Context: an optimization exercise on an open-source flow, tuned for a short achievable clock period and few clock cycles. The choices shown serve that exercise and are no tape-out recipe.
In this exercise RTL edits were held to simulation tests only and were not proved equivalent to the original.
Some runs may be left out. An edit can pass the tests and still lose a function that they never use.
Power figures rest on the tool's default switching activity, not on a simulated workload.

**design/flow/config.mk**
```make
export PLATFORM = sky130hd
export DESIGN_NAME = Temple
export DESIGN_NICKNAME = Temple
export VERILOG_FILES = /design/flow/design.v
export SDC_FILE = /design/flow/constraint.sdc
export NUM_CORES = 4
export LEC_CHECK = 0
export CAP_MARGIN = 20
export CORE_MARGIN = 2
export CORE_UTILIZATION = 40
export PLACE_DENSITY = 0.6
export SLEW_MARGIN = 20
```
**design/flow/constraint.sdc**
```tcl
create_clock -name core_clock -period 7.0 [get_ports {clk}]
set_input_delay 1.4000 -clock core_clock [delete_from_list [all_inputs] [get_ports {clk}]]
set_output_delay 1.4000 -clock core_clock [all_outputs]
set_load 0.01 [all_outputs]
```
**design/flow/design.v**
```verilog
`timescale 1ns / 1ns
`timescale 1ns / 1ns
module alu #(
    parameter DATA_WIDTH = 16
) (
    input [DATA_WIDTH-1:0] data_in1,
    data_in2,
    input [1:0] op,
    output reg [DATA_WIDTH-1:0] data_out,
    output [2:0] flag
);
  reg carry;
  wire zero, neg;
  wire [16:0] data_in1_add, data_in2_add;
  assign data_in1_add = data_in1;
  assign data_in2_add = data_in2;
  always @(*) begin
    case (op)
      2'b00: {carry, data_out} = {1'b0, ~(data_in1 | data_in2)};
      2'b01: {carry, data_out} = data_in1_add + data_in2_add;
      2'b10: {carry, data_out} = {1'b0, data_in1};
      2'b11: {carry, data_out} = {1'b0, (data_in2 >> 1)};
    endcase
  end
  assign zero = ~(|data_out);
  assign neg  = data_out[DATA_WIDTH-1];
  assign flag = {zero, neg, carry};
endmodule
`timescale 1ns / 1ns
module register #(
    parameter N = 16
) (
    input clk,
    rst,
    en,
    input [N-1:0] data_in,
    output reg [N-1:0] data_out
);
  always @(posedge clk, negedge rst) begin
    if (!rst) begin
      data_out <= 0;
    end else begin
      if (en) begin
        data_out <= data_in;
      end
    end
  end
endmodule
`timescale 1ns / 1ns
module registerfile #(
    parameter N = 16,
    M = 5
) (
    input clk,
    en,
    input [N-1:0] wr_data,
    input [M-1:0] addr,
    output [N-1:0] rd_data
);
  reg [N-1:0] mem[(2**M)-1:0];
  assign rd_data = (addr == 29) ? 0 : ( (addr == 30) ? 16'h1 : ( (addr == 31) ? 16'hffff : mem[addr]));
  always @(posedge clk) begin
    if (en) begin
      mem[addr] <= wr_data;
    end
  end
endmodule
`timescale 1ns / 1ns
 `timescale 1ns / 1ns
module state (
    input            clk,
    rst,
    input      [2:0] op,
    output reg [3:0] state,
    input      [2:0] flag
);
  reg [3:0] nextstate;
  reg       br;
  always @(*) begin
    case (state)
      4'b0000: begin
        if (op == 3'b000) begin
          nextstate = 4'b0001;
        end else if (op == 3'b001) begin
          nextstate = 4'b0010;
        end else if (op == 3'b010) begin
          nextstate = 4'b0011;
        end else if (op == 3'b011) begin
          nextstate = 4'b1010;
        end else if (op == 3'b100) begin
          nextstate = 4'b0100;
        end else if (op == 3'b101) begin
          nextstate = 4'b0101;
        end else if (op == 3'b110) begin
          nextstate = 4'b1000;
        end else nextstate = 4'b0111;
      end
      4'b0001: begin
        nextstate = 4'b1010;
      end
      4'b0010: nextstate = 4'b1010;
      4'b0011: nextstate = 4'b1010;
      4'b0100: nextstate = 4'b1010;
      4'b0101: nextstate = 4'b0110;
      4'b0110: nextstate = 4'b1010;
      4'b0111: nextstate = 4'b1010;
      4'b1000:
      if (br) nextstate = 4'b1001;
      else nextstate = 4'b1010;
      4'b1001: nextstate = 4'b0000;
      4'b1010: nextstate = 4'b0000;
      default: nextstate = 4'b0000;
    endcase   
  end
  always @(posedge clk, negedge rst) begin
    if (!rst) begin
      state <= 4'b0000;
    end else begin
      state <= nextstate;
    end
  end
  always @(*) begin
    case (op)
      3'h0: br = 0;
      3'h1: br = flag[0];
      3'h2: br = flag[1];
      3'h3: br = flag[1] | flag[0];
      3'h4: br = flag[2];
      3'h5: br = flag[2] | flag[0];
      3'h6: br = flag[2] | flag[1];
      3'h7: br = 1;
      default: br = 0;
    endcase   
  end   
endmodule   
`timescale 1ns / 1ns
 `timescale 1ns / 1ns
module decode (
    input [2:0] op,
    input [3:0] state,
    output reg [13:0] dec
);
  always @(*) begin
    case (state)
      4'b0000: begin
        if (op == 3'b110) begin
          dec = 14'b1_1_x_x_xx_xx_1_0_0_1_0_0;
        end else if (op == 3'b101) begin
          dec = 14'b1_1_x_x_xx_xx_1_0_0_0_0_0;
        end else if (op == 3'b011) begin
          dec = 14'bx_1_0_x_1x_xx_0_0_1_0_0_0;
        end else begin
          dec = 14'bx_1_x_x_xx_xx_0_0_0_1_0_0;
        end
      end
      4'b0001: dec = 14'bx_1_x_1_xx_00_0_1_0_0_1_0;
      4'b0010: dec = 14'bx_1_x_1_xx_01_0_1_0_0_1_0;
      4'b0011: dec = 14'bx_0_x_0_1x_xx_0_1_0_0_0_0;
      4'b0100: dec = 14'bx_0_x_x_xx_xx_0_0_0_0_0_1;
      4'b0101: dec = 14'b1_1_x_0_00_xx_1_1_0_0_0_0;
      4'b0110: dec = 14'b1_1_x_0_01_xx_0_1_0_0_0_0;
      4'b1000: dec = 14'bx_1_1_x_xx_xx_0_0_1_0_0_0;
      4'b1001: dec = 14'b0_1_x_x_xx_xx_1_0_0_0_0_0;
      4'b0111: dec = 14'bx_1_x_1_xx_11_0_1_0_0_1_0;
      4'b1011: dec = 14'bx_1_0_x_xx_xx_0_0_0_0_0_1;
      4'b1010: dec = 14'b1_1_x_x_xx_xx_1_0_0_0_0_0;
      default: dec = 14'b0;
    endcase
  end
endmodule
`timescale 1ns / 1ns
module Temple #(
    parameter ADDR_WIDTH = 16,
    parameter DATA_WIDTH = 16
) (
    input                   clk,
    rst,
    output [ADDR_WIDTH-1:0] addr,
    input  [          15:0] rd_data,
    output [          15:0] wr_data,
    output                  en
);
  wire [15:0] pc_sel_data, acc_sel_data, reg_sel_data, imm_sel_data;
  wire [15:0] pc_out, add_out, acc_out;
  wire [15:0] regfile_out, rf_out, alu_out;
  wire [2:0] flag_out, alu_flag;
  wire pc_sel, acc_sel, reg_sel, addr_sel;
  wire pc_en, acc_en, regfile_en, flag_en, rf_en;
  wire [1:0] imm_sel, alu_op;
  wire [ 2:0] op;
  wire [ 3:0] state;
  wire [13:0] dec;
  wire [ 4:0] regfile_addr;
  wire [ 7:0] half_imm_data;
  assign {pc_sel,addr_sel,reg_sel,acc_sel,imm_sel[1:0],alu_op[1:0],pc_en,acc_en,regfile_en,rf_en,flag_en,en} = dec;
  state statemachine (
      .clk(clk),
      .rst(rst),
      .op(op),
      .state(state),
      .flag(flag_out)
  );
  decode decode (
      .op(op),
      .state(state),
      .dec(dec)
  );
  register PC (
      .clk(clk),
      .rst(rst),
      .en(pc_en),
      .data_in(pc_sel_data),
      .data_out(pc_out)
  );
  register Acc (
      .clk(clk),
      .rst(rst),
      .en(acc_en),
      .data_in(acc_sel_data),
      .data_out(acc_out)
  );
  register #(
      .N(3)
  ) flag (
      .clk(clk),
      .rst(rst),
      .en(flag_en),
      .data_in(alu_flag),
      .data_out(flag_out)
  );
  register regi (
      .clk(clk),
      .rst(rst),
      .en(rf_en),
      .data_in(regfile_out),
      .data_out(rf_out)
  );
  alu alu (
      .data_in1(rf_out),
      .data_in2(acc_out),
      .op(alu_op),
      .data_out(alu_out),
      .flag(alu_flag)
  );
  registerfile regfile (
      .clk(clk),
      .en(regfile_en),
      .wr_data(reg_sel_data),
      .rd_data(regfile_out),
      .addr(regfile_addr)
  );
  assign pc_sel_data = (pc_sel) ? add_out : rf_out;
  assign add_out = pc_out + 16'h1;
  assign acc_sel_data = (acc_sel) ? alu_out : imm_sel_data;
  assign reg_sel_data = (reg_sel) ? add_out : acc_out;
  assign addr = addr_sel ? {pc_out[15:1], 1'b0} : {rf_out[15:1], 1'b0};
  assign wr_data = acc_out;
  assign op = (pc_out[0]) ? rd_data[15:13] : rd_data[7:5];
  assign regfile_addr = (pc_out[0]) ? rd_data[12:8] : rd_data[4:0];
  assign half_imm_data = (pc_out[0]) ? rd_data[15:8] : rd_data[7:0];
  assign imm_sel_data = (imm_sel[1]) ? rd_data[15:0] : ( (imm_sel[0]) ? {half_imm_data, acc_out[7:0]} : {acc_out[15:8], half_imm_data});
endmodule   
```
**design/flow/run.sh**
```bash
#!/bin/bash
# synth_recipe.tcl (not shown) runs the flow's synth.tcl, then flattens the netlist and writes it again
# the make line also repeats each setting of config.mk as NAME=value (left out here)
make -C /OpenROAD-flow-scripts/flow DESIGN_CONFIG=/design/flow/config.mk WORK_HOME=/design/flow/orfs CLKGATE_MAP_FILE= SYNTH_SCRIPT=/design/flow/synth_recipe.tcl finish
```
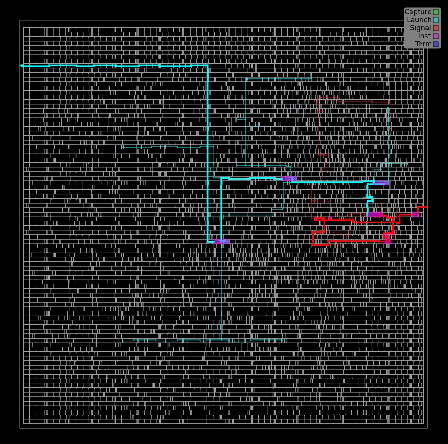
**Above:** run 1 (critical path on the layout).
Post-Route Utilization: 47.0%
Final Critical Period: 4.62 ns
number of non-filler instances in the completed layout: 2392
final setup margin: 2.38 ns

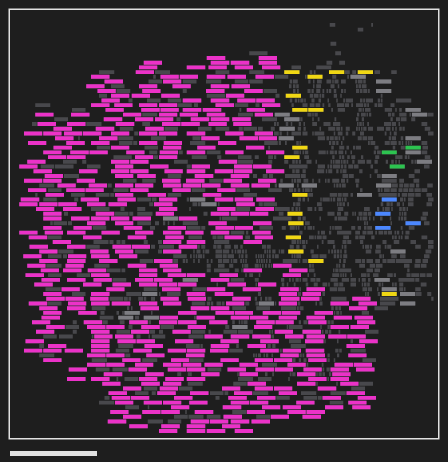
**Above:** run 1 (sequential cells coloured by netlist name).
The bar under the picture is 50 um long.
Key: yellow = `PC.data_out` [placed flops 16]; blue = `statemachine.state` [placed flops 4, where right middle]; magenta = `regfile.mem` [placed flops 495]; green = `flag.data_out` [placed flops 3]
Another 32 sequential cells are not coloured.

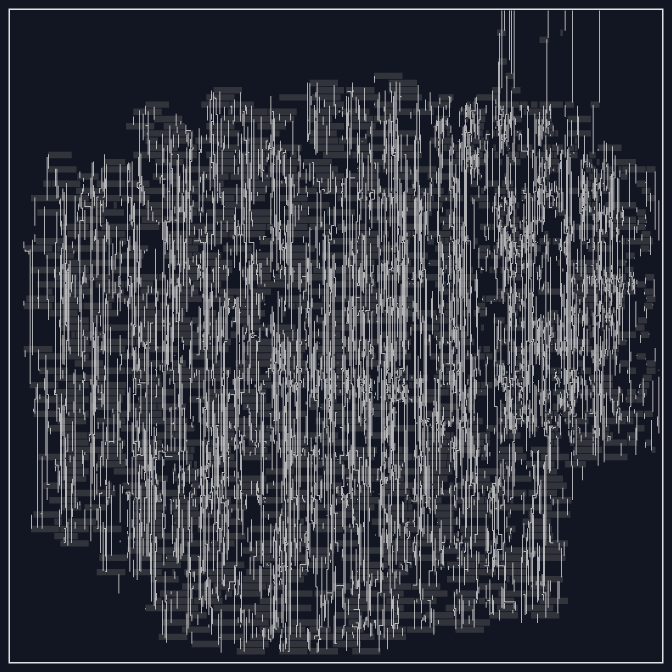
**Above:** run 1 (metal 2).
The longest straight run is 113 um. The wires run mostly vertical. The layer holds 47% of the routed length.

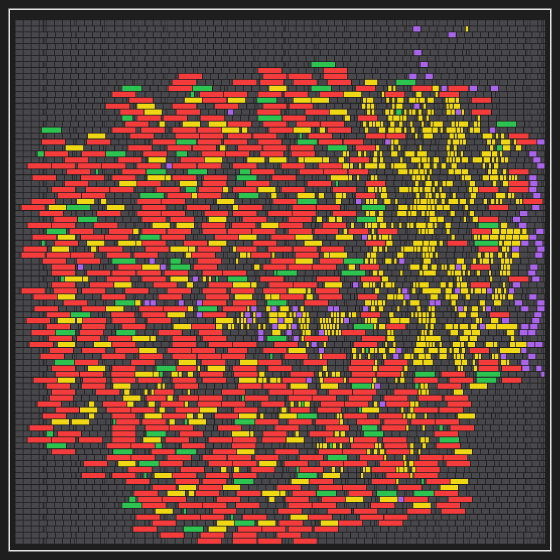
**Above:** run 1 (placement by cell class).
Fill, decap, tap and diode cells in grey.
Key: green = clock drivers and dummy loads [cells 101, share of their area 7.3%]; yellow = combinational and other logic [cells 866, share of their area 27%]; red = flops [cells 550, share of their area 62%]; purple = other buffers and delay cells [cells 110, share of their area 3.6%]

==> flow_metrics.env, run 1 <==
export IMPL_vdd_ir_drop_max_mv=0.273
export IMPL_p_clk_mw=3.09
export IMPL_synth_seq_area_share_pct=69.0
export IMPL_synth_top_family_by_area="multiplexers"
export IMPL_switching_share_pct=35.8
export IMPL_num_vias=14000
export IMPL_worstSkewPairLatency_ns=0.64
export IMPL_grt_pass1_vias=13600
export IMPL_combPwrFrac_pct=34.6
export IMPL_hp_class="reg2reg"
export IMPL_final_seq_area_um2=16200
export IMPL_root_buffer="clkbuf_16"
export IMPL_p_int_mw=7.82
export IMPL_crit_path_end="addr[4]"
export IMPL_nNetsFinal=1636
export IMPL_end_kind="primary output"
export IMPL_synth_fa_ha_area_share_pct=1.84
export IMPL_p_leak_nw=9.09
export IMPL_cts_reportedPaths_clkPinSlew_ns=0.06
export IMPL_synth_top_area_share_pct=63.1
export IMPL_cp_common_cell="o21ai_0"
export IMPL_die_x_um=247
export IMPL_pwr_share_seq_pct=40.1
export IMPL_p_comb_mw=4.21
export IMPL_place_area_um2=25300
export IMPL_taps=765
export IMPL_syn_cell_area_um2=23500
export IMPL_largest_reg_flops=495
export IMPL_slew_limit_headroom_pct=27.1
export IMPL_status="timing/DRC/antenna clean"
export IMPL_seq_share_pct=59.6
export IMPL_cp_top_family="compound AO/OA/AOI/OAI gates"
export IMPL_cts_made_buffers=56
export IMPL_synth_mux_area_fraction_pct=11.6
export IMPL_drive_gt1_share_pct=18.9
Testbench counts for the RTL of run 1, summed over its fixed seeds: cycles 396,368.
## Run 2: files that changed since run 1, shown whole
==> design/flow/design.v <==
`timescale 1ns / 1ns
module ksadd (
    input  [15:0] a,
    input  [15:0] b,
    input  [ 1:0] k,
    output [16:0] sum
);
  wire [15:0] kk = {14'd0, k};
  wire [15:0] s = a ^ b ^ kk;
  wire [16:0] c = {(a & b) | (a & kk) | (b & kk), 1'b0};
  wire [15:0] g0 = s & c[15:0];
  wire [15:0] p0 = s ^ c[15:0];
  wire [15:0] g1, p1, g2, p2, g3, p3, g4, p4;
  genvar i;
  generate
    for (i = 0; i < 16; i = i + 1) begin : l1
      if (i >= 1) begin : a
        assign g1[i] = g0[i] | (p0[i] & g0[i-1]);
        assign p1[i] = p0[i] & p0[i-1];
      end else begin : b
        assign g1[i] = g0[i];
        assign p1[i] = p0[i];
      end
    end
    for (i = 0; i < 16; i = i + 1) begin : l2
      if (i >= 2) begin : a
        assign g2[i] = g1[i] | (p1[i] & g1[i-2]);
        assign p2[i] = p1[i] & p1[i-2];
      end else begin : b
        assign g2[i] = g1[i];
        assign p2[i] = p1[i];
      end
    end
    for (i = 0; i < 16; i = i + 1) begin : l3
      if (i >= 4) begin : a
        assign g3[i] = g2[i] | (p2[i] & g2[i-4]);
        assign p3[i] = p2[i] & p2[i-4];
      end else begin : b
        assign g3[i] = g2[i];
        assign p3[i] = p2[i];
      end
    end
    for (i = 0; i < 16; i = i + 1) begin : l4
      if (i >= 8) begin : a
        assign g4[i] = g3[i] | (p3[i] & g3[i-8]);
        assign p4[i] = p3[i] & p3[i-8];
      end else begin : b
        assign g4[i] = g3[i];
        assign p4[i] = p3[i];
      end
    end
  endgenerate
  assign sum[15:0] = p0 ^ {g4[14:0], 1'b0};
  assign sum[16] = c[16] ^ g4[15];
endmodule
`timescale 1ns / 1ns
module Temple #(
    parameter ADDR_WIDTH = 16,
    parameter DATA_WIDTH = 16
) (
    input                   clk,
    rst,
    output [ADDR_WIDTH-1:0] addr,
    input  [          15:0] rd_data,
    output [          15:0] wr_data,
    output                  en
);
  localparam QN = 12;   
  localparam CB = 5;   
  localparam NC = 1 << CB;
  localparam OP_NOR = 3'b000, OP_ADD = 3'b001, OP_LD = 3'b010, OP_MOVE = 3'b011;
  localparam OP_SD = 3'b100, OP_SETI = 3'b101, OP_JL = 3'b110, OP_SRL = 3'b111;
  reg  [     7:0] q        [0:QN-1];
  reg  [  QN+3:1] vt;   
  reg  [    15:0] pcq;   
  reg  [    15:0] fa;   
  reg  [    14:0] cw1, cw2, cw3;   
  reg             cah, cbh;   
  reg  [    15:0] caw, cbw;
  reg  [  NC-1:0] c_v;
  reg  [14-CB:0] c_tag    [0:NC-1];
  reg  [    15:0] c_dat    [0:NC-1];
  reg             ev;   
  reg             e_mv;   
  reg  [     4:0] e_mvr;
  reg  [     7:0] e_op;   
  reg             e_za;   
  reg  [     1:0] e_k;   
  reg             e_sm;   
  reg  [     4:0] e_smr;
  reg  [     4:0] e_l;   
  reg  [    15:0] e_imm;   
  reg  [     2:0] e_cond;   
  reg  [    15:0] opr;   
  reg             msel;   
  reg             en_r;   
  reg             o_sel;   
  reg  [    14:0] o_opr;   
  reg  [    14:0] o_fa;   
  reg  [    15:0] o_wd;   
  reg  [    15:0] acc;
  reg             cf, nf, zf;
  reg  [29*16-1:0] rfv;   
  wire [    15:0] rv       [0:31];
  genvar gi;
  generate
    for (gi = 0; gi < 29; gi = gi + 1) begin : g_rv
      assign rv[gi] = rfv[16*gi+:16];
    end
  endgenerate
  assign rv[29] = 16'h0000;
  assign rv[30] = 16'h0001;
  assign rv[31] = 16'hffff;
  function [1:0] oplen(input [2:0] op);
    oplen = (op == OP_SETI) ? 2'd3 : ((op == OP_JL) ? 2'd2 : 2'd1);
  endfunction
  function opreads(input [2:0] op);
    opreads = (op == OP_NOR) | (op == OP_ADD) | (op == OP_LD) | (op == OP_SD) | (op == OP_JL);
  endfunction
  function brcond(input [2:0] c, input cc, input nn, input zz);
    case (c)
      3'd0: brcond = 1'b0;
      3'd1: brcond = cc;
      3'd2: brcond = nn;
      3'd3: brcond = nn | cc;
      3'd4: brcond = zz;
      3'd5: brcond = zz | cc;
      3'd6: brcond = zz | nn;
      default: brcond = 1'b1;
    endcase
  endfunction
  wire e_nor = e_op[OP_NOR], e_add = e_op[OP_ADD], e_ld = e_op[OP_LD], e_move = e_op[OP_MOVE];
  wire e_sd = e_op[OP_SD], e_seti = e_op[OP_SETI], e_jl = e_op[OP_JL], e_srl = e_op[OP_SRL];
  wire [15:0] aa = e_za ? 16'h0000 : acc;
  wire [16:0] sum;
  ksadd adder (
      .a  (opr),
      .b  (aa),
      .k  (e_k),
      .sum(sum)
  );
  wire [15:0] orv = opr | acc;
  wire [15:0] ax = opr ^ aa;
  wire [15:0] ao = opr | aa;
  wire [15:0] an = opr & aa;
  wire [15:0] k1c = 16'hffff, k2c = 16'hfffe;
  wire z0 = ~|(ax ^ {ao[14:0], 1'b0});
  wire z1 = ~|(ax ^ k1c ^ {an[14:0], 1'b0});
  wire [15:0] cc2 = an | (ao & ~k2c);
  wire z2 = ~|(ax ^ k2c ^ {cc2[14:0], 1'b0});
  wire zk = (e_k == 2'd0) ? z0 : ((e_k == 2'd1) ? z1 : z2);
  reg c_n, n_n, z_n;   
  always @(*) begin
    c_n = cf;
    n_n = nf;
    z_n = zf;
    if (ev & e_nor) begin
      c_n = 1'b0;
      n_n = ~orv[15];
      z_n = &orv;
    end
    if (ev & e_add) begin
      c_n = (e_k != 2'd0) ? zk : sum[16];
      n_n = sum[15];
      z_n = zk;
    end
    if (ev & e_srl) begin
      c_n = 1'b0;
      n_n = 1'b0;
      z_n = ~|acc[15:1];
    end
  end
  reg [15:0] acc_o;   
  always @(*) begin
    acc_o = acc;
    if (ev) begin
      if (e_nor) acc_o = ~orv;
      if (e_srl) acc_o = {1'b0, acc[15:1]};
      if (e_ld) acc_o = rd_data;
      if (e_seti) acc_o = e_imm;
    end
  end
  wire e_addv = ev & e_add;
  wire [15:0] acc_n = e_addv ? sum[15:0] : acc_o;
  wire e_setf = ev & (e_nor | e_add | e_srl);
  wire taken = ev & e_jl & brcond(e_cond, cf, nf, zf);
  wire sdflush = ev & e_sd & ((opr[15:4] == pcq[15:4]) | (opr[15:4] == fa[15:4]));
  wire kill = taken | sdflush;
  wire wa = ev & e_mv;
  wire wb = ev & e_jl;
  wire wc = ev & e_sm;
  assign addr = o_sel ? {o_opr, 1'b0} : {o_fa, 1'b0};
  assign wr_data = o_wd;
  assign en = en_r;
  wire [14:0] faw = fa[15:1];
  wire [14:0] tw = opr[15:1];
  wire sdcw = ev & e_sd;   
  wire [CB-1:0] sdi = tw[CB-1:0];
  wire hita = cah, hitb = cbh;
  wire [15:0] cda = caw, cdb = cbw;
  wire lh0 = c_v[faw[CB-1:0]] & (c_tag[faw[CB-1:0]] == faw[14:CB]);
  wire lh1 = c_v[cw1[CB-1:0]] & (c_tag[cw1[CB-1:0]] == cw1[14:CB]);
  wire lh2 = c_v[cw2[CB-1:0]] & (c_tag[cw2[CB-1:0]] == cw2[14:CB]);
  wire lh3 = c_v[cw3[CB-1:0]] & (c_tag[cw3[CB-1:0]] == cw3[14:CB]);
  wire [15:0] ld0 = c_dat[faw[CB-1:0]];
  wire [15:0] ld1 = c_dat[cw1[CB-1:0]];
  wire [15:0] ld2 = c_dat[cw2[CB-1:0]];
  wire [15:0] ld3 = c_dat[cw3[CB-1:0]];
  wire [14:0] tw1 = tw + 15'd1, tw2 = tw + 15'd2;
  wire lht1 = c_v[tw1[CB-1:0]] & (c_tag[tw1[CB-1:0]] == tw1[14:CB]);
  wire lht2 = c_v[tw2[CB-1:0]] & (c_tag[tw2[CB-1:0]] == tw2[14:CB]);
  wire [15:0] ldt1 = c_dat[tw1[CB-1:0]];
  wire [15:0] ldt2 = c_dat[tw2[CB-1:0]];
  wire room = ~vt[QN-3];
  wire pfetch = ~msel & room;
  wire cfetch = msel & ~taken & hita & room;
  wire useb = pfetch & hitb;
  wire [2:0] op0 = q[0][7:5], op1 = q[1][7:5], op2 = q[2][7:5], op3 = q[3][7:5];
  wire [4:0] r0 = q[0][4:0], r1 = q[1][4:0], r2 = q[2][4:0], r3 = q[3][4:0];
  wire [2:0] op[0:6];
  wire [4:0] rr[0:6];
  genvar gp;
  generate
    for (gp = 0; gp < 7; gp = gp + 1) begin : g_dec
      assign op[gp] = q[gp][7:5];
      assign rr[gp] = q[gp][4:0];
    end
  endgenerate
  wire [6:0] inc;   
  generate
    for (gp = 0; gp < 7; gp = gp + 1) begin : g_inc
      assign inc[gp] = (op[gp] == OP_ADD) & (rr[gp] == 5'd30) & vt[gp+1];
    end
  endgenerate
  wire g0_c = (op0 == OP_NOR) & (r0 == 5'd31) & (op1 == OP_ADD) & vt[2];
  wire g0_a = (op0 == OP_ADD);
  wire g0_k1 = g0_c ? inc[2] : (g0_a & inc[1]);
  wire g0_k2 = g0_c ? (inc[2] & inc[3]) : (g0_a & inc[1] & inc[2]);
  wire [4:1] g0_l;
  assign g0_l[4] = g0_c & g0_k2;
  assign g0_l[3] = (g0_c & g0_k1 & ~g0_k2) | (g0_a & g0_k2) | (~g0_c & ~g0_a & (op0 == OP_SETI));
  assign g0_l[2] = (g0_c & ~g0_k1) | (g0_a & g0_k1 & ~g0_k2) | (~g0_c & ~g0_a & (op0 == OP_JL));
  assign g0_l[1] = ~g0_l[4] & ~g0_l[3] & ~g0_l[2];
  wire g0_ok = (g0_l[1] & vt[1]) | (g0_l[2] & vt[2]) | (g0_l[3] & vt[3]) | (g0_l[4] & vt[4]);
  wire g0_w = (op0 != OP_MOVE) & (op0 != OP_SD) & (op0 != OP_JL);
  wire g0_s = g0_w & ((g0_l[1] & (op1 == OP_MOVE) & vt[2]) | (g0_l[2] & (op2 == OP_MOVE) & vt[3]) |
                      (g0_l[3] & (op3 == OP_MOVE) & vt[4]) | (g0_l[4] & (op[4] == OP_MOVE) & vt[5]));
  wire [4:0] g0_sr = g0_l[1] ? r1 : (g0_l[2] ? r2 : (g0_l[3] ? r3 : rr[4]));
  wire g1_c = (op1 == OP_NOR) & (r1 == 5'd31) & (op2 == OP_ADD) & vt[3];
  wire g1_a = (op1 == OP_ADD);
  wire g1_k1 = g1_c ? inc[3] : (g1_a & inc[2]);
  wire g1_k2 = g1_c ? (inc[3] & inc[4]) : (g1_a & inc[2] & inc[3]);
  wire [4:1] g1_l;
  assign g1_l[4] = g1_c & g1_k2;
  assign g1_l[3] = (g1_c & g1_k1 & ~g1_k2) | (g1_a & g1_k2) | (~g1_c & ~g1_a & (op1 == OP_SETI));
  assign g1_l[2] = (g1_c & ~g1_k1) | (g1_a & g1_k1 & ~g1_k2) | (~g1_c & ~g1_a & (op1 == OP_JL));
  assign g1_l[1] = ~g1_l[4] & ~g1_l[3] & ~g1_l[2];
  wire g1_ok = (g1_l[1] & vt[2]) | (g1_l[2] & vt[3]) | (g1_l[3] & vt[4]) | (g1_l[4] & vt[5]);
  wire g1_w = (op1 != OP_MOVE) & (op1 != OP_SD) & (op1 != OP_JL);
  wire g1_s = g1_w & ((g1_l[1] & (op2 == OP_MOVE) & vt[3]) | (g1_l[2] & (op3 == OP_MOVE) & vt[4]) |
                      (g1_l[3] & (op[4] == OP_MOVE) & vt[5]) | (g1_l[4] & (op[5] == OP_MOVE) & vt[6]));
  wire [4:0] g1_sr = g1_l[1] ? r2 : (g1_l[2] ? r3 : (g1_l[3] ? rr[4] : rr[5]));
  wire g1_conf = g1_c ? (r2 == r0) : (opreads(op1) & (r1 == r0));
  wire fuse = (op0 == OP_MOVE) & g1_ok & (op1 != OP_MOVE) & ~g1_conf;
  wire dv = g0_ok & ~kill;
  wire sfx = fuse ? g1_s : g0_s;
  wire [6:0] sh;
  assign sh[0] = ~dv;
  assign sh[1] = dv & (fuse ? 1'b0 : (g0_l[1] & ~g0_s));
  assign sh[2] = dv & (fuse ? (g1_l[1] & ~g1_s) : ((g0_l[2] & ~g0_s) | (g0_l[1] & g0_s)));
  assign sh[3] = dv & (fuse ? ((g1_l[2] & ~g1_s) | (g1_l[1] & g1_s)) : ((g0_l[3] & ~g0_s) | (g0_l[2] & g0_s)));
  assign sh[4] = dv & (fuse ? ((g1_l[3] & ~g1_s) | (g1_l[2] & g1_s)) : ((g0_l[4] & ~g0_s) | (g0_l[3] & g0_s)));
  assign sh[5] = dv & (fuse ? ((g1_l[4] & ~g1_s) | (g1_l[3] & g1_s)) : (g0_l[4] & g0_s));
  assign sh[6] = dv & fuse & g1_l[4] & g1_s;
  wire g0_g = g0_c | g0_a, g1_g = g1_c | g1_a;
  wire [2:0] mop = fuse ? (g1_g ? OP_ADD : op1) : (g0_g ? OP_ADD : op0);
  wire mza = fuse ? g1_c : g0_c;
  wire [1:0] mk = fuse ? {g1_k2, g1_k1 & ~g1_k2} : {g0_k2, g0_k1 & ~g0_k2};
  wire [7:0] bl = fuse ? q[2] : q[1];   
  wire [7:0] bh = fuse ? q[3] : q[2];   
  wire msm = sfx | (~fuse & (op0 == OP_MOVE));
  wire [4:0] msr = (~fuse & (op0 == OP_MOVE)) ? r0 : (fuse ? g1_sr : g0_sr);
  function [15:0] fwd(input [4:0] r, input [15:0] p);
    if (r[4:2] == 3'b111 && r[1:0] != 2'b00) fwd = p;
    else if (wb && e_l == r) fwd = pcq;
    else if (wa && e_mvr == r) fwd = acc;
    else fwd = p;
  endfunction
  function fwdc(input [4:0] r);
    fwdc = ~(r[4:2] == 3'b111 && r[1:0] != 2'b00) & wc & (e_smr == r);
  endfunction
  wire [15:0] opd0 = fwd(r0, rv[r0]);
  wire [15:0] opd1 = fwd(r1, rv[r1]);
  wire [15:0] opd2 = fwd(r2, rv[r2]);
  wire os0 = ~fuse & ~g0_c;
  wire os1 = fuse ? ~g1_c : g0_c;
  wire os2 = fuse & g1_c;
  wire [15:0] opd0c = fwdc(r0) ? acc_n : opd0;
  wire [15:0] opd1c = fwdc(r1) ? acc_n : opd1;
  wire [15:0] opd2c = fwdc(r2) ? acc_n : opd2;
  wire [15:0] opd = ({16{os0}} & opd0c) | ({16{os1}} & opd1c) | ({16{os2}} & opd2c);
  wire d_tk = e_setf | brcond(bl[7:5], cf, nf, zf);
  wire d_ld = mop == OP_LD, d_sd = mop == OP_SD, d_jl = mop == OP_JL;
  wire ins_odd = taken ? opr[0] : fa[0];
  wire [15:0] wa_d = (msel & ~taken) ? cda : rd_data;   
  reg  [7:0] insb[0:3];
  always @(*) begin
    if (ins_odd) begin
      insb[0] = wa_d[15:8];
      insb[1] = cdb[7:0];
      insb[2] = cdb[15:8];
      insb[3] = cdb[15:8];
    end else begin
      insb[0] = wa_d[7:0];
      insb[1] = wa_d[15:8];
      insb[2] = cdb[7:0];
      insb[3] = cdb[15:8];
    end
  end
  wire ins_en = (taken | pfetch | cfetch) & ~sdflush;
  wire [4:0] nh;
  assign nh[0] = ~ins_en;
  assign nh[1] = ins_en & ins_odd & ~useb;
  assign nh[2] = ins_en & ~ins_odd & ~useb;
  assign nh[3] = ins_en & ins_odd & useb;
  assign nh[4] = ins_en & ~ins_odd & useb;
  wire [QN:0] ceq;
  genvar gk;
  generate
    for (gk = 0; gk <= QN; gk = gk + 1) begin : g_ceq
      if (gk == 0) assign ceq[gk] = ~vt[1];
      else assign ceq[gk] = vt[gk] & ~vt[gk+1];
    end
  endgenerate
  reg [7:0] strm[0:QN+5];
  integer i, j;
  always @(*) begin
    for (i = 0; i < QN + 6; i = i + 1) begin
      strm[i] = (i < QN) ? q[i] : 8'h00;
      if (i >= QN || !vt[i+1])
        for (j = 0; j < 4; j = j + 1) if (i >= j && i - j <= QN && ceq[i-j]) strm[i] = insb[j];
    end
    if (taken) begin
      for (i = 0; i < QN + 6; i = i + 1) strm[i] = (i < 4) ? insb[i] : 8'h00;
    end
  end
  reg [7:0] qn[0:QN-1];
  always @(*) begin
    for (i = 0; i < QN; i = i + 1) begin
      qn[i] = ({8{sh[0]}} & strm[i]) | ({8{sh[1]}} & strm[i+1]) | ({8{sh[2]}} & strm[i+2]) |
              ({8{sh[3]}} & strm[i+3]) | ({8{sh[4]}} & strm[i+4]) | ({8{sh[5]}} & strm[i+5]) |
              ({8{sh[6]}} & strm[i+6]);
    end
  end
  wire [QN+3:1] vb = (taken | sdflush) ? {(QN + 3) {1'b0}} : vt;
  reg [10:0] kd;
  integer a, b;
  always @(*) begin
    kd = 11'd0;
    for (a = 0; a < 7; a = a + 1)
      for (b = 0; b < 5; b = b + 1) kd[b-a+6] = kd[b-a+6] | (sh[a] & nh[b]);
  end
  wire [QN+12:0] vx = {6'b000000, vb, 4'b1111};
  reg [QN+3:1] vn;
  integer d;
  always @(*) begin
    for (i = 1; i <= QN + 3; i = i + 1) begin
      vn[i] = 1'b0;
      for (d = 0; d < 11; d = d + 1)
        if (i - d + 6 >= -3) vn[i] = vn[i] | (kd[d] & vx[i-d+6+3]);
    end
  end
  wire [15:0] pcq_n = ({16{sh[0]}} & pcq) | ({16{sh[1]}} & (pcq + 16'd1)) | ({16{sh[2]}} & (pcq + 16'd2)) |
                      ({16{sh[3]}} & (pcq + 16'd3)) | ({16{sh[4]}} & (pcq + 16'd4)) |
                      ({16{sh[5]}} & (pcq + 16'd5)) | ({16{sh[6]}} & (pcq + 16'd6));
  always @(posedge clk, negedge rst) begin
    if (!rst) begin
      vt   <= {(QN + 3) {1'b0}};
      pcq  <= 16'd0;
      fa   <= 16'd0;
      cw1  <= 15'd1;
      cw2  <= 15'd2;
      cw3  <= 15'd3;
      cah   <= 1'b0;
      cbh   <= 1'b0;
      ev   <= 1'b0;
      msel <= 1'b0;
      o_sel <= 1'b0;
      o_fa <= 15'd0;
      o_wd <= 16'd0;
      en_r <= 1'b0;
      acc  <= 16'd0;
      cf   <= 1'b0;
      nf   <= 1'b0;
      zf   <= 1'b0;
      c_v  <= {NC{1'b0}};
    end else begin
      vt   <= vn;
      ev   <= dv;
      msel <= dv & (d_ld | d_sd | (d_jl & d_tk));
      o_sel <= dv & (d_ld | d_sd | (d_jl & d_tk));
      if (ev) o_wd <= acc_n;
      en_r <= dv & d_sd;
      cf   <= c_n;
      nf   <= n_n;
      zf   <= z_n;
      if (taken) begin
        pcq <= opr;
        fa  <= {tw + 15'd1, 1'b0};
        o_fa <= tw + 15'd1;
        cw1 <= tw + 15'd2;
        cw2 <= tw + 15'd3;
        cw3 <= tw + 15'd4;
        cah  <= lht1;
        cbh  <= lht2;
        caw  <= ldt1;
        cbw  <= ldt2;
      end else if (sdflush) begin
        fa  <= pcq;
        o_fa <= pcq[15:1];
        cw1 <= pcq[15:1] + 15'd1;
        cw2 <= pcq[15:1] + 15'd2;
        cw3 <= pcq[15:1] + 15'd3;
        cah  <= 1'b0;
        cbh  <= 1'b0;
      end else begin
        pcq <= pcq_n;
        if (pfetch | cfetch) begin
          fa  <= {useb ? cw2 : cw1, 1'b0};
          o_fa <= useb ? cw2 : cw1;
          cw1 <= useb ? cw3 : cw2;
          cw2 <= useb ? cw3 + 15'd1 : cw3;
          cw3 <= useb ? cw3 + 15'd2 : cw3 + 15'd1;
          cah  <= (useb ? lh2 : lh1) & ~(sdcw & (sdi == (useb ? cw2[CB-1:0] : cw1[CB-1:0])));
          cbh  <= (useb ? lh3 : lh2) & ~(sdcw & (sdi == (useb ? cw3[CB-1:0] : cw2[CB-1:0])));
          caw  <= useb ? ld2 : ld1;
          cbw  <= useb ? ld3 : ld2;
        end else begin
          cah  <= lh0 & ~(sdcw & (sdi == faw[CB-1:0]));
          cbh  <= lh1 & ~(sdcw & (sdi == cw1[CB-1:0]));
          caw  <= ld0;
          cbw  <= ld1;
        end
      end
      acc  <= acc_n;
      if (pfetch) c_v[faw[CB-1:0]] <= 1'b1;
      else if (taken) c_v[tw[CB-1:0]] <= 1'b1;
      else if (ev & e_sd) c_v[tw[CB-1:0]] <= 1'b1;
    end
  end
  always @(posedge clk) begin
    if (pfetch) begin
      c_tag[faw[CB-1:0]] <= faw[14:CB];
      c_dat[faw[CB-1:0]] <= rd_data;
    end else if (taken) begin
      c_tag[tw[CB-1:0]] <= tw[14:CB];
      c_dat[tw[CB-1:0]] <= rd_data;
    end else if (ev & e_sd) begin
      c_tag[tw[CB-1:0]] <= tw[14:CB];
      c_dat[tw[CB-1:0]] <= acc;
    end
  end
  always @(posedge clk) begin
    for (i = 0; i < QN; i = i + 1) q[i] <= qn[i];
    e_mv  <= fuse;
    e_mvr <= r0;
    e_op  <= 8'd1 << mop;
    e_za  <= mza;
    e_k   <= mk;
    e_sm  <= msm;
    e_smr <= msr;
    e_l   <= bl[4:0];
    e_imm <= {bh, bl};
    e_cond <= bl[7:5];
    opr   <= opd;
    if (dv) o_opr <= opd[15:1];
  end
  generate
    for (gi = 0; gi < 29; gi = gi + 1) begin : g_rf
      always @(posedge clk) begin
        if (wc && e_smr == gi) rfv[16*gi+:16] <= acc_n;
        else if (wb && e_l == gi) rfv[16*gi+:16] <= pcq;
        else if (wa && e_mvr == gi) rfv[16*gi+:16] <= acc;
      end
    end
  endgenerate
endmodule
==> design/flow/config.mk <==
export PLATFORM = sky130hd
export DESIGN_NAME = Temple
export DESIGN_NICKNAME = Temple
export VERILOG_FILES = /design/flow/design.v
export SDC_FILE = /design/flow/constraint.sdc
export NUM_CORES = 4
export LEC_CHECK = 0
export ABC_CLOCK_PERIOD_IN_PS = 2500
export CAP_MARGIN = 20
export CORE_MARGIN = 2
export CORE_UTILIZATION = 20
export PLACE_DENSITY = 0.4
export SETUP_SLACK_MARGIN = 3.5
export SLEW_MARGIN = 20
==> run 2 against run 1 <==
- global-route usage is 1.8 points higher
- sequential share of layout area is 32 points lower
- first-iteration DRC count grew to 13 times the previous value
- die area grew to 11 times the previous value
- area after synthesis grew to 5.6 times the previous value
- clock power grew to 3.9 times the previous value
- sequential cell count is 1107 higher
- via count grew to 9.1 times the previous value
- power grew to 8.5 times the previous value
- critical path depth is 13 higher
- critical endpoint is now rfv[317]
- largest cell class is now multi-input combinational cells
==> flow_metrics.env, run 2 <==
export IMPL_synth_top_family_by_area="multiplexers"
export IMPL_slew_limit_headroom_pct=17.3
export IMPL_worstSkewPairLatency_ns=1.02
export IMPL_num_vias=128000
export IMPL_cts_made_buffers=214
export IMPL_p_leak_nw=55.6
export IMPL_synth_top_area_share_pct=30.6
export IMPL_synth_fa_ha_area_share_pct=0.711
export IMPL_grt_pass1_vias=117000
export IMPL_largest_reg_flops=512
export IMPL_seq_share_pct=28.0
export IMPL_cp_top_family="compound AO/OA/AOI/OAI gates"
export IMPL_die_x_um=815
export IMPL_p_comb_mw=74.5
export IMPL_hp_class="in2async"
export IMPL_drive_gt1_share_pct=37.9
export IMPL_layout_cells_non_filler=20900
export IMPL_pwr_share_seq_pct=16.3
export IMPL_crit_path_end="rfv[317]"
export IMPL_status="timing/DRC/antenna clean"
export IMPL_root_buffer="clkbuf_16"
export IMPL_p_int_mw=51.1
export IMPL_p_clk_mw=12.0
export IMPL_end_kind="flip-flop"
export IMPL_synth_mux_area_fraction_pct=31.6
export IMPL_nNetsFinal=12100
export IMPL_synth_seq_area_share_pct=36.0
Testbench counts for the RTL of run 2, summed over its fixed seeds: cycles 101,086.
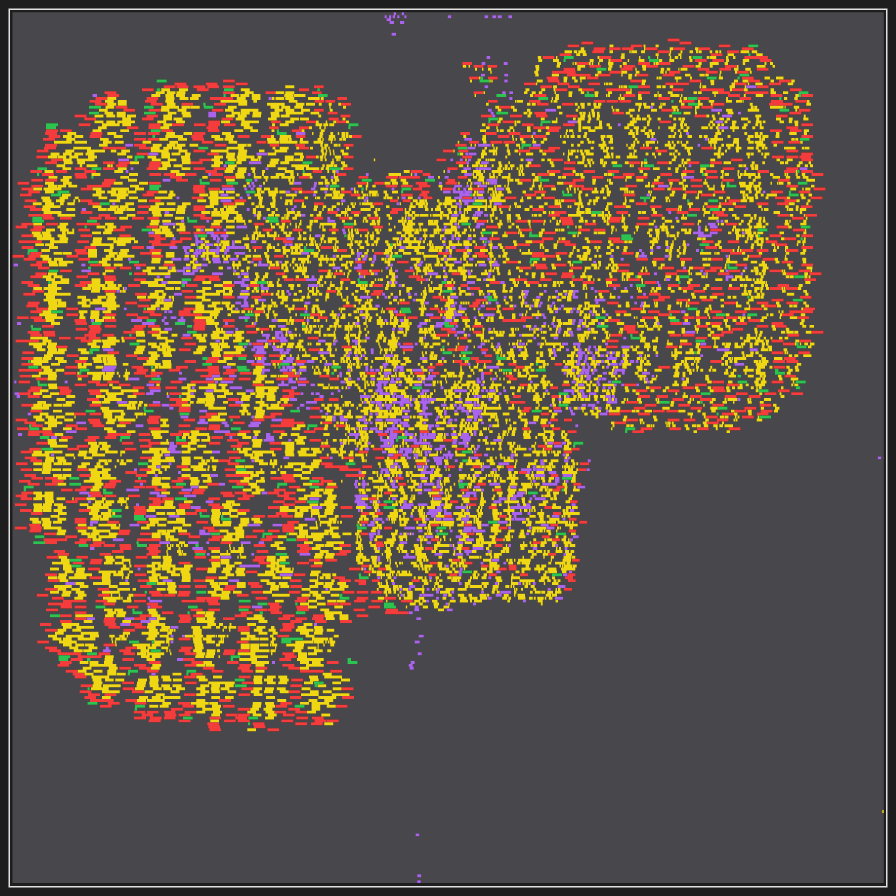
**Above:** run 2 (placement by cell class).
Fill, decap, tap and diode cells in grey.
Key: purple = other buffers and delay cells [cells 1403, share of their area 11%]; yellow = combinational and other logic [cells 8741, share of their area 55%]; green = clock drivers and dummy loads [cells 387, share of their area 4.5%]; red = flops [cells 1657, share of their area 30%]

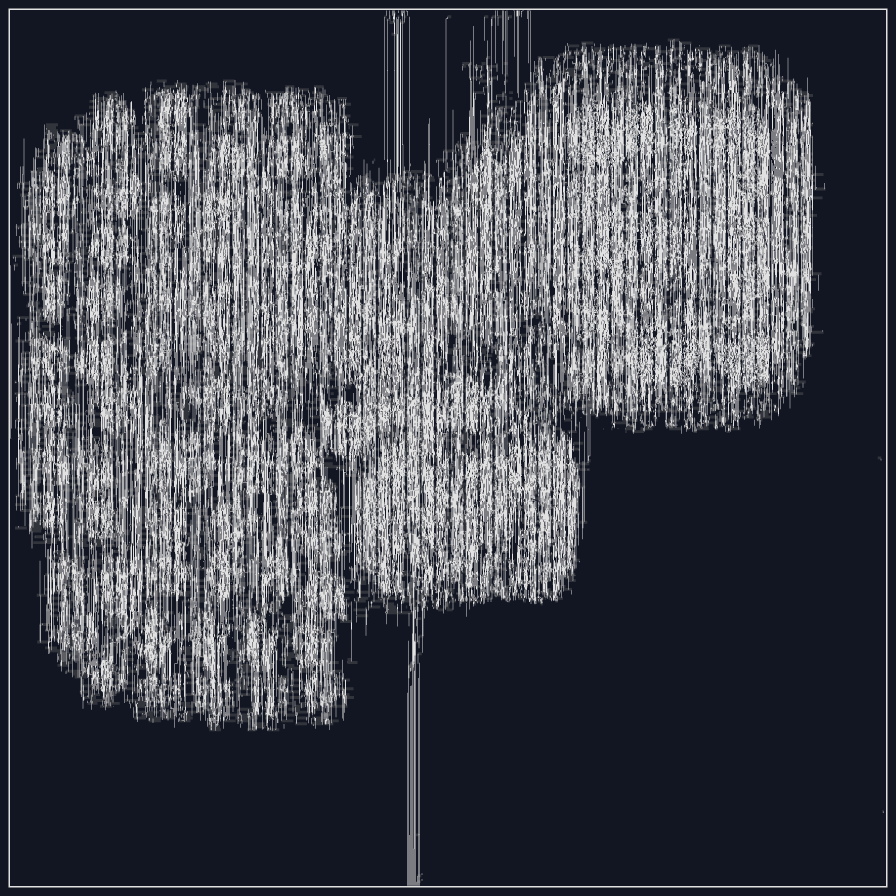
**Above:** run 2 (metal 2).
9852 nets have wire on it. The layer carries 346 mm of wire. The layer holds 42% of the routed length.

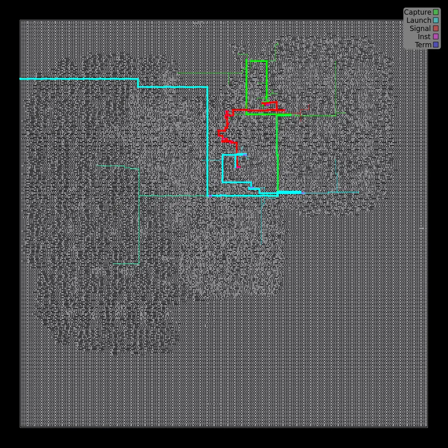
**Above:** run 2 (critical path on the layout).
total negative slack: 0 ns
Post-Route Utilization: 25.9%
final setup margin: 2.90 ns
Final Critical Period: 4.10 ns

## Run 3: files that changed since run 2, shown whole
==> design/flow/design.v <==
`timescale 1ns / 1ns
module ksadd (
    input  [15:0] a,
    input  [15:0] b,
    input  [ 1:0] k,
    output [16:0] sum
);
  wire [15:0] kk = {14'd0, k};
  wire [15:0] s = a ^ b ^ kk;
  wire [16:0] c = {(a & b) | (a & kk) | (b & kk), 1'b0};
  wire [15:0] g0 = s & c[15:0];
  wire [15:0] p0 = s ^ c[15:0];
  wire [15:0] g1, p1, g2, p2, g3, p3, g4, p4;
  genvar i;
  generate
    for (i = 0; i < 16; i = i + 1) begin : l1
      if (i >= 1) begin : a
        assign g1[i] = g0[i] | (p0[i] & g0[i-1]);
        assign p1[i] = p0[i] & p0[i-1];
      end else begin : b
        assign g1[i] = g0[i];
        assign p1[i] = p0[i];
      end
    end
    for (i = 0; i < 16; i = i + 1) begin : l2
      if (i >= 2) begin : a
        assign g2[i] = g1[i] | (p1[i] & g1[i-2]);
        assign p2[i] = p1[i] & p1[i-2];
      end else begin : b
        assign g2[i] = g1[i];
        assign p2[i] = p1[i];
      end
    end
    for (i = 0; i < 16; i = i + 1) begin : l3
      if (i >= 4) begin : a
        assign g3[i] = g2[i] | (p2[i] & g2[i-4]);
        assign p3[i] = p2[i] & p2[i-4];
      end else begin : b
        assign g3[i] = g2[i];
        assign p3[i] = p2[i];
      end
    end
    for (i = 0; i < 16; i = i + 1) begin : l4
      if (i >= 8) begin : a
        assign g4[i] = g3[i] | (p3[i] & g3[i-8]);
        assign p4[i] = p3[i] & p3[i-8];
      end else begin : b
        assign g4[i] = g3[i];
        assign p4[i] = p3[i];
      end
    end
  endgenerate
  assign sum[15:0] = p0 ^ {g4[14:0], 1'b0};
  assign sum[16] = c[16] ^ g4[15];
endmodule
`timescale 1ns / 1ns
module Temple #(
    parameter ADDR_WIDTH = 16,
    parameter DATA_WIDTH = 16
) (
    input                   clk,
    rst,
    output [ADDR_WIDTH-1:0] addr,
    input  [          15:0] rd_data,
    output [          15:0] wr_data,
    output                  en
);
  localparam QN = 12;   
  localparam CB = 5;   
  localparam NC = 1 << CB;
  localparam OP_NOR = 3'b000, OP_ADD = 3'b001, OP_LD = 3'b010, OP_MOVE = 3'b011;
  localparam OP_SD = 3'b100, OP_SETI = 3'b101, OP_JL = 3'b110, OP_SRL = 3'b111;
  reg  [    15:0] q        [0:QN-1];   
  reg  [  QN+3:1] vt;   
  reg  [    15:0] pcb;   
  reg  [     2:0] padv;
  reg  [    15:0] fa;   
  reg  [    14:0] cw1, cw2, cw3;   
  reg             cah, cbh;   
  reg  [    15:0] caw, cbw;
  reg  [  NC-1:0] c_v;
  reg  [14-CB:0] c_tag    [0:NC-1];
  reg  [    15:0] c_dat    [0:NC-1];
  reg             ev;   
  reg             e_mv;   
  reg  [     4:0] e_mvr;
  reg  [     7:0] e_op;   
  reg             e_za;   
  reg  [     1:0] e_k;   
  reg             e_sm;   
  reg             e_sx;   
  reg  [     4:0] e_smr;
  reg             pw_v;
  reg  [     4:0] pw_r;
  reg  [     4:0] e_l;   
  reg  [    15:0] e_imm;   
  reg  [     2:0] e_cond;   
  reg  [    15:0] opr;   
  reg             msel;   
  reg             en_r;   
  reg             o_fsel;   
  reg  [    14:0] o_opr;   
  reg  [    14:0] o_fa;   
  reg  [    15:0] o_wd;   
  reg  [    15:0] acc;
  reg             cf, nf, zf;
  reg  [29*16-1:0] rfv;   
  wire [    15:0] rv       [0:31];
  genvar gi;
  generate
    for (gi = 0; gi < 29; gi = gi + 1) begin : g_rv
      assign rv[gi] = rfv[16*gi+:16];
    end
  endgenerate
  assign rv[29] = 16'h0000;
  assign rv[30] = 16'h0001;
  assign rv[31] = 16'hffff;
  function [7:0] pdec(input [7:0] b);
    pdec[0] = b[7:5] == OP_MOVE;
    pdec[1] = b == {OP_NOR, 5'd31};
    pdec[2] = b[7:5] == OP_ADD;
    pdec[3] = b == {OP_ADD, 5'd30};
    pdec[4] = b[7:5] == OP_SETI;
    pdec[5] = b[7:5] == OP_JL;
    pdec[6] = (b[7:5] == OP_NOR) | (b[7:5] == OP_ADD) | (b[7:5] == OP_LD) | (b[7:5] == OP_SD) | (b[7:5] == OP_JL);
    pdec[7] = (b[7:5] != OP_MOVE) & (b[7:5] != OP_SD) & (b[7:5] != OP_JL);
  endfunction
  function [1:0] oplen(input [2:0] op);
    oplen = (op == OP_SETI) ? 2'd3 : ((op == OP_JL) ? 2'd2 : 2'd1);
  endfunction
  function opreads(input [2:0] op);
    opreads = (op == OP_NOR) | (op == OP_ADD) | (op == OP_LD) | (op == OP_SD) | (op == OP_JL);
  endfunction
  function brcond(input [2:0] c, input cc, input nn, input zz);
    case (c)
      3'd0: brcond = 1'b0;
      3'd1: brcond = cc;
      3'd2: brcond = nn;
      3'd3: brcond = nn | cc;
      3'd4: brcond = zz;
      3'd5: brcond = zz | cc;
      3'd6: brcond = zz | nn;
      default: brcond = 1'b1;
    endcase
  endfunction
  wire e_nor = e_op[OP_NOR], e_add = e_op[OP_ADD], e_ld = e_op[OP_LD], e_move = e_op[OP_MOVE];
  wire e_sd = e_op[OP_SD], e_seti = e_op[OP_SETI], e_jl = e_op[OP_JL], e_srl = e_op[OP_SRL];
  wire [15:0] aa = e_za ? 16'h0000 : acc;
  wire [16:0] sum;
  ksadd adder (
      .a  (opr),
      .b  (aa),
      .k  (e_k),
      .sum(sum)
  );
  wire [15:0] orv = opr | acc;
  wire [15:0] ax = opr ^ aa;
  wire [15:0] ao = opr | aa;
  wire [15:0] an = opr & aa;
  wire [15:0] k1c = 16'hffff, k2c = 16'hfffe;
  wire z0 = ~|(ax ^ {ao[14:0], 1'b0});
  wire z1 = ~|(ax ^ k1c ^ {an[14:0], 1'b0});
  wire [15:0] cc2 = an | (ao & ~k2c);
  wire z2 = ~|(ax ^ k2c ^ {cc2[14:0], 1'b0});
  wire zk = (e_k == 2'd0) ? z0 : ((e_k == 2'd1) ? z1 : z2);
  reg c_n, n_n, z_n;   
  always @(*) begin
    c_n = cf;
    n_n = nf;
    z_n = zf;
    if (ev & e_nor) begin
      c_n = 1'b0;
      n_n = ~orv[15];
      z_n = &orv;
    end
    if (ev & e_add) begin
      c_n = (e_k != 2'd0) ? zk : sum[16];
      n_n = sum[15];
      z_n = zk;
    end
    if (ev & e_srl) begin
      c_n = 1'b0;
      n_n = 1'b0;
      z_n = ~|acc[15:1];
    end
  end
  reg [15:0] acc_o;   
  always @(*) begin
    acc_o = acc;
    if (ev) begin
      if (e_nor) acc_o = ~orv;
      if (e_srl) acc_o = {1'b0, acc[15:1]};
      if (e_ld) acc_o = rd_data;
      if (e_seti) acc_o = e_imm;
    end
  end
  wire e_addv = ev & e_add;
  wire [15:0] acc_n = e_addv ? sum[15:0] : acc_o;
  wire e_setf = ev & (e_nor | e_add | e_srl);
  wire taken = ev & e_jl & brcond(e_cond, cf, nf, zf);
  wire [15:0] pcq = pcb + {13'd0, padv};
  wire [11:0] pcb1 = pcb[15:4] + 12'd1;
  wire sdflush = ev & e_sd & ((opr[15:4] == pcb[15:4]) | (opr[15:4] == pcb1) | (opr[15:4] == fa[15:4]));
  wire kill = taken | sdflush;
  wire wa = ev & e_mv;
  wire wb = ev & e_jl;
  wire wc = ev & e_sm;   
  wire wd = pw_v;   
  assign addr = o_fsel ? {o_fa, 1'b0} : {o_opr, 1'b0};
  assign wr_data = o_wd;
  assign en = en_r;
  wire [14:0] faw = fa[15:1];
  wire [14:0] tw = opr[15:1];
  wire sdcw = ev & e_sd;   
  wire [CB-1:0] sdi = tw[CB-1:0];
  wire hita = cah, hitb = cbh;
  wire [15:0] cda = caw, cdb = cbw;
  wire lh0 = c_v[faw[CB-1:0]] & (c_tag[faw[CB-1:0]] == faw[14:CB]);
  wire lh1 = c_v[cw1[CB-1:0]] & (c_tag[cw1[CB-1:0]] == cw1[14:CB]);
  wire lh2 = c_v[cw2[CB-1:0]] & (c_tag[cw2[CB-1:0]] == cw2[14:CB]);
  wire lh3 = c_v[cw3[CB-1:0]] & (c_tag[cw3[CB-1:0]] == cw3[14:CB]);
  wire [15:0] ld0 = c_dat[faw[CB-1:0]];
  wire [15:0] ld1 = c_dat[cw1[CB-1:0]];
  wire [15:0] ld2 = c_dat[cw2[CB-1:0]];
  wire [15:0] ld3 = c_dat[cw3[CB-1:0]];
  wire room = ~vt[QN-3];
  wire pfetch = ~msel & room;
  wire cfetch = msel & ~taken & hita & room;
  wire useb = pfetch & hitb;
  wire [2:0] op0 = q[0][7:5], op1 = q[1][7:5], op2 = q[2][7:5], op3 = q[3][7:5];
  wire [4:0] r0 = q[0][4:0], r1 = q[1][4:0], r2 = q[2][4:0], r3 = q[3][4:0];
  wire [2:0] op[0:6];
  wire [4:0] rr[0:6];
  wire [6:0] pm, pn, pa, pi, ps, pj, pr, pw;   
  genvar gp;
  generate
    for (gp = 0; gp < 7; gp = gp + 1) begin : g_dec
      assign op[gp] = q[gp][7:5];
      assign rr[gp] = q[gp][4:0];
      assign pm[gp] = q[gp][8];
      assign pn[gp] = q[gp][9];
      assign pa[gp] = q[gp][10];
      assign pi[gp] = q[gp][11];
      assign ps[gp] = q[gp][12];
      assign pj[gp] = q[gp][13];
      assign pr[gp] = q[gp][14];
      assign pw[gp] = q[gp][15];
    end
  endgenerate
  wire [6:0] inc = pi & vt[7:1];   
  wire g0_c = pn[0] & pa[1] & vt[2];
  wire g0_a = pa[0];
  wire g0_k1 = g0_c ? inc[2] : (g0_a & inc[1]);
  wire g0_k2 = g0_c ? (inc[2] & inc[3]) : (g0_a & inc[1] & inc[2]);
  wire [4:1] g0_l;
  assign g0_l[4] = g0_c & g0_k2;
  assign g0_l[3] = (g0_c & g0_k1 & ~g0_k2) | (g0_a & g0_k2) | (~g0_c & ps[0]);
  assign g0_l[2] = (g0_c & ~g0_k1) | (g0_a & g0_k1 & ~g0_k2) | (~g0_c & pj[0]);
  assign g0_l[1] = ~g0_l[4] & ~g0_l[3] & ~g0_l[2];
  wire g0_ok = (g0_l[1] & vt[1]) | (g0_l[2] & vt[2]) | (g0_l[3] & vt[3]) | (g0_l[4] & vt[4]);
  wire g0_s = pw[0] & ((g0_l[1] & pm[1] & vt[2]) | (g0_l[2] & pm[2] & vt[3]) |
                       (g0_l[3] & pm[3] & vt[4]) | (g0_l[4] & pm[4] & vt[5]));
  wire [4:0] g0_sr = g0_l[1] ? r1 : (g0_l[2] ? r2 : (g0_l[3] ? r3 : rr[4]));
  wire g1_c = pn[1] & pa[2] & vt[3];
  wire g1_a = pa[1];
  wire g1_k1 = g1_c ? inc[3] : (g1_a & inc[2]);
  wire g1_k2 = g1_c ? (inc[3] & inc[4]) : (g1_a & inc[2] & inc[3]);
  wire [4:1] g1_l;
  assign g1_l[4] = g1_c & g1_k2;
  assign g1_l[3] = (g1_c & g1_k1 & ~g1_k2) | (g1_a & g1_k2) | (~g1_c & ps[1]);
  assign g1_l[2] = (g1_c & ~g1_k1) | (g1_a & g1_k1 & ~g1_k2) | (~g1_c & pj[1]);
  assign g1_l[1] = ~g1_l[4] & ~g1_l[3] & ~g1_l[2];
  wire g1_ok = (g1_l[1] & vt[2]) | (g1_l[2] & vt[3]) | (g1_l[3] & vt[4]) | (g1_l[4] & vt[5]);
  wire g1_s = pw[1] & ((g1_l[1] & pm[2] & vt[3]) | (g1_l[2] & pm[3] & vt[4]) |
                       (g1_l[3] & pm[4] & vt[5]) | (g1_l[4] & pm[5] & vt[6]));
  wire [4:0] g1_sr = g1_l[1] ? r2 : (g1_l[2] ? r3 : (g1_l[3] ? rr[4] : rr[5]));
  wire g1_conf = g1_c ? (r2 == r0) : (pr[1] & (r1 == r0));
  wire fuse = pm[0] & g1_ok & ~pm[1] & ~g1_conf;
  wire hx = ev & e_sx & (((pr[0] & ~pm[0] & ~pn[0]) & (r0 == e_smr)) |
                         (((pm[0] & pr[1] & ~pn[1]) | (pn[0] & pa[1])) & (r1 == e_smr)) |
                         ((pm[0] & pn[1] & pa[2]) & (r2 == e_smr)));
  wire dv = g0_ok & ~kill & ~hx;
  wire sfx = fuse ? g1_s : g0_s;
  wire [6:0] sh;
  assign sh[0] = ~dv;
  assign sh[1] = dv & (fuse ? 1'b0 : (g0_l[1] & ~g0_s));
  assign sh[2] = dv & (fuse ? (g1_l[1] & ~g1_s) : ((g0_l[2] & ~g0_s) | (g0_l[1] & g0_s)));
  assign sh[3] = dv & (fuse ? ((g1_l[2] & ~g1_s) | (g1_l[1] & g1_s)) : ((g0_l[3] & ~g0_s) | (g0_l[2] & g0_s)));
  assign sh[4] = dv & (fuse ? ((g1_l[3] & ~g1_s) | (g1_l[2] & g1_s)) : ((g0_l[4] & ~g0_s) | (g0_l[3] & g0_s)));
  assign sh[5] = dv & (fuse ? ((g1_l[4] & ~g1_s) | (g1_l[3] & g1_s)) : (g0_l[4] & g0_s));
  assign sh[6] = dv & fuse & g1_l[4] & g1_s;
  wire g0_g = g0_c | g0_a, g1_g = g1_c | g1_a;
  wire [2:0] mop = fuse ? (g1_g ? OP_ADD : op1) : (g0_g ? OP_ADD : op0);
  wire mza = fuse ? g1_c : g0_c;
  wire [1:0] mk = fuse ? {g1_k2, g1_k1 & ~g1_k2} : {g0_k2, g0_k1 & ~g0_k2};
  wire [7:0] bl = fuse ? q[2][7:0] : q[1][7:0];   
  wire [7:0] bh = fuse ? q[3][7:0] : q[2][7:0];   
  wire msm = ~fuse & pm[0];
  wire [4:0] msr = (~fuse & pm[0]) ? r0 : (fuse ? g1_sr : g0_sr);
  function [15:0] fwd(input [4:0] r, input [15:0] p);
    if (r[4:2] == 3'b111 && r[1:0] != 2'b00) fwd = p;
    else if (wb && e_l == r) fwd = pcq;
    else if ((wa && e_mvr == r) || (wc && e_smr == r) || (wd && pw_r == r)) fwd = acc;
    else fwd = p;
  endfunction
  wire [15:0] opd0 = fwd(r0, rv[r0]);
  wire [15:0] opd1 = fwd(r1, rv[r1]);
  wire [15:0] opd2 = fwd(r2, rv[r2]);
  wire os0 = ~fuse & ~g0_c;
  wire os1 = fuse ? ~g1_c : g0_c;
  wire os2 = fuse & g1_c;
  wire [15:0] opd = ({16{os0}} & opd0) | ({16{os1}} & opd1) | ({16{os2}} & opd2);
  wire d_tk = e_setf | brcond(bl[7:5], cf, nf, zf);
  wire d_ld = mop == OP_LD, d_sd = mop == OP_SD, d_jl = mop == OP_JL;
  wire ins_odd = taken ? opr[0] : fa[0];
  wire [15:0] wa_d = (msel & ~taken) ? cda : rd_data;   
  reg  [7:0] insb[0:3];
  wire [15:0] insp[0:3];
  assign insp[0] = {pdec(insb[0]), insb[0]};
  assign insp[1] = {pdec(insb[1]), insb[1]};
  assign insp[2] = {pdec(insb[2]), insb[2]};
  assign insp[3] = {pdec(insb[3]), insb[3]};
  always @(*) begin
    if (ins_odd) begin
      insb[0] = wa_d[15:8];
      insb[1] = cdb[7:0];
      insb[2] = cdb[15:8];
      insb[3] = cdb[15:8];
    end else begin
      insb[0] = wa_d[7:0];
      insb[1] = wa_d[15:8];
      insb[2] = cdb[7:0];
      insb[3] = cdb[15:8];
    end
  end
  wire ins_en = (taken | pfetch | cfetch) & ~sdflush;
  wire [4:0] nh;
  assign nh[0] = ~ins_en;
  assign nh[1] = ins_en & ins_odd & ~useb;
  assign nh[2] = ins_en & ~ins_odd & ~useb;
  assign nh[3] = ins_en & ins_odd & useb;
  assign nh[4] = ins_en & ~ins_odd & useb;
  wire [QN:0] ceq;
  genvar gk;
  generate
    for (gk = 0; gk <= QN; gk = gk + 1) begin : g_ceq
      if (gk == 0) assign ceq[gk] = ~vt[1];
      else assign ceq[gk] = vt[gk] & ~vt[gk+1];
    end
  endgenerate
  reg [15:0] strm[0:QN+5];
  integer i, j;
  always @(*) begin
    for (i = 0; i < QN + 6; i = i + 1) begin
      strm[i] = (i < QN) ? q[i] : 16'h0000;
      if (i >= QN || !vt[i+1])
        for (j = 0; j < 4; j = j + 1) if (i >= j && i - j <= QN && ceq[i-j]) strm[i] = insp[j];
    end
    if (taken) begin
      for (i = 0; i < QN + 6; i = i + 1) strm[i] = (i < 4) ? insp[i] : 16'h0000;
    end
  end
  reg [15:0] qn[0:QN-1];
  always @(*) begin
    for (i = 0; i < QN; i = i + 1) begin
      qn[i] = ({16{sh[0]}} & strm[i]) | ({16{sh[1]}} & strm[i+1]) | ({16{sh[2]}} & strm[i+2]) |
              ({16{sh[3]}} & strm[i+3]) | ({16{sh[4]}} & strm[i+4]) | ({16{sh[5]}} & strm[i+5]) |
              ({16{sh[6]}} & strm[i+6]);
    end
  end
  wire [QN+3:1] vb = (taken | sdflush) ? {(QN + 3) {1'b0}} : vt;
  reg [10:0] kd;
  integer a, b;
  always @(*) begin
    kd = 11'd0;
    for (a = 0; a < 7; a = a + 1)
      for (b = 0; b < 5; b = b + 1) kd[b-a+6] = kd[b-a+6] | (sh[a] & nh[b]);
  end
  wire [QN+12:0] vx = {6'b000000, vb, 4'b1111};
  reg [QN+3:1] vn;
  integer d;
  always @(*) begin
    for (i = 1; i <= QN + 3; i = i + 1) begin
      vn[i] = 1'b0;
      for (d = 0; d < 11; d = d + 1)
        if (i - d + 6 >= -3) vn[i] = vn[i] | (kd[d] & vx[i-d+6+3]);
    end
  end
  wire [2:0] s_n = {sh[4] | sh[5] | sh[6], sh[2] | sh[3] | sh[6], sh[1] | sh[3] | sh[5]};
  always @(posedge clk, negedge rst) begin
    if (!rst) begin
      vt   <= {(QN + 3) {1'b0}};
      pcb  <= 16'd0;
      padv <= 3'd0;
      fa   <= 16'd0;
      cw1  <= 15'd1;
      cw2  <= 15'd2;
      cw3  <= 15'd3;
      cah   <= 1'b0;
      cbh   <= 1'b0;
      ev   <= 1'b0;
      msel <= 1'b0;
      o_fsel <= 1'b1;
      pw_v <= 1'b0;
      o_fa <= 15'd0;
      o_wd <= 16'd0;
      en_r <= 1'b0;
      acc  <= 16'd0;
      cf   <= 1'b0;
      nf   <= 1'b0;
      zf   <= 1'b0;
      c_v  <= {NC{1'b0}};
    end else begin
      vt   <= vn;
      ev   <= dv;
      msel <= dv & (d_ld | d_sd | (d_jl & d_tk));
      o_fsel <= ~(dv & (d_ld | d_sd | (d_jl & d_tk)));
      pw_v <= ev & e_sx;
      if (ev) o_wd <= acc_n;
      en_r <= dv & d_sd;
      cf   <= c_n;
      nf   <= n_n;
      zf   <= z_n;
      if (taken) begin
        pcb <= opr;
        padv <= 3'd0;
        fa  <= {tw + 15'd1, 1'b0};
        o_fa <= tw + 15'd1;
        cw1 <= tw + 15'd2;
        cw2 <= tw + 15'd3;
        cw3 <= tw + 15'd4;
        cah  <= 1'b0;
        cbh  <= 1'b0;
      end else if (sdflush) begin
        pcb <= pcq;
        padv <= 3'd0;
        fa  <= pcq;
        o_fa <= pcq[15:1];
        cw1 <= pcq[15:1] + 15'd1;
        cw2 <= pcq[15:1] + 15'd2;
        cw3 <= pcq[15:1] + 15'd3;
        cah  <= 1'b0;
        cbh  <= 1'b0;
      end else begin
        pcb <= pcq;
        padv <= s_n;
        if (pfetch | cfetch) begin
          fa  <= {useb ? cw2 : cw1, 1'b0};
          o_fa <= useb ? o_fa + 15'd2 : o_fa + 15'd1;
          cw1 <= useb ? cw3 : cw2;
          cw2 <= useb ? cw3 + 15'd1 : cw3;
          cw3 <= useb ? cw3 + 15'd2 : cw3 + 15'd1;
          cah  <= (useb ? lh2 : lh1) & ~(sdcw & (sdi == (useb ? cw2[CB-1:0] : cw1[CB-1:0])));
          cbh  <= (useb ? lh3 : lh2) & ~(sdcw & (sdi == (useb ? cw3[CB-1:0] : cw2[CB-1:0])));
          caw  <= useb ? ld2 : ld1;
          cbw  <= useb ? ld3 : ld2;
        end else begin
          cah  <= lh0 & ~(sdcw & (sdi == faw[CB-1:0]));
          cbh  <= lh1 & ~(sdcw & (sdi == cw1[CB-1:0]));
          caw  <= ld0;
          cbw  <= ld1;
        end
      end
      acc  <= acc_n;
      if (pfetch) c_v[faw[CB-1:0]] <= 1'b1;
      else if (taken) c_v[tw[CB-1:0]] <= 1'b1;
      else if (ev & e_sd) c_v[tw[CB-1:0]] <= 1'b1;
    end
  end
  always @(posedge clk) begin
    if (pfetch) begin
      c_tag[faw[CB-1:0]] <= faw[14:CB];
      c_dat[faw[CB-1:0]] <= rd_data;
    end else if (taken) begin
      c_tag[tw[CB-1:0]] <= tw[14:CB];
      c_dat[tw[CB-1:0]] <= rd_data;
    end else if (ev & e_sd) begin
      c_tag[tw[CB-1:0]] <= tw[14:CB];
      c_dat[tw[CB-1:0]] <= acc;
    end
  end
  always @(posedge clk) begin
    for (i = 0; i < QN; i = i + 1) q[i] <= qn[i];
    e_mv  <= fuse;
    e_mvr <= r0;
    e_op  <= 8'd1 << mop;
    e_za  <= mza;
    e_k   <= mk;
    e_sm  <= msm;
    e_sx  <= sfx;
    pw_r  <= e_smr;
    e_smr <= msr;
    e_l   <= bl[4:0];
    e_imm <= {bh, bl};
    e_cond <= bl[7:5];
    opr   <= opd;
    if (dv) o_opr <= opd[15:1];
  end
  generate
    for (gi = 0; gi < 29; gi = gi + 1) begin : g_rf
      always @(posedge clk) begin
        if (wb && e_l == gi) rfv[16*gi+:16] <= pcq;
        else if ((wa && e_mvr == gi) || (wc && e_smr == gi) || (wd && pw_r == gi)) rfv[16*gi+:16] <= acc;
      end
    end
  endgenerate
endmodule
==> run 3 against run 2 <==
- now fails the layout checks on antenna violations
- worst hold slack lost 0.022 ns
- combinational power shrank 9.1%
- via count shrank 1.1%
- register-to-register slack gained 0.12 ns
- clock skew shrank 0.031 ns
- critical path depth shrank 6
- die area shrank 5.9%
- sequential share of layout area grew 2.8 points
- sequential cell count grew 121
- highest routed layer unchanged
==> flow_metrics.env, run 3 <==
export IMPL_synth_top_area_share_pct=32.6
export IMPL_cp_common_cell="nor2_2"
export IMPL_syn_cell_area_um2=124000
export IMPL_fillers=64600
export IMPL_critPathRequiredTime_ns=7.79
export IMPL_vdd_ir_drop_max_mv=0.442
export IMPL_wl_met3_mm=114
export IMPL_crit_path_end="q[2][10]"
export IMPL_largest_reg_flops=512
export IMPL_io_pins=51
export IMPL_switching_share_pct=51.6
export IMPL_pwr_share_clk_pct=12.6
export IMPL_p_clk_mw=12.4
export IMPL_grt_pass1_vias=115000
export IMPL_antenna_left=1
export IMPL_cts_made_buffers=220
export IMPL_end_kind="flip-flop"
export IMPL_combPwrFrac_pct=68.9
export IMPL_top_power_group="combinational cells"
export IMPL_route_met2_wl_mm=326
export IMPL_synth_seq_area_share_pct=40.3
export IMPL_cp_top_family="compound AO/OA/AOI/OAI gates"
export IMPL_status="failed layout checks"
export IMPL_seq_share_pct=30.8
export IMPL_p_int_mw=47.5
export IMPL_hp_class="in2async"
export IMPL_antenna_found_initial=78
export IMPL_synth_fa_ha_area_share_pct=0.792
export IMPL_die_x_um=791
export IMPL_so_faults="antenna violations"
export IMPL_root_buffer="clkbuf_16"
export IMPL_worstSkewPairLatency_ns=0.99
export IMPL_taps=8148
export IMPL_synth_top_family_by_area="multiplexers"
export IMPL_synth_mux_area_fraction_pct=21.6
export IMPL_slew_limit_headroom_pct=18.9
export IMPL_setup_tns_final_ns=0
export IMPL_p_comb_mw=67.7
export IMPL_p_leak_nw=53.7
export IMPL_pwr_share_seq_pct=18.4
export IMPL_final_seq_area_um2=50100
export IMPL_cts_reportedPaths_clkPinSlew_ns=0.06
Testbench counts for the RTL of run 3, summed over its fixed seeds: cycles 103,500.
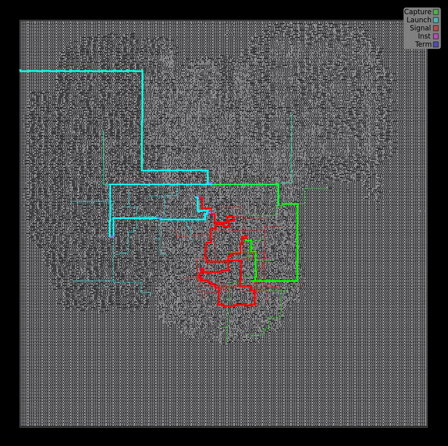
**Above:** run 3 (critical path on the layout).
final setup margin: 3.02 ns
Final Critical Period: 3.98 ns
number of non-filler instances in the completed layout: 20400
Post-Route Utilization: 26.3%

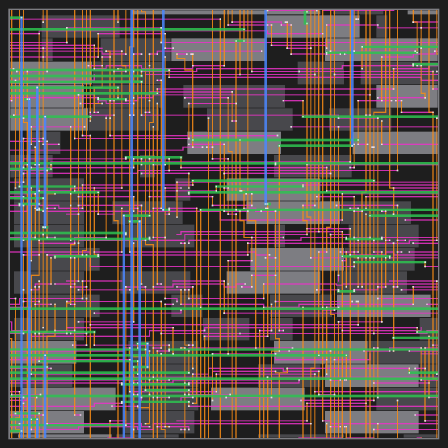
**Above:** run 3 (close-up of the layout).
Window x 173 to 223, y 568 to 618 um. Cells in grey, sequential cells in the stronger grey; small squares are vias.
Key: green = metal 3; blue = metal 4; orange = metal 2; magenta = metal 1
Netlist names of flops here include `c_tag` (21). Sequential cells in the window: 21. 65 logic cells have their middle in the window. Most frequent: mux4_2 (23), edfxtp_1 (21).

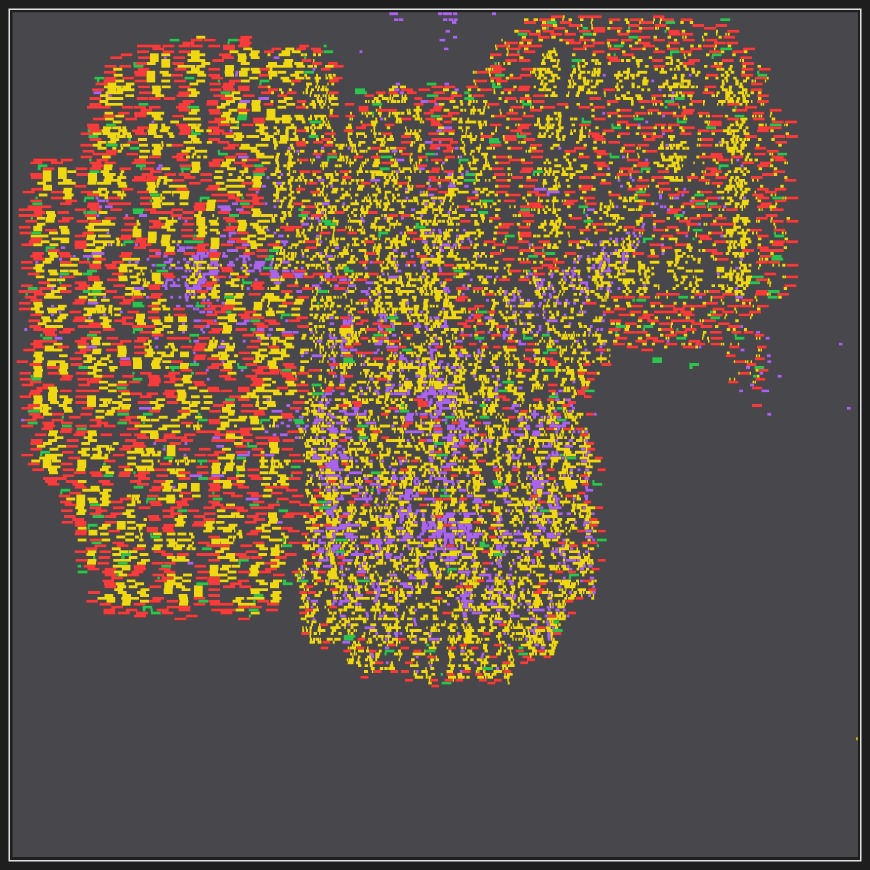
**Above:** run 3 (placement by cell class).
Fill, decap, tap and diode cells in grey.
Key: yellow = combinational and other logic [cells 8474, share of their area 51%]; purple = other buffers and delay cells [cells 1564, share of their area 11%]; red = flops [cells 1778, share of their area 33%]; green = clock drivers and dummy loads [cells 408, share of their area 4.9%]

==> run 4, diff against run 3 <==
--- a/design/flow/design.v
+++ b/design/flow/design.v
@@ -98,4 +98,6 @@
   reg  [    15:0] opr;   
   reg             msel;   
+  reg             sdf_r;
+  reg  [    15:0] sdf_pc;
   reg             en_r;   
   reg             o_fsel;   
@@ -144,4 +146,5 @@
     endcase
   endfunction
+  wire evx = ev & ~sdf_r;
   wire e_nor = e_op[OP_NOR], e_add = e_op[OP_ADD], e_ld = e_op[OP_LD], e_move = e_op[OP_MOVE];
   wire e_sd = e_op[OP_SD], e_seti = e_op[OP_SETI], e_jl = e_op[OP_JL], e_srl = e_op[OP_SRL];
@@ -169,15 +172,15 @@
     n_n = nf;
     z_n = zf;
-    if (ev & e_nor) begin
+    if (evx & e_nor) begin
       c_n = 1'b0;
       n_n = ~orv[15];
       z_n = &orv;
     end
-    if (ev & e_add) begin
+    if (evx & e_add) begin
       c_n = (e_k != 2'd0) ? zk : sum[16];
       n_n = sum[15];
       z_n = zk;
     end
-    if (ev & e_srl) begin
+    if (evx & e_srl) begin
       c_n = 1'b0;
       n_n = 1'b0;
@@ -188,5 +191,5 @@
   always @(*) begin
     acc_o = acc;
-    if (ev) begin
+    if (evx) begin
       if (e_nor) acc_o = ~orv;
       if (e_srl) acc_o = {1'b0, acc[15:1]};
@@ -195,15 +198,15 @@
     end
   end
-  wire e_addv = ev & e_add;
+  wire e_addv = evx & e_add;
   wire [15:0] acc_n = e_addv ? sum[15:0] : acc_o;
-  wire e_setf = ev & (e_nor | e_add | e_srl);
-  wire taken = ev & e_jl & brcond(e_cond, cf, nf, zf);
+  wire e_setf = evx & (e_nor | e_add | e_srl);
+  wire taken = evx & e_jl & brcond(e_cond, cf, nf, zf);
   wire [15:0] pcq = pcb + {13'd0, padv};
   wire [11:0] pcb1 = pcb[15:4] + 12'd1;
-  wire sdflush = ev & e_sd & ((opr[15:4] == pcb[15:4]) | (opr[15:4] == pcb1) | (opr[15:4] == fa[15:4]));
-  wire kill = taken | sdflush;
-  wire wa = ev & e_mv;
-  wire wb = ev & e_jl;
-  wire wc = ev & e_sm;   
+  wire sdhit = evx & e_sd & ((opr[15:4] == pcb[15:4]) | (opr[15:4] == pcb1) | (opr[15:4] == fa[15:4]));
+  wire kill = taken | sdf_r;
+  wire wa = evx & e_mv;
+  wire wb = evx & e_jl;
+  wire wc = evx & e_sm;   
   wire wd = pw_v;   
   assign addr = o_fsel ? {o_fa, 1'b0} : {o_opr, 1'b0};
@@ -212,5 +215,5 @@
   wire [14:0] faw = fa[15:1];
   wire [14:0] tw = opr[15:1];
-  wire sdcw = ev & e_sd;   
+  wire sdcw = evx & e_sd;   
   wire [CB-1:0] sdi = tw[CB-1:0];
   wire hita = cah, hitb = cbh;
@@ -226,5 +229,5 @@
   wire room = ~vt[QN-3];
   wire pfetch = ~msel & room;
-  wire cfetch = msel & ~taken & hita & room;
+  wire cfetch = msel & ~e_jl & hita & room;
   wire useb = pfetch & hitb;
   wire [2:0] op0 = q[0][7:5], op1 = q[1][7:5], op2 = q[2][7:5], op3 = q[3][7:5];
@@ -313,6 +316,6 @@
   wire d_tk = e_setf | brcond(bl[7:5], cf, nf, zf);
   wire d_ld = mop == OP_LD, d_sd = mop == OP_SD, d_jl = mop == OP_JL;
-  wire ins_odd = taken ? opr[0] : fa[0];
-  wire [15:0] wa_d = (msel & ~taken) ? cda : rd_data;   
+  wire ins_odd = (msel & e_jl) ? opr[0] : fa[0];
+  wire [15:0] wa_d = (msel & ~e_jl) ? cda : rd_data;   
   reg  [7:0] insb[0:3];
   wire [15:0] insp[0:3];
@@ -334,5 +337,5 @@
     end
   end
-  wire ins_en = (taken | pfetch | cfetch) & ~sdflush;
+  wire ins_en = (taken | pfetch | cfetch) & ~sdf_r;
   wire [4:0] nh;
   assign nh[0] = ~ins_en;
@@ -357,7 +360,4 @@
         for (j = 0; j < 4; j = j + 1) if (i >= j && i - j <= QN && ceq[i-j]) strm[i] = insp[j];
     end
-    if (taken) begin
-      for (i = 0; i < QN + 6; i = i + 1) strm[i] = (i < 4) ? insp[i] : 16'h0000;
-    end
   end
   reg [15:0] qn[0:QN-1];
@@ -367,7 +367,8 @@
               ({16{sh[3]}} & strm[i+3]) | ({16{sh[4]}} & strm[i+4]) | ({16{sh[5]}} & strm[i+5]) |
               ({16{sh[6]}} & strm[i+6]);
+      if (taken) qn[i] = (i < 4) ? insp[i] : 16'h0000;
     end
   end
-  wire [QN+3:1] vb = (taken | sdflush) ? {(QN + 3) {1'b0}} : vt;
+  wire [QN+3:1] vb = (taken | sdf_r) ? {(QN + 3) {1'b0}} : vt;
   reg [10:0] kd;
   integer a, b;
@@ -403,4 +404,5 @@
       o_fsel <= 1'b1;
       pw_v <= 1'b0;
+      sdf_r <= 1'b0;
       o_fa <= 15'd0;
       o_wd <= 16'd0;
@@ -416,7 +418,8 @@
       msel <= dv & (d_ld | d_sd | (d_jl & d_tk));
       o_fsel <= ~(dv & (d_ld | d_sd | (d_jl & d_tk)));
-      pw_v <= ev & e_sx;
-      if (ev) o_wd <= acc_n;
-      en_r <= dv & d_sd;
+      pw_v <= evx & e_sx;
+      if (evx) o_wd <= acc_n;
+      sdf_r <= sdhit;
+      en_r <= dv & d_sd & ~sdhit;
       cf   <= c_n;
       nf   <= n_n;
@@ -432,12 +435,12 @@
         cah  <= 1'b0;
         cbh  <= 1'b0;
-      end else if (sdflush) begin
-        pcb <= pcq;
+      end else if (sdf_r) begin
+        pcb <= sdf_pc;
         padv <= 3'd0;
-        fa  <= pcq;
-        o_fa <= pcq[15:1];
-        cw1 <= pcq[15:1] + 15'd1;
-        cw2 <= pcq[15:1] + 15'd2;
-        cw3 <= pcq[15:1] + 15'd3;
+        fa  <= sdf_pc;
+        o_fa <= sdf_pc[15:1];
+        cw1 <= sdf_pc[15:1] + 15'd1;
+        cw2 <= sdf_pc[15:1] + 15'd2;
+        cw3 <= sdf_pc[15:1] + 15'd3;
         cah  <= 1'b0;
         cbh  <= 1'b0;
@@ -465,5 +468,5 @@
       if (pfetch) c_v[faw[CB-1:0]] <= 1'b1;
       else if (taken) c_v[tw[CB-1:0]] <= 1'b1;
-      else if (ev & e_sd) c_v[tw[CB-1:0]] <= 1'b1;
+      else if (evx & e_sd) c_v[tw[CB-1:0]] <= 1'b1;
     end
   end
@@ -475,5 +478,5 @@
       c_tag[tw[CB-1:0]] <= tw[14:CB];
       c_dat[tw[CB-1:0]] <= rd_data;
-    end else if (ev & e_sd) begin
+    end else if (evx & e_sd) begin
       c_tag[tw[CB-1:0]] <= tw[14:CB];
       c_dat[tw[CB-1:0]] <= acc;
@@ -490,4 +493,5 @@
     e_sx  <= sfx;
     pw_r  <= e_smr;
+    sdf_pc <= pcq;
     e_smr <= msr;
     e_l   <= bl[4:0];
==> run 4 against run 3 <==
- the run now finishes clean
- final cell count shrank 1.2%
- utilization shrank 0.47 points
- power shrank 1.3%
- clock skew grew 0.036 ns
- critical path depth shrank 2
- synthesized cell count shrank 0.14%
- largest cell class unchanged
- largest power group unchanged
==> flow_metrics.env, run 4 <==
export IMPL_switching_share_pct=51.5
export IMPL_synth_fa_ha_area_share_pct=0.795
export IMPL_synth_top_area_share_pct=32.7
export IMPL_hp_class="in2async"
export IMPL_io_pins=51
export IMPL_p_int_mw=47.0
export IMPL_drive_gt1_share_pct=32.6
export IMPL_p_comb_mw=66.1
export IMPL_nNetsFinal=11900
export IMPL_synthFlopType="edfxtp_1"
export IMPL_end_kind="flip-flop"
export IMPL_setup_ws_ns=3.01
export IMPL_cp_common_cell="buf_12"
export IMPL_root_buffer="clkbuf_16"
export IMPL_setup_tns_final_ns=0
export IMPL_largest_reg_flops=512
export IMPL_combPwrFrac_pct=68.2
export IMPL_worstSetupPathType="reg2reg"
export IMPL_cts_reportedPaths_clkPinSlew_ns=0.07
export IMPL_pg_seq_mw=18.2
export IMPL_synth_top_family_by_area="multiplexers"
export IMPL_utilization_pct=25.8
export IMPL_wl_met3_mm=101
export IMPL_antenna_found_initial=80
export IMPL_p_leak_nw=52.2
export IMPL_diodes=71
export IMPL_hold_worst_slack_ns=0.320
export IMPL_die_x_um=790
export IMPL_p_clk_mw=12.6
export IMPL_pwr_share_clk_pct=13.0
export IMPL_critPathRequiredTime_ns=7.70
export IMPL_cts_max_level=4
export IMPL_synth_mux_area_fraction_pct=21.3
export IMPL_top_power_group="combinational cells"
export IMPL_drv_slew=0
export IMPL_num_vias=122000
export IMPL_pwr_share_seq_pct=18.8
export IMPL_numClockSinks=1795
export IMPL_cts_made_buffers=224
export IMPL_synth_seq_area_share_pct=40.8
export IMPL_cts_max_path_buffers=4
export IMPL_status="timing/DRC/antenna clean"
export IMPL_cts_setup_buffers=379
export IMPL_worstSkewPairLatency_ns=1.02
export IMPL_vdd_ir_drop_max_mv=0.380
export IMPL_taps=8120
export IMPL_crit_fanout=21
export IMPL_crit_path_end="q[1][9]"
export IMPL_layout_cells_non_filler=20200
export IMPL_seq_share_pct=31.8
export IMPL_grt_pass1_vias=111000
export IMPL_fillers=64000
export IMPL_antenna_left=0
export IMPL_slew_limit_headroom_pct=7.12
export IMPL_synth_edf_count=1343
export IMPL_syn_cell_area_um2=123000
export IMPL_place_area_um2=135000
export IMPL_viasPerCell=6.06
Testbench counts for the RTL of run 4, summed over its fixed seeds: cycles 103,580.
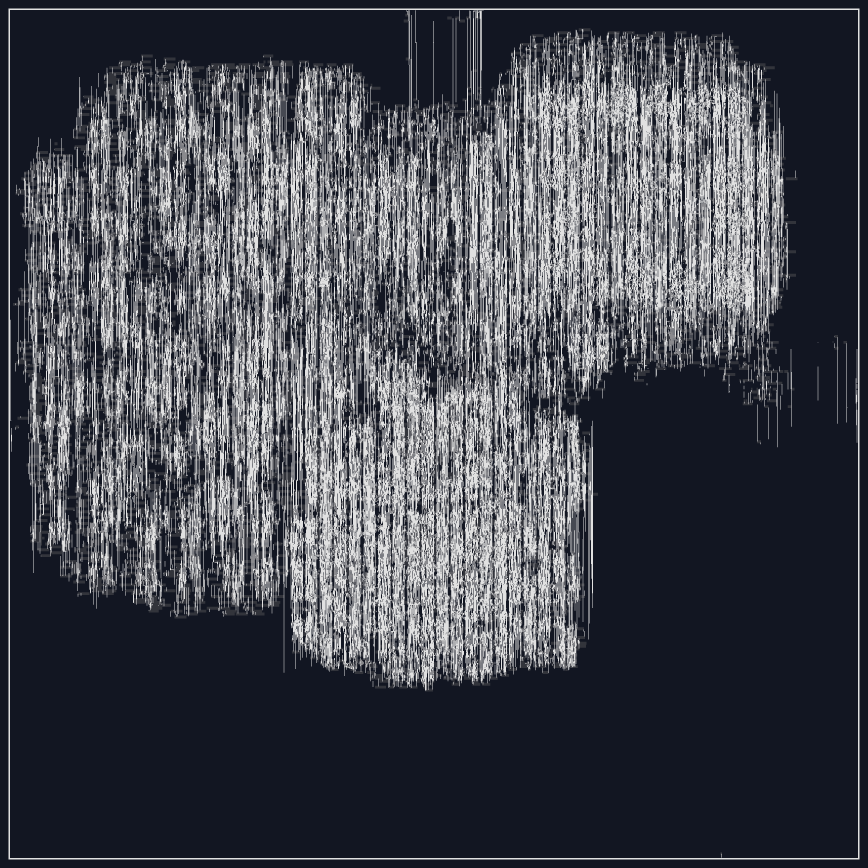
**Above:** run 4 (metal 2).
9746 nets have wire on it. The layer holds 41% of the routed length. The wires run mostly vertical. The layer carries 315 mm of wire. The longest straight run is 174 um.

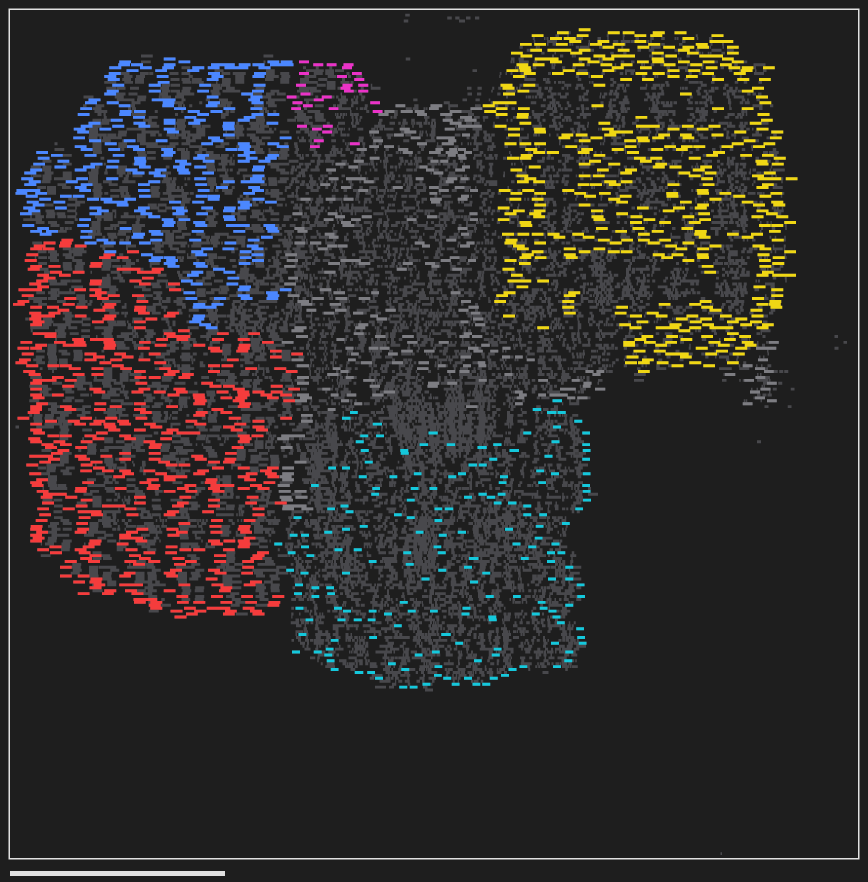
**Above:** run 4 (sequential cells coloured by netlist name).
The bar under the picture is 200 um long.
Key: blue = `c_tag` [placed flops 320, where top left]; yellow = `rfv` [placed flops 464, where top right]; red = `c_dat` [placed flops 512, where left middle]; magenta = `c_v` [placed flops 32]; cyan = `q` [placed flops 191]

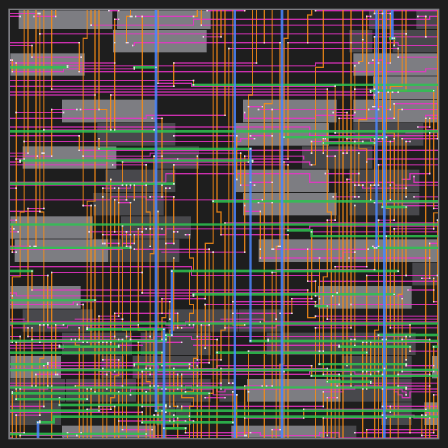
**Above:** run 4 (close-up of the layout).
Window x 172 to 222, y 567 to 617 um. Cells in grey, sequential cells in the stronger grey; small squares are vias.
Key: orange = metal 2; blue = metal 4; magenta = metal 1; green = metal 3
57 logic cells have their middle in the window. Netlist names of flops here include `c_tag` (23). Most frequent: edfxtp_1 (23), mux4_2 (18), clkbuf_16 (4). Sequential cells in the window: 23.

==> run 5, diff against run 4 <==
==> design/flow/flow/run.sh (new file) <==
#!/bin/bash
# The standard layout (standard.sh), with two changes: the port buffers are
# buf_4 cells instead of the smallest buffer, and the resizer may change a
# cell to one with another footprint (a stronger flip-flop of the same type,
# a faster buffer). make's output goes to flow_make.log here; each ORFS step
# keeps its own log under orfs/logs.
set -o pipefail
bash standard.sh MATCH_CELL_FOOTPRINT=0 "BUFFER_PORTS_ARGS=-buffer_cell sky130_fd_sc_hd__buf_4" finish > flow_make.log 2>&1
==> design/flow/standard.sh (new file) <==
#!/bin/bash
# synth_recipe.tcl (not shown) runs the flow's synth.tcl, then flattens the netlist and writes it again
# the make line also repeats each setting of config.mk as NAME=value (left out here)
make -C /OpenROAD-flow-scripts/flow DESIGN_CONFIG=/design/flow/config.mk WORK_HOME=/design/flow/orfs CLKGATE_MAP_FILE= SYNTH_SCRIPT=/design/flow/synth_recipe.tcl "${@:-finish}"
removed: design/flow/run.sh
==> run 5 against run 4 <==
- maximum frequency up 7.2%
- via count decreased by 0.17%
- utilization shrank 0.47 points
- clock skew fell by 0.021 ns
- power decreased by 2.5%
==> flow_metrics.env, run 5 <==
export IMPL_final_seq_area_um2=50500
export IMPL_taps=8120
export IMPL_seq_share_pct=32.4
export IMPL_cp_common_cell="buf_12"
export IMPL_syn_cell_area_um2=123000
export IMPL_switching_share_pct=51.7
export IMPL_top_power_group="combinational cells"
export IMPL_synthFlopType="edfxtp_1"
export IMPL_antenna_found_initial=72
export IMPL_pwr_share_seq_pct=19.3
export IMPL_viasPerCell=6.07
export IMPL_wl_met3_mm=104
export IMPL_slew_limit_headroom_pct=16.1
export IMPL_synth_top_area_share_pct=32.7
export IMPL_hold_worst_slack_ns=0.275
export IMPL_grt_pass1_vias=111000
export IMPL_root_buffer="clkbuf_16"
export IMPL_route_met2_wl_mm=312
export IMPL_combPwrFrac_pct=67.8
export IMPL_setup_tns_final_ns=0
export IMPL_synth_edf_count=1343
export IMPL_numClockSinks=1795
export IMPL_synth_seq_area_share_pct=40.8
export IMPL_p_clk_mw=12.2
export IMPL_synth_top_family_by_area="multiplexers"
export IMPL_fillers=64300
export IMPL_layout_common_cells="1343 x edfxtp_1, 1035 x nand2_1, 995 x mux4_2"
export IMPL_p_leak_nw=51.0
export IMPL_cts_setup_buffers=338
export IMPL_drv_slew=0
export IMPL_largest_reg_flops=512
export IMPL_cp_top_family="compound AO/OA/AOI/OAI gates"
export IMPL_vdd_ir_drop_max_mv=0.421
export IMPL_nNetsFinal=11900
export IMPL_end_kind="flip-flop"
export IMPL_critPathRequiredTime_ns=7.76
export IMPL_p_int_mw=45.6
export IMPL_pwr_share_clk_pct=12.9
export IMPL_place_area_um2=135000
export IMPL_hp_class="in2async"
export IMPL_crit_fanout=8
export IMPL_io_pins=51
export IMPL_synth_mux_area_fraction_pct=21.3
export IMPL_status="timing/DRC/antenna clean"
export IMPL_crit_path_end="vt[8]"
export IMPL_synth_fa_ha_area_share_pct=0.795
export IMPL_diodes=46
export IMPL_cts_max_path_buffers=4
export IMPL_num_vias=122000
export IMPL_cts_max_level=4
export IMPL_die_x_um=790
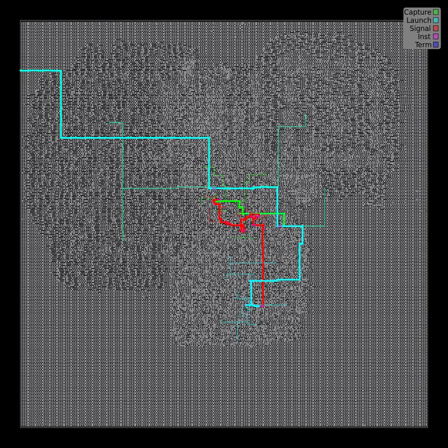
**Above:** run 5 (critical path on the layout).
Post-Route Utilization: 25.4%
number of non-filler instances in the completed layout: 20100
final setup margin: 3.28 ns
Final Critical Period: 3.72 ns

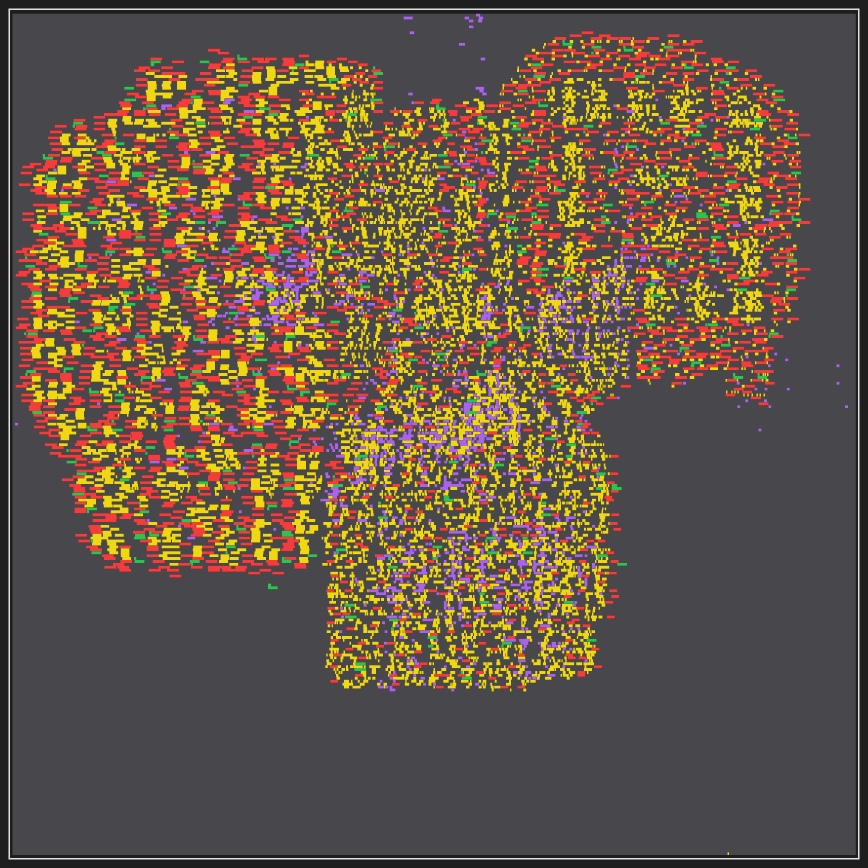
**Above:** run 5 (placement by cell class).
Fill, decap, tap and diode cells in grey.
Key: red = flops [cells 1795, share of their area 35%]; purple = other buffers and delay cells [cells 1317, share of their area 9.5%]; yellow = combinational and other logic [cells 8425, share of their area 51%]; green = clock drivers and dummy loads [cells 410, share of their area 5.0%]

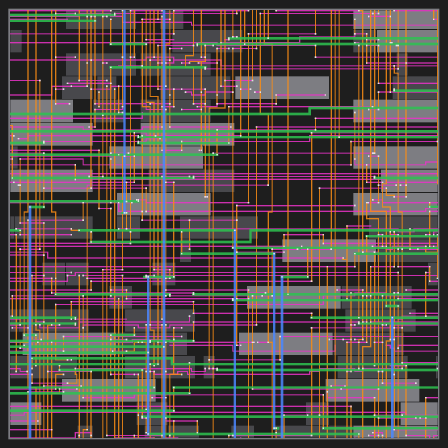
**Above:** run 5 (close-up of the layout).
Window x 172 to 222, y 567 to 617 um. Cells in grey, sequential cells in the stronger grey; small squares are vias.
Key: blue = metal 4; magenta = metal 1; green = metal 3; orange = metal 2
Sequential cells in the window: 20. 61 logic cells have their middle in the window. Netlist names of flops here include `c_tag` (20). Most frequent: edfxtp_1 (20), mux4_2 (17), buf_4 (8).

==> run 6, diff against run 5 <==
--- a/design/flow/design.v
+++ b/design/flow/design.v
@@ -101,5 +101,4 @@
   reg  [    15:0] sdf_pc;
   reg             en_r;   
-  reg             o_fsel;   
   reg  [    14:0] o_opr;   
   reg  [    14:0] o_fa;   
@@ -210,5 +209,5 @@
   wire wc = evx & e_sm;   
   wire wd = pw_v;   
-  assign addr = o_fsel ? {o_fa, 1'b0} : {o_opr, 1'b0};
+  assign addr = msel ? {o_opr, 1'b0} : {o_fa, 1'b0};
   assign wr_data = o_wd;
   assign en = en_r;
@@ -371,19 +370,15 @@
   end
   wire [QN+3:1] vb = (taken | sdf_r) ? {(QN + 3) {1'b0}} : vt;
-  reg [10:0] kd;
-  integer a, b;
-  always @(*) begin
-    kd = 11'd0;
-    for (a = 0; a < 7; a = a + 1)
-      for (b = 0; b < 5; b = b + 1) kd[b-a+6] = kd[b-a+6] | (sh[a] & nh[b]);
-  end
-  wire [QN+12:0] vx = {6'b000000, vb, 4'b1111};
+  reg [QN+9:1] va;
   reg [QN+3:1] vn;
-  integer d;
   always @(*) begin
+    for (i = 1; i <= QN + 9; i = i + 1) begin
+      va[i] = nh[0] & ((i <= QN + 3) ? vb[i] : 1'b0);
+      for (j = 1; j < 5; j = j + 1)
+        va[i] = va[i] | (nh[j] & ((i <= j) ? 1'b1 : ((i - j <= QN + 3) ? vb[i-j] : 1'b0)));
+    end
     for (i = 1; i <= QN + 3; i = i + 1) begin
       vn[i] = 1'b0;
-      for (d = 0; d < 11; d = d + 1)
-        if (i - d + 6 >= -3) vn[i] = vn[i] | (kd[d] & vx[i-d+6+3]);
+      for (j = 0; j < 7; j = j + 1) vn[i] = vn[i] | (sh[j] & va[i+j]);
     end
   end
@@ -402,5 +397,4 @@
       ev   <= 1'b0;
       msel <= 1'b0;
-      o_fsel <= 1'b1;
       pw_v <= 1'b0;
       sdf_r <= 1'b0;
@@ -417,5 +411,4 @@
       ev   <= dv;
       msel <= dv & (d_ld | d_sd | (d_jl & d_tk));
-      o_fsel <= ~(dv & (d_ld | d_sd | (d_jl & d_tk)));
       pw_v <= evx & e_sx;
       if (evx) o_wd <= acc_n;
==> design/flow/run.sh (new file) <==
#!/bin/bash
# synth_recipe.tcl (not shown) runs the flow's synth.tcl, then flattens the netlist and writes it again
# the make line also repeats each setting of config.mk as NAME=value (left out here)
make -C /OpenROAD-flow-scripts/flow DESIGN_CONFIG=/design/flow/config.mk WORK_HOME=/design/flow/orfs CLKGATE_MAP_FILE= SYNTH_SCRIPT=/design/flow/synth_recipe.tcl finish
--- a/design/flow/config.mk
+++ b/design/flow/config.mk
@@ -9,6 +9,7 @@
 export CAP_MARGIN = 20
 export CORE_MARGIN = 2
-export CORE_UTILIZATION = 20
-export PLACE_DENSITY = 0.4
+export CORE_UTILIZATION = 25
+export CTS_CLUSTER_SIZE = 30
+export PLACE_DENSITY = 0.45
 export SETUP_SLACK_MARGIN = 3.5
 export SLEW_MARGIN = 20
removed: design/flow/flow/run.sh
removed: design/flow/standard.sh
==> run 6 against run 5 <==
- still clean
- final area fell by 1.3%
- final cell count fell by 7.5%
- first-iteration DRC count rose by 12%
- critical endpoint is now q[3][9]
- largest cell class unchanged
==> flow_metrics.env, run 6 <==
export IMPL_status="timing/DRC/antenna clean"
export IMPL_num_vias=124000
export IMPL_grt_pass1_vias=113000
export IMPL_pwr_share_seq_pct=20.1
export IMPL_vdd_ir_drop_max_mv=0.342
export IMPL_route_met2_wl_mm=309
export IMPL_seq_share_pct=32.8
export IMPL_final_seq_area_um2=50400
export IMPL_drv_slew=0
export IMPL_diodes=41
export IMPL_setup_tns_final_ns=0
export IMPL_p_clk_mw=12.3
export IMPL_synth_top_family_by_area="compound AO/OA/AOI/OAI gates"
export IMPL_cts_reportedPaths_clkPinSlew_ns=0.06
export IMPL_critPathRequiredTime_ns=7.91
export IMPL_wl_met3_mm=104
export IMPL_fin_crit_ns=3.74
export IMPL_crit_fanout=7
export IMPL_fillers=49900
export IMPL_cts_max_path_buffers=4
export IMPL_synth_fa_ha_area_share_pct=0.790
export IMPL_cts_max_level=4
export IMPL_root_buffer="clkbuf_16"
export IMPL_drive_gt1_share_pct=28.9
export IMPL_end_kind="flip-flop"
export IMPL_p_leak_nw=50.8
export IMPL_syn_cell_area_um2=124000
export IMPL_hp_class="in2async"
export IMPL_cts_setup_buffers=345
export IMPL_cts_made_buffers=221
export IMPL_synth_top_area_share_pct=32.5
export IMPL_top_power_group="combinational cells"
export IMPL_pwr_share_clk_pct=13.7
export IMPL_worstSetupPathType="reg2reg"
export IMPL_layout_common_cells="1343 x edfxtp_1, 941 x nand2_1, 919 x mux4_2"
export IMPL_slew_limit_headroom_pct=14.9
export IMPL_numClockSinks=1794
Testbench counts for the RTL of run 6, summed over its fixed seeds: cycles 103,580.
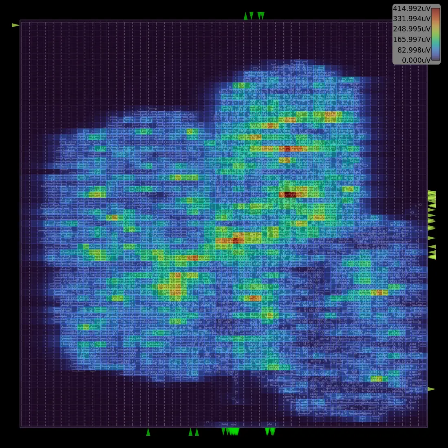
**Above:** run 6 (IR drop over the die).
Power Internal: 43.7 mW
Sw Pwr: 46.0 mW
PwrDens: 582 nW/um^2
Final Total Pwr: 89.7 mW

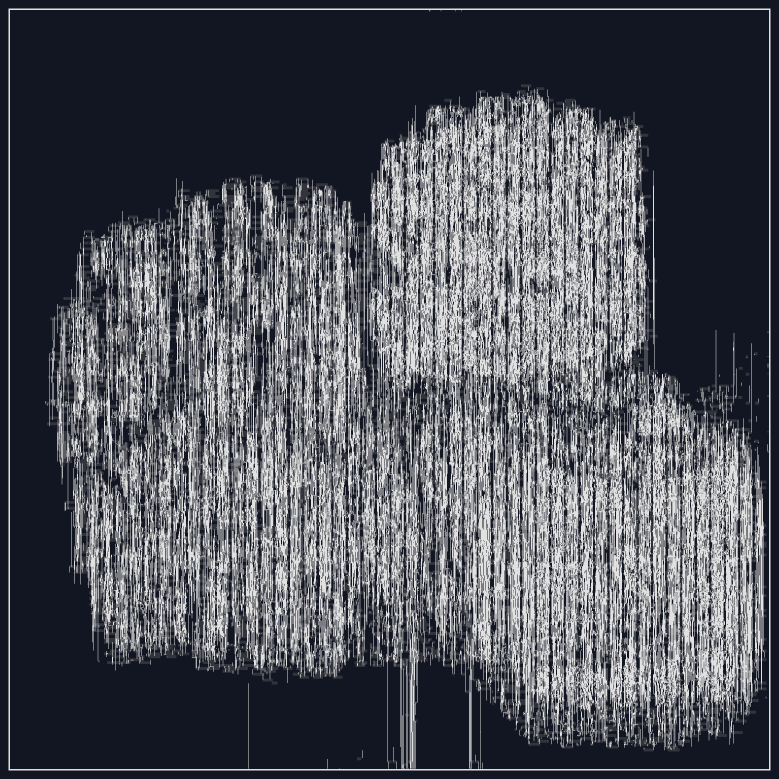
**Above:** run 6 (metal 2).
The longest straight run is 155 um. The wires run mostly vertical. 9670 nets have wire on it.

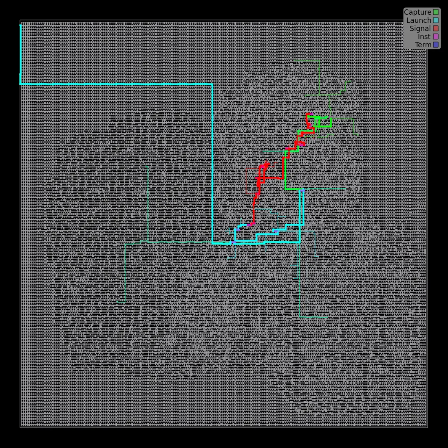
**Above:** run 6 (critical path on the layout).
final setup margin: 3.26 ns
Post-Route Utilization: 31.2%
number of non-filler instances in the completed layout: 18600

==> run 7, diff against run 6 <==
--- a/design/flow/design.v
+++ b/design/flow/design.v
@@ -98,4 +98,6 @@
   reg  [    15:0] opr;   
   reg             msel;   
+  reg             mls;   
+  reg             mjl;   
   reg             sdf_r;
   reg  [    15:0] sdf_pc;
@@ -228,5 +230,5 @@
   wire room = ~vt[QN-3];
   wire pfetch = ~msel & room;
-  wire cfetch = msel & ~e_jl & hita & room;
+  wire cfetch = mls & hita & room;
   wire useb = pfetch & hitb;
   wire [2:0] op0 = q[0][7:5], op1 = q[1][7:5], op2 = q[2][7:5], op3 = q[3][7:5];
@@ -315,6 +317,6 @@
   wire d_tk = e_setf | brcond(bl[7:5], cf, nf, zf);
   wire d_ld = mop == OP_LD, d_sd = mop == OP_SD, d_jl = mop == OP_JL;
-  wire ins_odd = (msel & e_jl) ? opr[0] : fa[0];
-  wire [15:0] wa_d = (msel & ~e_jl) ? cda : rd_data;   
+  wire ins_odd = mjl ? opr[0] : fa[0];
+  wire [15:0] wa_d = mls ? cda : rd_data;   
   reg  [7:0] insb[0:3];
   wire [15:0] insp[0:3];
@@ -397,4 +399,6 @@
       ev   <= 1'b0;
       msel <= 1'b0;
+      mls  <= 1'b0;
+      mjl  <= 1'b0;
       pw_v <= 1'b0;
       sdf_r <= 1'b0;
@@ -411,4 +415,6 @@
       ev   <= dv;
       msel <= dv & (d_ld | d_sd | (d_jl & d_tk));
+      mls  <= dv & (d_ld | d_sd);
+      mjl  <= dv & d_jl & d_tk;
       pw_v <= evx & e_sx;
       if (evx) o_wd <= acc_n;
==> design/flow/flow/run.sh (new file) <==
#!/bin/bash
# The standard layout (standard.sh), with two changes: the port buffers are
# buf_4 cells instead of the smallest buffer, and the resizer may change a
# cell to one with another footprint (a stronger flip-flop of the same type,
# a faster buffer). make's output goes to flow_make.log here; each ORFS step
# keeps its own log under orfs/logs.
set -o pipefail
bash standard.sh MATCH_CELL_FOOTPRINT=0 "BUFFER_PORTS_ARGS=-buffer_cell sky130_fd_sc_hd__buf_4" finish > flow_make.log 2>&1
==> design/flow/standard.sh (new file) <==
#!/bin/bash
# synth_recipe.tcl (not shown) runs the flow's synth.tcl, then flattens the netlist and writes it again
# the make line also repeats each setting of config.mk as NAME=value (left out here)
make -C /OpenROAD-flow-scripts/flow DESIGN_CONFIG=/design/flow/config.mk WORK_HOME=/design/flow/orfs CLKGATE_MAP_FILE= SYNTH_SCRIPT=/design/flow/synth_recipe.tcl "${@:-finish}"
--- a/design/flow/config.mk
+++ b/design/flow/config.mk
@@ -10,5 +10,4 @@
 export CORE_MARGIN = 2
 export CORE_UTILIZATION = 25
-export CTS_CLUSTER_SIZE = 30
 export PLACE_DENSITY = 0.45
 export SETUP_SLACK_MARGIN = 3.5
removed: design/flow/run.sh
==> run 7 against run 6 <==
- still clean
- global-route usage shrank 0.20 points
- clock skew rose by 0.017 ns
- power shrank 4.9%
- via count shrank 1.2%
- worst hold slack got worse by 0.041 ns
- maximum frequency is essentially flat
- final cell count decreased by 0.42%
- utilization decreased by 0.70 points
- register-to-register slack about the same
- die area about the same
- area after synthesis about the same
- clock power hardly changed
- largest power group unchanged
==> flow_metrics.env, run 7 <==
export IMPL_grt_pass1_vias=113000
export IMPL_top_power_group="combinational cells"
export IMPL_crit_path_end="cbh"
export IMPL_layout_common_cells="1343 x edfxtp_1, 945 x nor2_1, 925 x nand2_1"
export IMPL_synthFlopType="edfxtp_1"
export IMPL_synth_top_family_by_area="compound AO/OA/AOI/OAI gates"
export IMPL_route_met2_wl_mm=303
export IMPL_root_buffer="clkbuf_16"
export IMPL_antenna_found_initial=72
export IMPL_status="timing/DRC/antenna clean"
export IMPL_cts_made_buffers=219
export IMPL_diodes=29
export IMPL_pg_seq_mw=17.6
export IMPL_fin_crit_ns=3.74
export IMPL_fillers=50400
export IMPL_taps=6500
export IMPL_p_leak_nw=49.5
export IMPL_cp_top_family="multiplexers"
export IMPL_wl_met3_mm=108
export IMPL_final_seq_area_um2=50500
export IMPL_slew_limit_headroom_pct=13.5
export IMPL_place_area_um2=133000
export IMPL_cts_reportedPaths_clkPinSlew_ns=0.06
export IMPL_worstSetupPathType="reg2reg"
export IMPL_cts_max_level=4
export IMPL_synth_fa_ha_area_share_pct=0.801
export IMPL_num_vias=123000
export IMPL_vdd_ir_drop_max_mv=0.405
export IMPL_worstSkewPairLatency_ns=1.00
export IMPL_cts_max_path_buffers=4
export IMPL_pwr_share_seq_pct=20.6
export IMPL_layout_cells_non_filler=18500
export IMPL_drive_gt1_share_pct=26.4
export IMPL_critPathRequiredTime_ns=7.88
export IMPL_p_comb_mw=55.2
export IMPL_setup_tns_final_ns=0
export IMPL_io_pins=51
export IMPL_synth_edf_count=1343
export IMPL_pwr_share_clk_pct=14.6
export IMPL_end_kind="flip-flop"
export IMPL_hp_class="in2async"
export IMPL_die_x_um=708
export IMPL_synth_top_area_share_pct=32.5
export IMPL_seq_share_pct=33.5
export IMPL_cts_setup_buffers=350
export IMPL_utilization_pct=30.5
export IMPL_syn_cell_area_um2=124000
export IMPL_combPwrFrac_pct=64.7
export IMPL_hold_worst_slack_ns=0.256
Testbench counts for the RTL of run 7, summed over its fixed seeds: cycles 103,580.
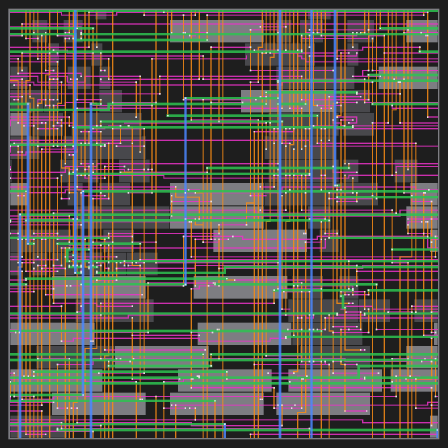
**Above:** run 7 (close-up of the layout).
Window x 152 to 202, y 506 to 556 um. Cells in grey, sequential cells in the stronger grey; small squares are vias.
Key: green = metal 3; orange = metal 2; blue = metal 4; magenta = metal 1
72 logic cells have their middle in the window. Sequential cells in the window: 18. Most frequent: edfxtp_1 (18), mux4_2 (11), mux2i_1 (9). Netlist names of flops here include `c_tag` (18).

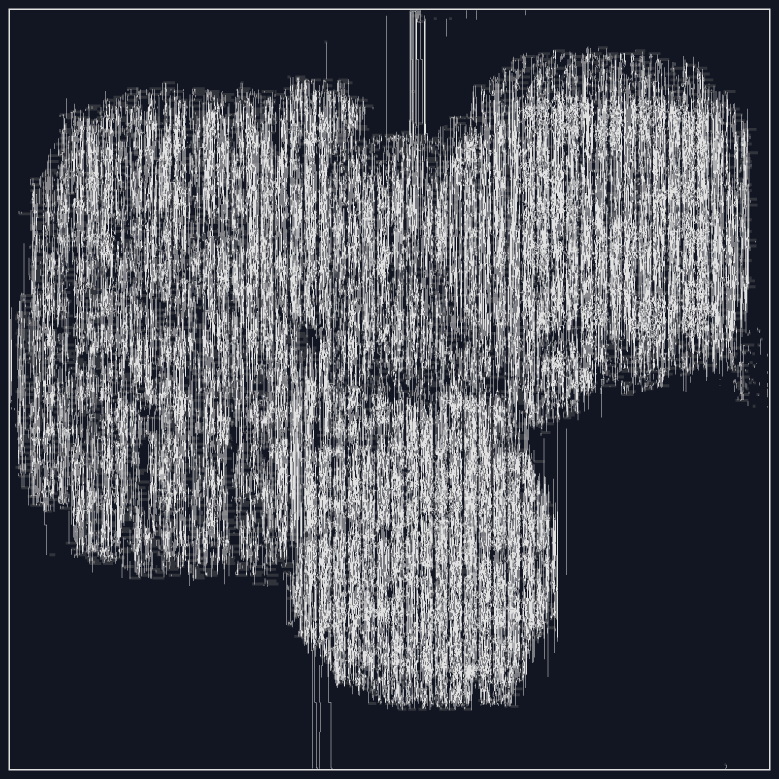
**Above:** run 7 (metal 2).
The layer carries 303 mm of wire. The wires run mostly vertical. 9504 nets have wire on it.

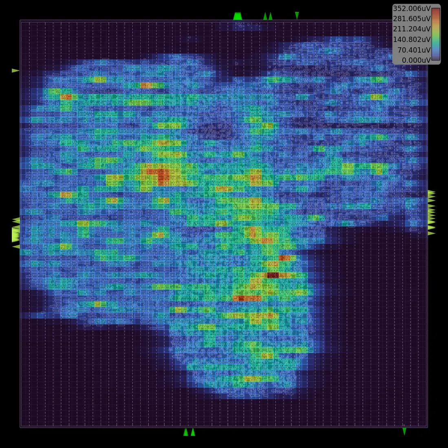
**Above:** run 7 (IR drop over the die).
Final Total Pwr: 85.3 mW
PwrDens: 566 nW/um^2
Power Internal: 41.8 mW
Sw Pwr: 43.4 mW

==> run 8, diff against run 7 <==
--- a/design/flow/config.mk
+++ b/design/flow/config.mk
@@ -9,6 +9,6 @@
 export CAP_MARGIN = 20
 export CORE_MARGIN = 2
-export CORE_UTILIZATION = 25
-export PLACE_DENSITY = 0.45
+export CORE_UTILIZATION = 32
+export PLACE_DENSITY = 0.55
 export SETUP_SLACK_MARGIN = 3.5
 export SLEW_MARGIN = 20
==> run 8 against run 7 <==
- still clean on timing, DRC and antenna
- sequential power barely moved
- wire length down 8.1%
- sequential share of layout area increased by 1.2 points
- via count down 0.52%
- clock skew grew 0.018 ns
- utilization up 7.2 points
- largest power group unchanged
- highest routed layer unchanged
==> flow_metrics.env, run 8 <==
export IMPL_status="timing/DRC/antenna clean"
export IMPL_root_buffer="clkbuf_16"
export IMPL_taps=5175
export IMPL_slew_limit_headroom_pct=16.0
export IMPL_p_leak_nw=48.0
export IMPL_largest_reg_flops=512
export IMPL_p_comb_mw=51.7
export IMPL_powerDensity_nw_per_um2=559
export IMPL_pg_seq_mw=17.7
export IMPL_antenna_left=0
export IMPL_p_clk_mw=11.9
export IMPL_final_seq_area_um2=50500
export IMPL_switching_power_mw=40.9
export IMPL_worstSkewPairLatency_ns=1.04
export IMPL_cts_max_level=4
export IMPL_seq_share_pct=34.7
export IMPL_grt_pass1_vias=112000
export IMPL_critPathRequiredTime_ns=7.82
export IMPL_hp_class="in2async"
export IMPL_synth_seq_area_share_pct=40.6
export IMPL_hold_worst_slack_ns=0.307
export IMPL_antenna_found_initial=41
export IMPL_crit_path_end="cah"
export IMPL_nNetsFinal=11700
export IMPL_synth_top_family_by_area="compound AO/OA/AOI/OAI gates"
export IMPL_drive_gt1_share_pct=24.3
export IMPL_synth_mux_area_fraction_pct=20.6
export IMPL_top_power_group="combinational cells"
export IMPL_synth_fa_ha_area_share_pct=0.801
export IMPL_setup_tns_final_ns=0
export IMPL_crit_fanout=14
export IMPL_layout_common_cells="1343 x edfxtp_1, 990 x nor2_1, 924 x nand2_1"
export IMPL_synth_edf_count=1343
export IMPL_synthFlopType="edfxtp_1"
export IMPL_switching_share_pct=50.3
export IMPL_num_vias=122000
export IMPL_end_kind="flip-flop"
export IMPL_wl_met3_mm=105
export IMPL_syn_cell_area_um2=124000
export IMPL_cts_max_path_buffers=4
export IMPL_synth_top_area_share_pct=32.5
export IMPL_cts_setup_buffers=208
export IMPL_io_pins=51
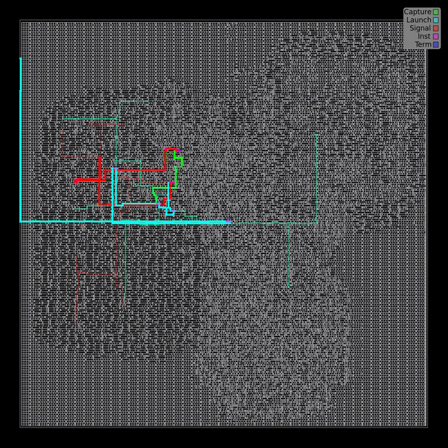
**Above:** run 8 (critical path on the layout).
final setup margin: 3.28 ns
number of non-filler instances in the completed layout: 17000
Final Critical Period: 3.72 ns
Post-Route Utilization: 37.7%

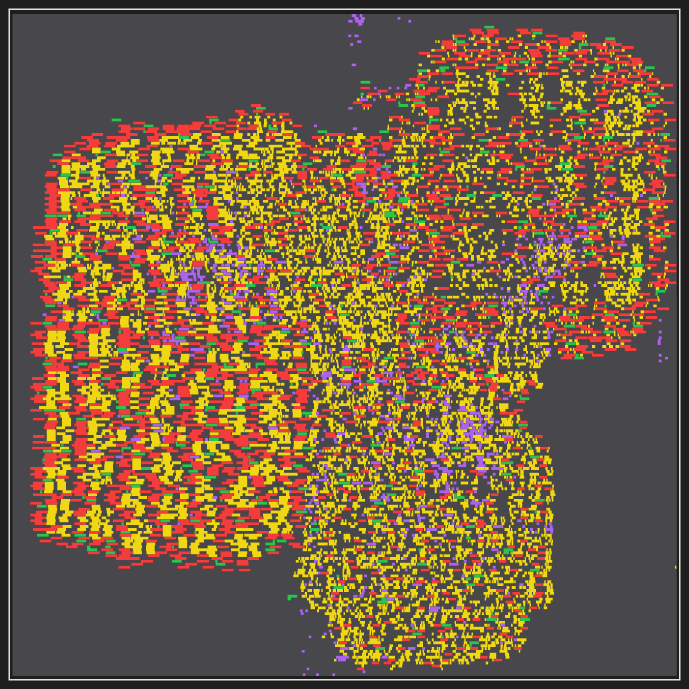
**Above:** run 8 (placement by cell class).
Fill, decap, tap and diode cells in grey.
Key: purple = other buffers and delay cells [cells 899, share of their area 6.7%]; red = flops [cells 1796, share of their area 36%]; yellow = combinational and other logic [cells 8703, share of their area 52%]; green = clock drivers and dummy loads [cells 404, share of their area 5.2%]

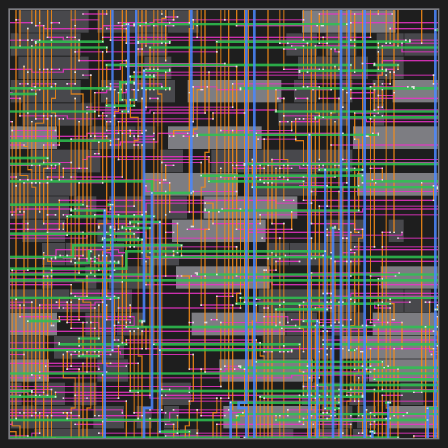
**Above:** run 8 (close-up of the layout).
Window x 132 to 182, y 445 to 495 um. Cells in grey, sequential cells in the stronger grey; small squares are vias.
Key: green = metal 3; magenta = metal 1; orange = metal 2; blue = metal 4
Most frequent: mux4_2 (20), edfxtp_1 (19), mux2i_1 (14). Netlist names of flops here include `c_tag` (19). Sequential cells in the window: 19. 103 logic cells have their middle in the window.

==> run 9, diff against run 8 <==
--- a/design/flow/design.v
+++ b/design/flow/design.v
@@ -103,6 +103,5 @@
   reg  [    15:0] sdf_pc;
   reg             en_r;   
-  reg  [    14:0] o_opr;   
-  reg  [    14:0] o_fa;   
+  reg  [    14:0] a_r;   
   reg  [    15:0] o_wd;   
   reg  [    15:0] acc;
@@ -211,5 +210,5 @@
   wire wc = evx & e_sm;   
   wire wd = pw_v;   
-  assign addr = msel ? {o_opr, 1'b0} : {o_fa, 1'b0};
+  assign addr = {a_r, 1'b0};
   assign wr_data = o_wd;
   assign en = en_r;
@@ -386,4 +385,7 @@
   end
   wire [2:0] s_n = {sh[4] | sh[5] | sh[6], sh[2] | sh[3] | sh[6], sh[1] | sh[3] | sh[5]};
+  wire ms_n = dv & (d_ld | d_sd | (d_jl & d_tk));
+  wire [14:0] fw_n = taken ? tw + 15'd1 : (sdf_r ? sdf_pc[15:1] :
+                     ((pfetch | cfetch) ? (useb ? cw2 : cw1) : fa[15:1]));
   always @(posedge clk, negedge rst) begin
     if (!rst) begin
@@ -403,5 +405,5 @@
       pw_v <= 1'b0;
       sdf_r <= 1'b0;
-      o_fa <= 15'd0;
+      a_r  <= 15'd0;
       o_wd <= 16'd0;
       en_r <= 1'b0;
@@ -414,5 +416,6 @@
       vt   <= vn;
       ev   <= dv;
-      msel <= dv & (d_ld | d_sd | (d_jl & d_tk));
+      msel <= ms_n;
+      a_r  <= ms_n ? opd[15:1] : fw_n;
       mls  <= dv & (d_ld | d_sd);
       mjl  <= dv & d_jl & d_tk;
@@ -428,5 +431,4 @@
         padv <= 3'd0;
         fa  <= {tw + 15'd1, 1'b0};
-        o_fa <= tw + 15'd1;
         cw1 <= tw + 15'd2;
         cw2 <= tw + 15'd3;
@@ -438,5 +440,4 @@
         padv <= 3'd0;
         fa  <= sdf_pc;
-        o_fa <= sdf_pc[15:1];
         cw1 <= sdf_pc[15:1] + 15'd1;
         cw2 <= sdf_pc[15:1] + 15'd2;
@@ -449,5 +450,4 @@
         if (pfetch | cfetch) begin
           fa  <= {useb ? cw2 : cw1, 1'b0};
-          o_fa <= useb ? o_fa + 15'd2 : o_fa + 15'd1;
           cw1 <= useb ? cw3 : cw2;
           cw2 <= useb ? cw3 + 15'd1 : cw3;
@@ -498,5 +498,4 @@
     e_cond <= bl[7:5];
     opr   <= opd;
-    if (dv) o_opr <= opd[15:1];
   end
   generate
--- a/design/flow/config.mk
+++ b/design/flow/config.mk
@@ -9,6 +9,6 @@
 export CAP_MARGIN = 20
 export CORE_MARGIN = 2
-export CORE_UTILIZATION = 32
-export PLACE_DENSITY = 0.55
+export CORE_UTILIZATION = 25
+export PLACE_DENSITY = 0.45
 export SETUP_SLACK_MARGIN = 3.5
 export SLEW_MARGIN = 20
==> run 9 against run 8 <==
- global-route usage decreased by 4.8 points
- non-clock buffer count grew 229
- final cell count is 10% higher
- die area up 28%
- largest cell class unchanged
- largest power group unchanged
==> flow_metrics.env, run 9 <==
export IMPL_synth_fa_ha_area_share_pct=0.787
export IMPL_num_vias=123000
export IMPL_fin_crit_ns=3.78
export IMPL_root_buffer="clkbuf_16"
export IMPL_numClockSinks=1781
export IMPL_worstSetupPathType="reg2reg"
export IMPL_setup_ws_ns=3.22
export IMPL_largest_reg_flops=512
export IMPL_top_power_group="combinational cells"
export IMPL_synth_seq_area_share_pct=40.0
export IMPL_p_leak_nw=50.5
export IMPL_status="timing/DRC/antenna clean"
export IMPL_powerDensity_nw_per_um2=592
export IMPL_worstSkewPairLatency_ns=1.00
export IMPL_io_pins=51
export IMPL_layout_common_cells="1328 x edfxtp_1, 968 x nand2_1, 942 x mux4_2"
export IMPL_vdd_ir_drop_max_mv=0.604
export IMPL_p_clk_mw=13.0
export IMPL_grt_pass1_vias=113000
export IMPL_place_area_um2=134000
export IMPL_drv_slew=0
export IMPL_cts_max_path_buffers=4
export IMPL_taps=6655
export IMPL_combPwrFrac_pct=65.7
export IMPL_synth_mux_area_fraction_pct=20.8
export IMPL_end_kind="flip-flop"
export IMPL_cts_max_level=4
export IMPL_die_x_um=710
export IMPL_pwr_share_clk_pct=14.4
export IMPL_wl_met3_mm=101
export IMPL_switching_share_pct=51.4
export IMPL_crit_fanout=11
export IMPL_p_comb_mw=59.1
export IMPL_crit_path_end="a_r[14]"
export IMPL_cts_reportedPaths_clkPinSlew_ns=0.07
export IMPL_synth_top_family_by_area="multiplexers"
export IMPL_hp_class="in2async"
export IMPL_layout_cells_non_filler=18700
export IMPL_cts_made_buffers=222
export IMPL_fillers=50700
export IMPL_diodes=29
export IMPL_cts_setup_buffers=299
export IMPL_syn_cell_area_um2=125000
export IMPL_nNetsFinal=11900
export IMPL_seq_share_pct=32.9
export IMPL_slew_limit_headroom_pct=9.66
Testbench counts for the RTL of run 9, summed over its fixed seeds: cycles 103,580.
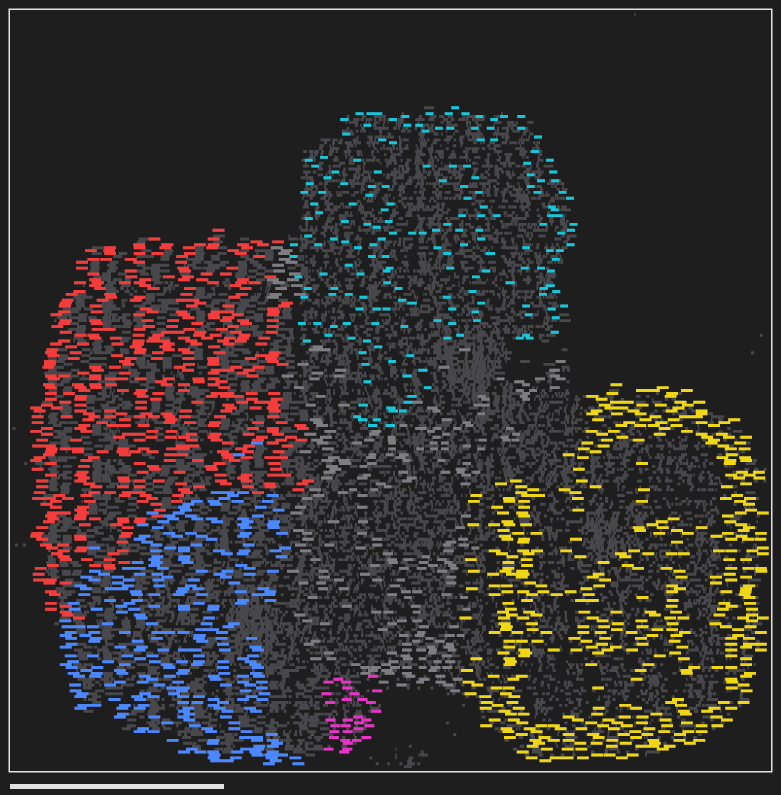
**Above:** run 9 (sequential cells coloured by netlist name).
The bar under the picture is 200 um long.
Key: red = `c_dat` [placed flops 512, where left middle]; blue = `c_tag` [placed flops 320, where bottom left]; yellow = `rfv` [placed flops 464]; cyan = `q` [placed flops 191]; magenta = `c_v` [placed flops 32, where bottom middle]
Another 262 sequential cells are not coloured.

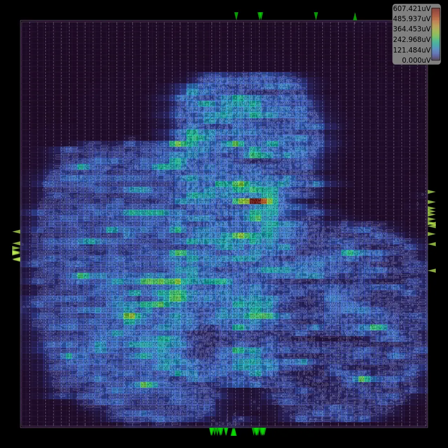
**Above:** run 9 (IR drop over the die).
Power Internal: 43.7 mW
Final Total Pwr: 90.0 mW
Sw Pwr: 46.3 mW

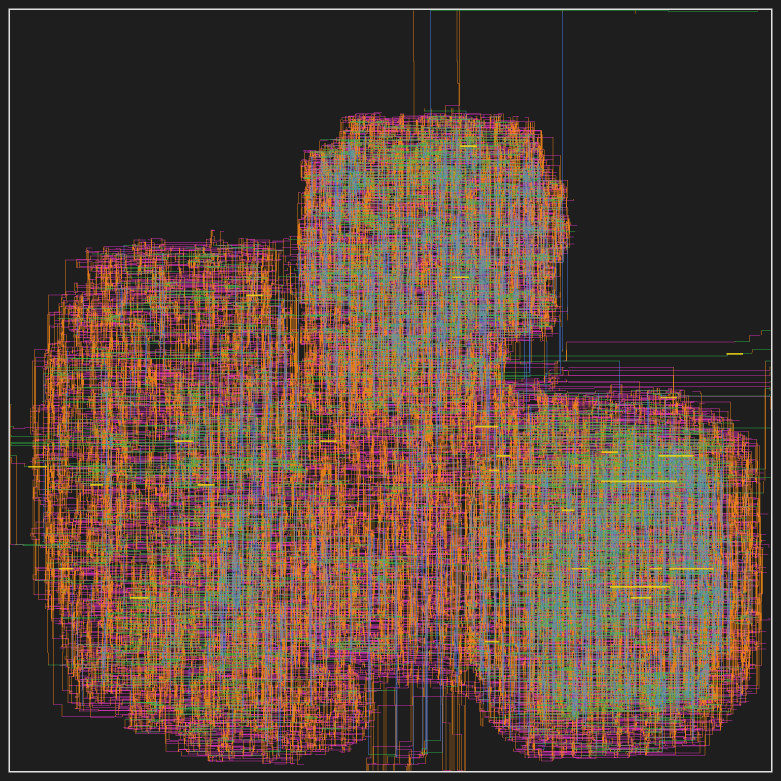
**Above:** run 9 (signal wires by layer).
Key: green = metal 3 [wire length 101 mm]; blue = metal 4 [wire length 64.6 mm]; yellow = metal 5 [wire length 477 um]; magenta = metal 1 [wire length 279 mm]; orange = metal 2 [wire length 312 mm]

## what the ideal ports hide
In the flow no input, the clock included, has a driving cell. The finished layouts below were timed again as built, in two steps.
Step 1 sets driving cells, clkbuf_16 on the clock port and buf_2 on the other inputs (assumed; they add their load-dependent delay and slew).
Step 2 moves the port delays by t, midway between the first and last clock arrival at a register: inputs arrive t later, outputs are due t later. That takes back most of the time a late clock gives input paths.
a / b / c = ideal ports / drivers / drivers and shift; a / b = the first two.
| run | t, ns | setup WS [ns] | hold slack, ns | clock arrival spread, ns |
|---|---|---|---|---|
| run 1 | 0.676 | 2.377 / 2.319 / 2.028 | 0.495 / 0.495 / 0.495 | 0.039 / 0.039 |
| run 2 | 1.078 | 2.898 / 2.898 / 2.286 | 0.341 / 0.442 / 0.486 | 0.140 / 0.140 |
| run 3 | 1.067 | 3.016 / 3.016 / 1.983 | 0.319 / 0.374 / 0.480 | 0.099 / 0.099 |
| run 4 | 1.074 | 3.007 / 3.007 / 1.940 | 0.320 / 0.250 / 0.487 | 0.142 / 0.143 |
| run 5 | 1.087 | 3.276 / 3.200 / 2.308 | 0.275 / 0.212 / 0.476 | 0.132 / 0.131 |
| run 6 | 1.099 | 3.258 / 3.147 / 2.308 | 0.296 / 0.274 / 0.476 | 0.147 / 0.147 |
| run 7 | 1.077 | 3.261 / 3.261 / 2.492 | 0.256 / 0.239 / 0.473 | 0.117 / 0.117 |
| run 8 | 1.071 | 3.277 / 3.277 / 2.679 | 0.307 / 0.319 / 0.499 | 0.136 / 0.137 |
| run 9 | 1.061 | 3.222 / 3.222 / 2.395 | 0.337 / 0.457 / 0.492 | 0.153 / 0.153 |
For run 4, which loses most, drivers alone change the setup slack by 0.000 ns; drivers and shift together by -1.067 ns.
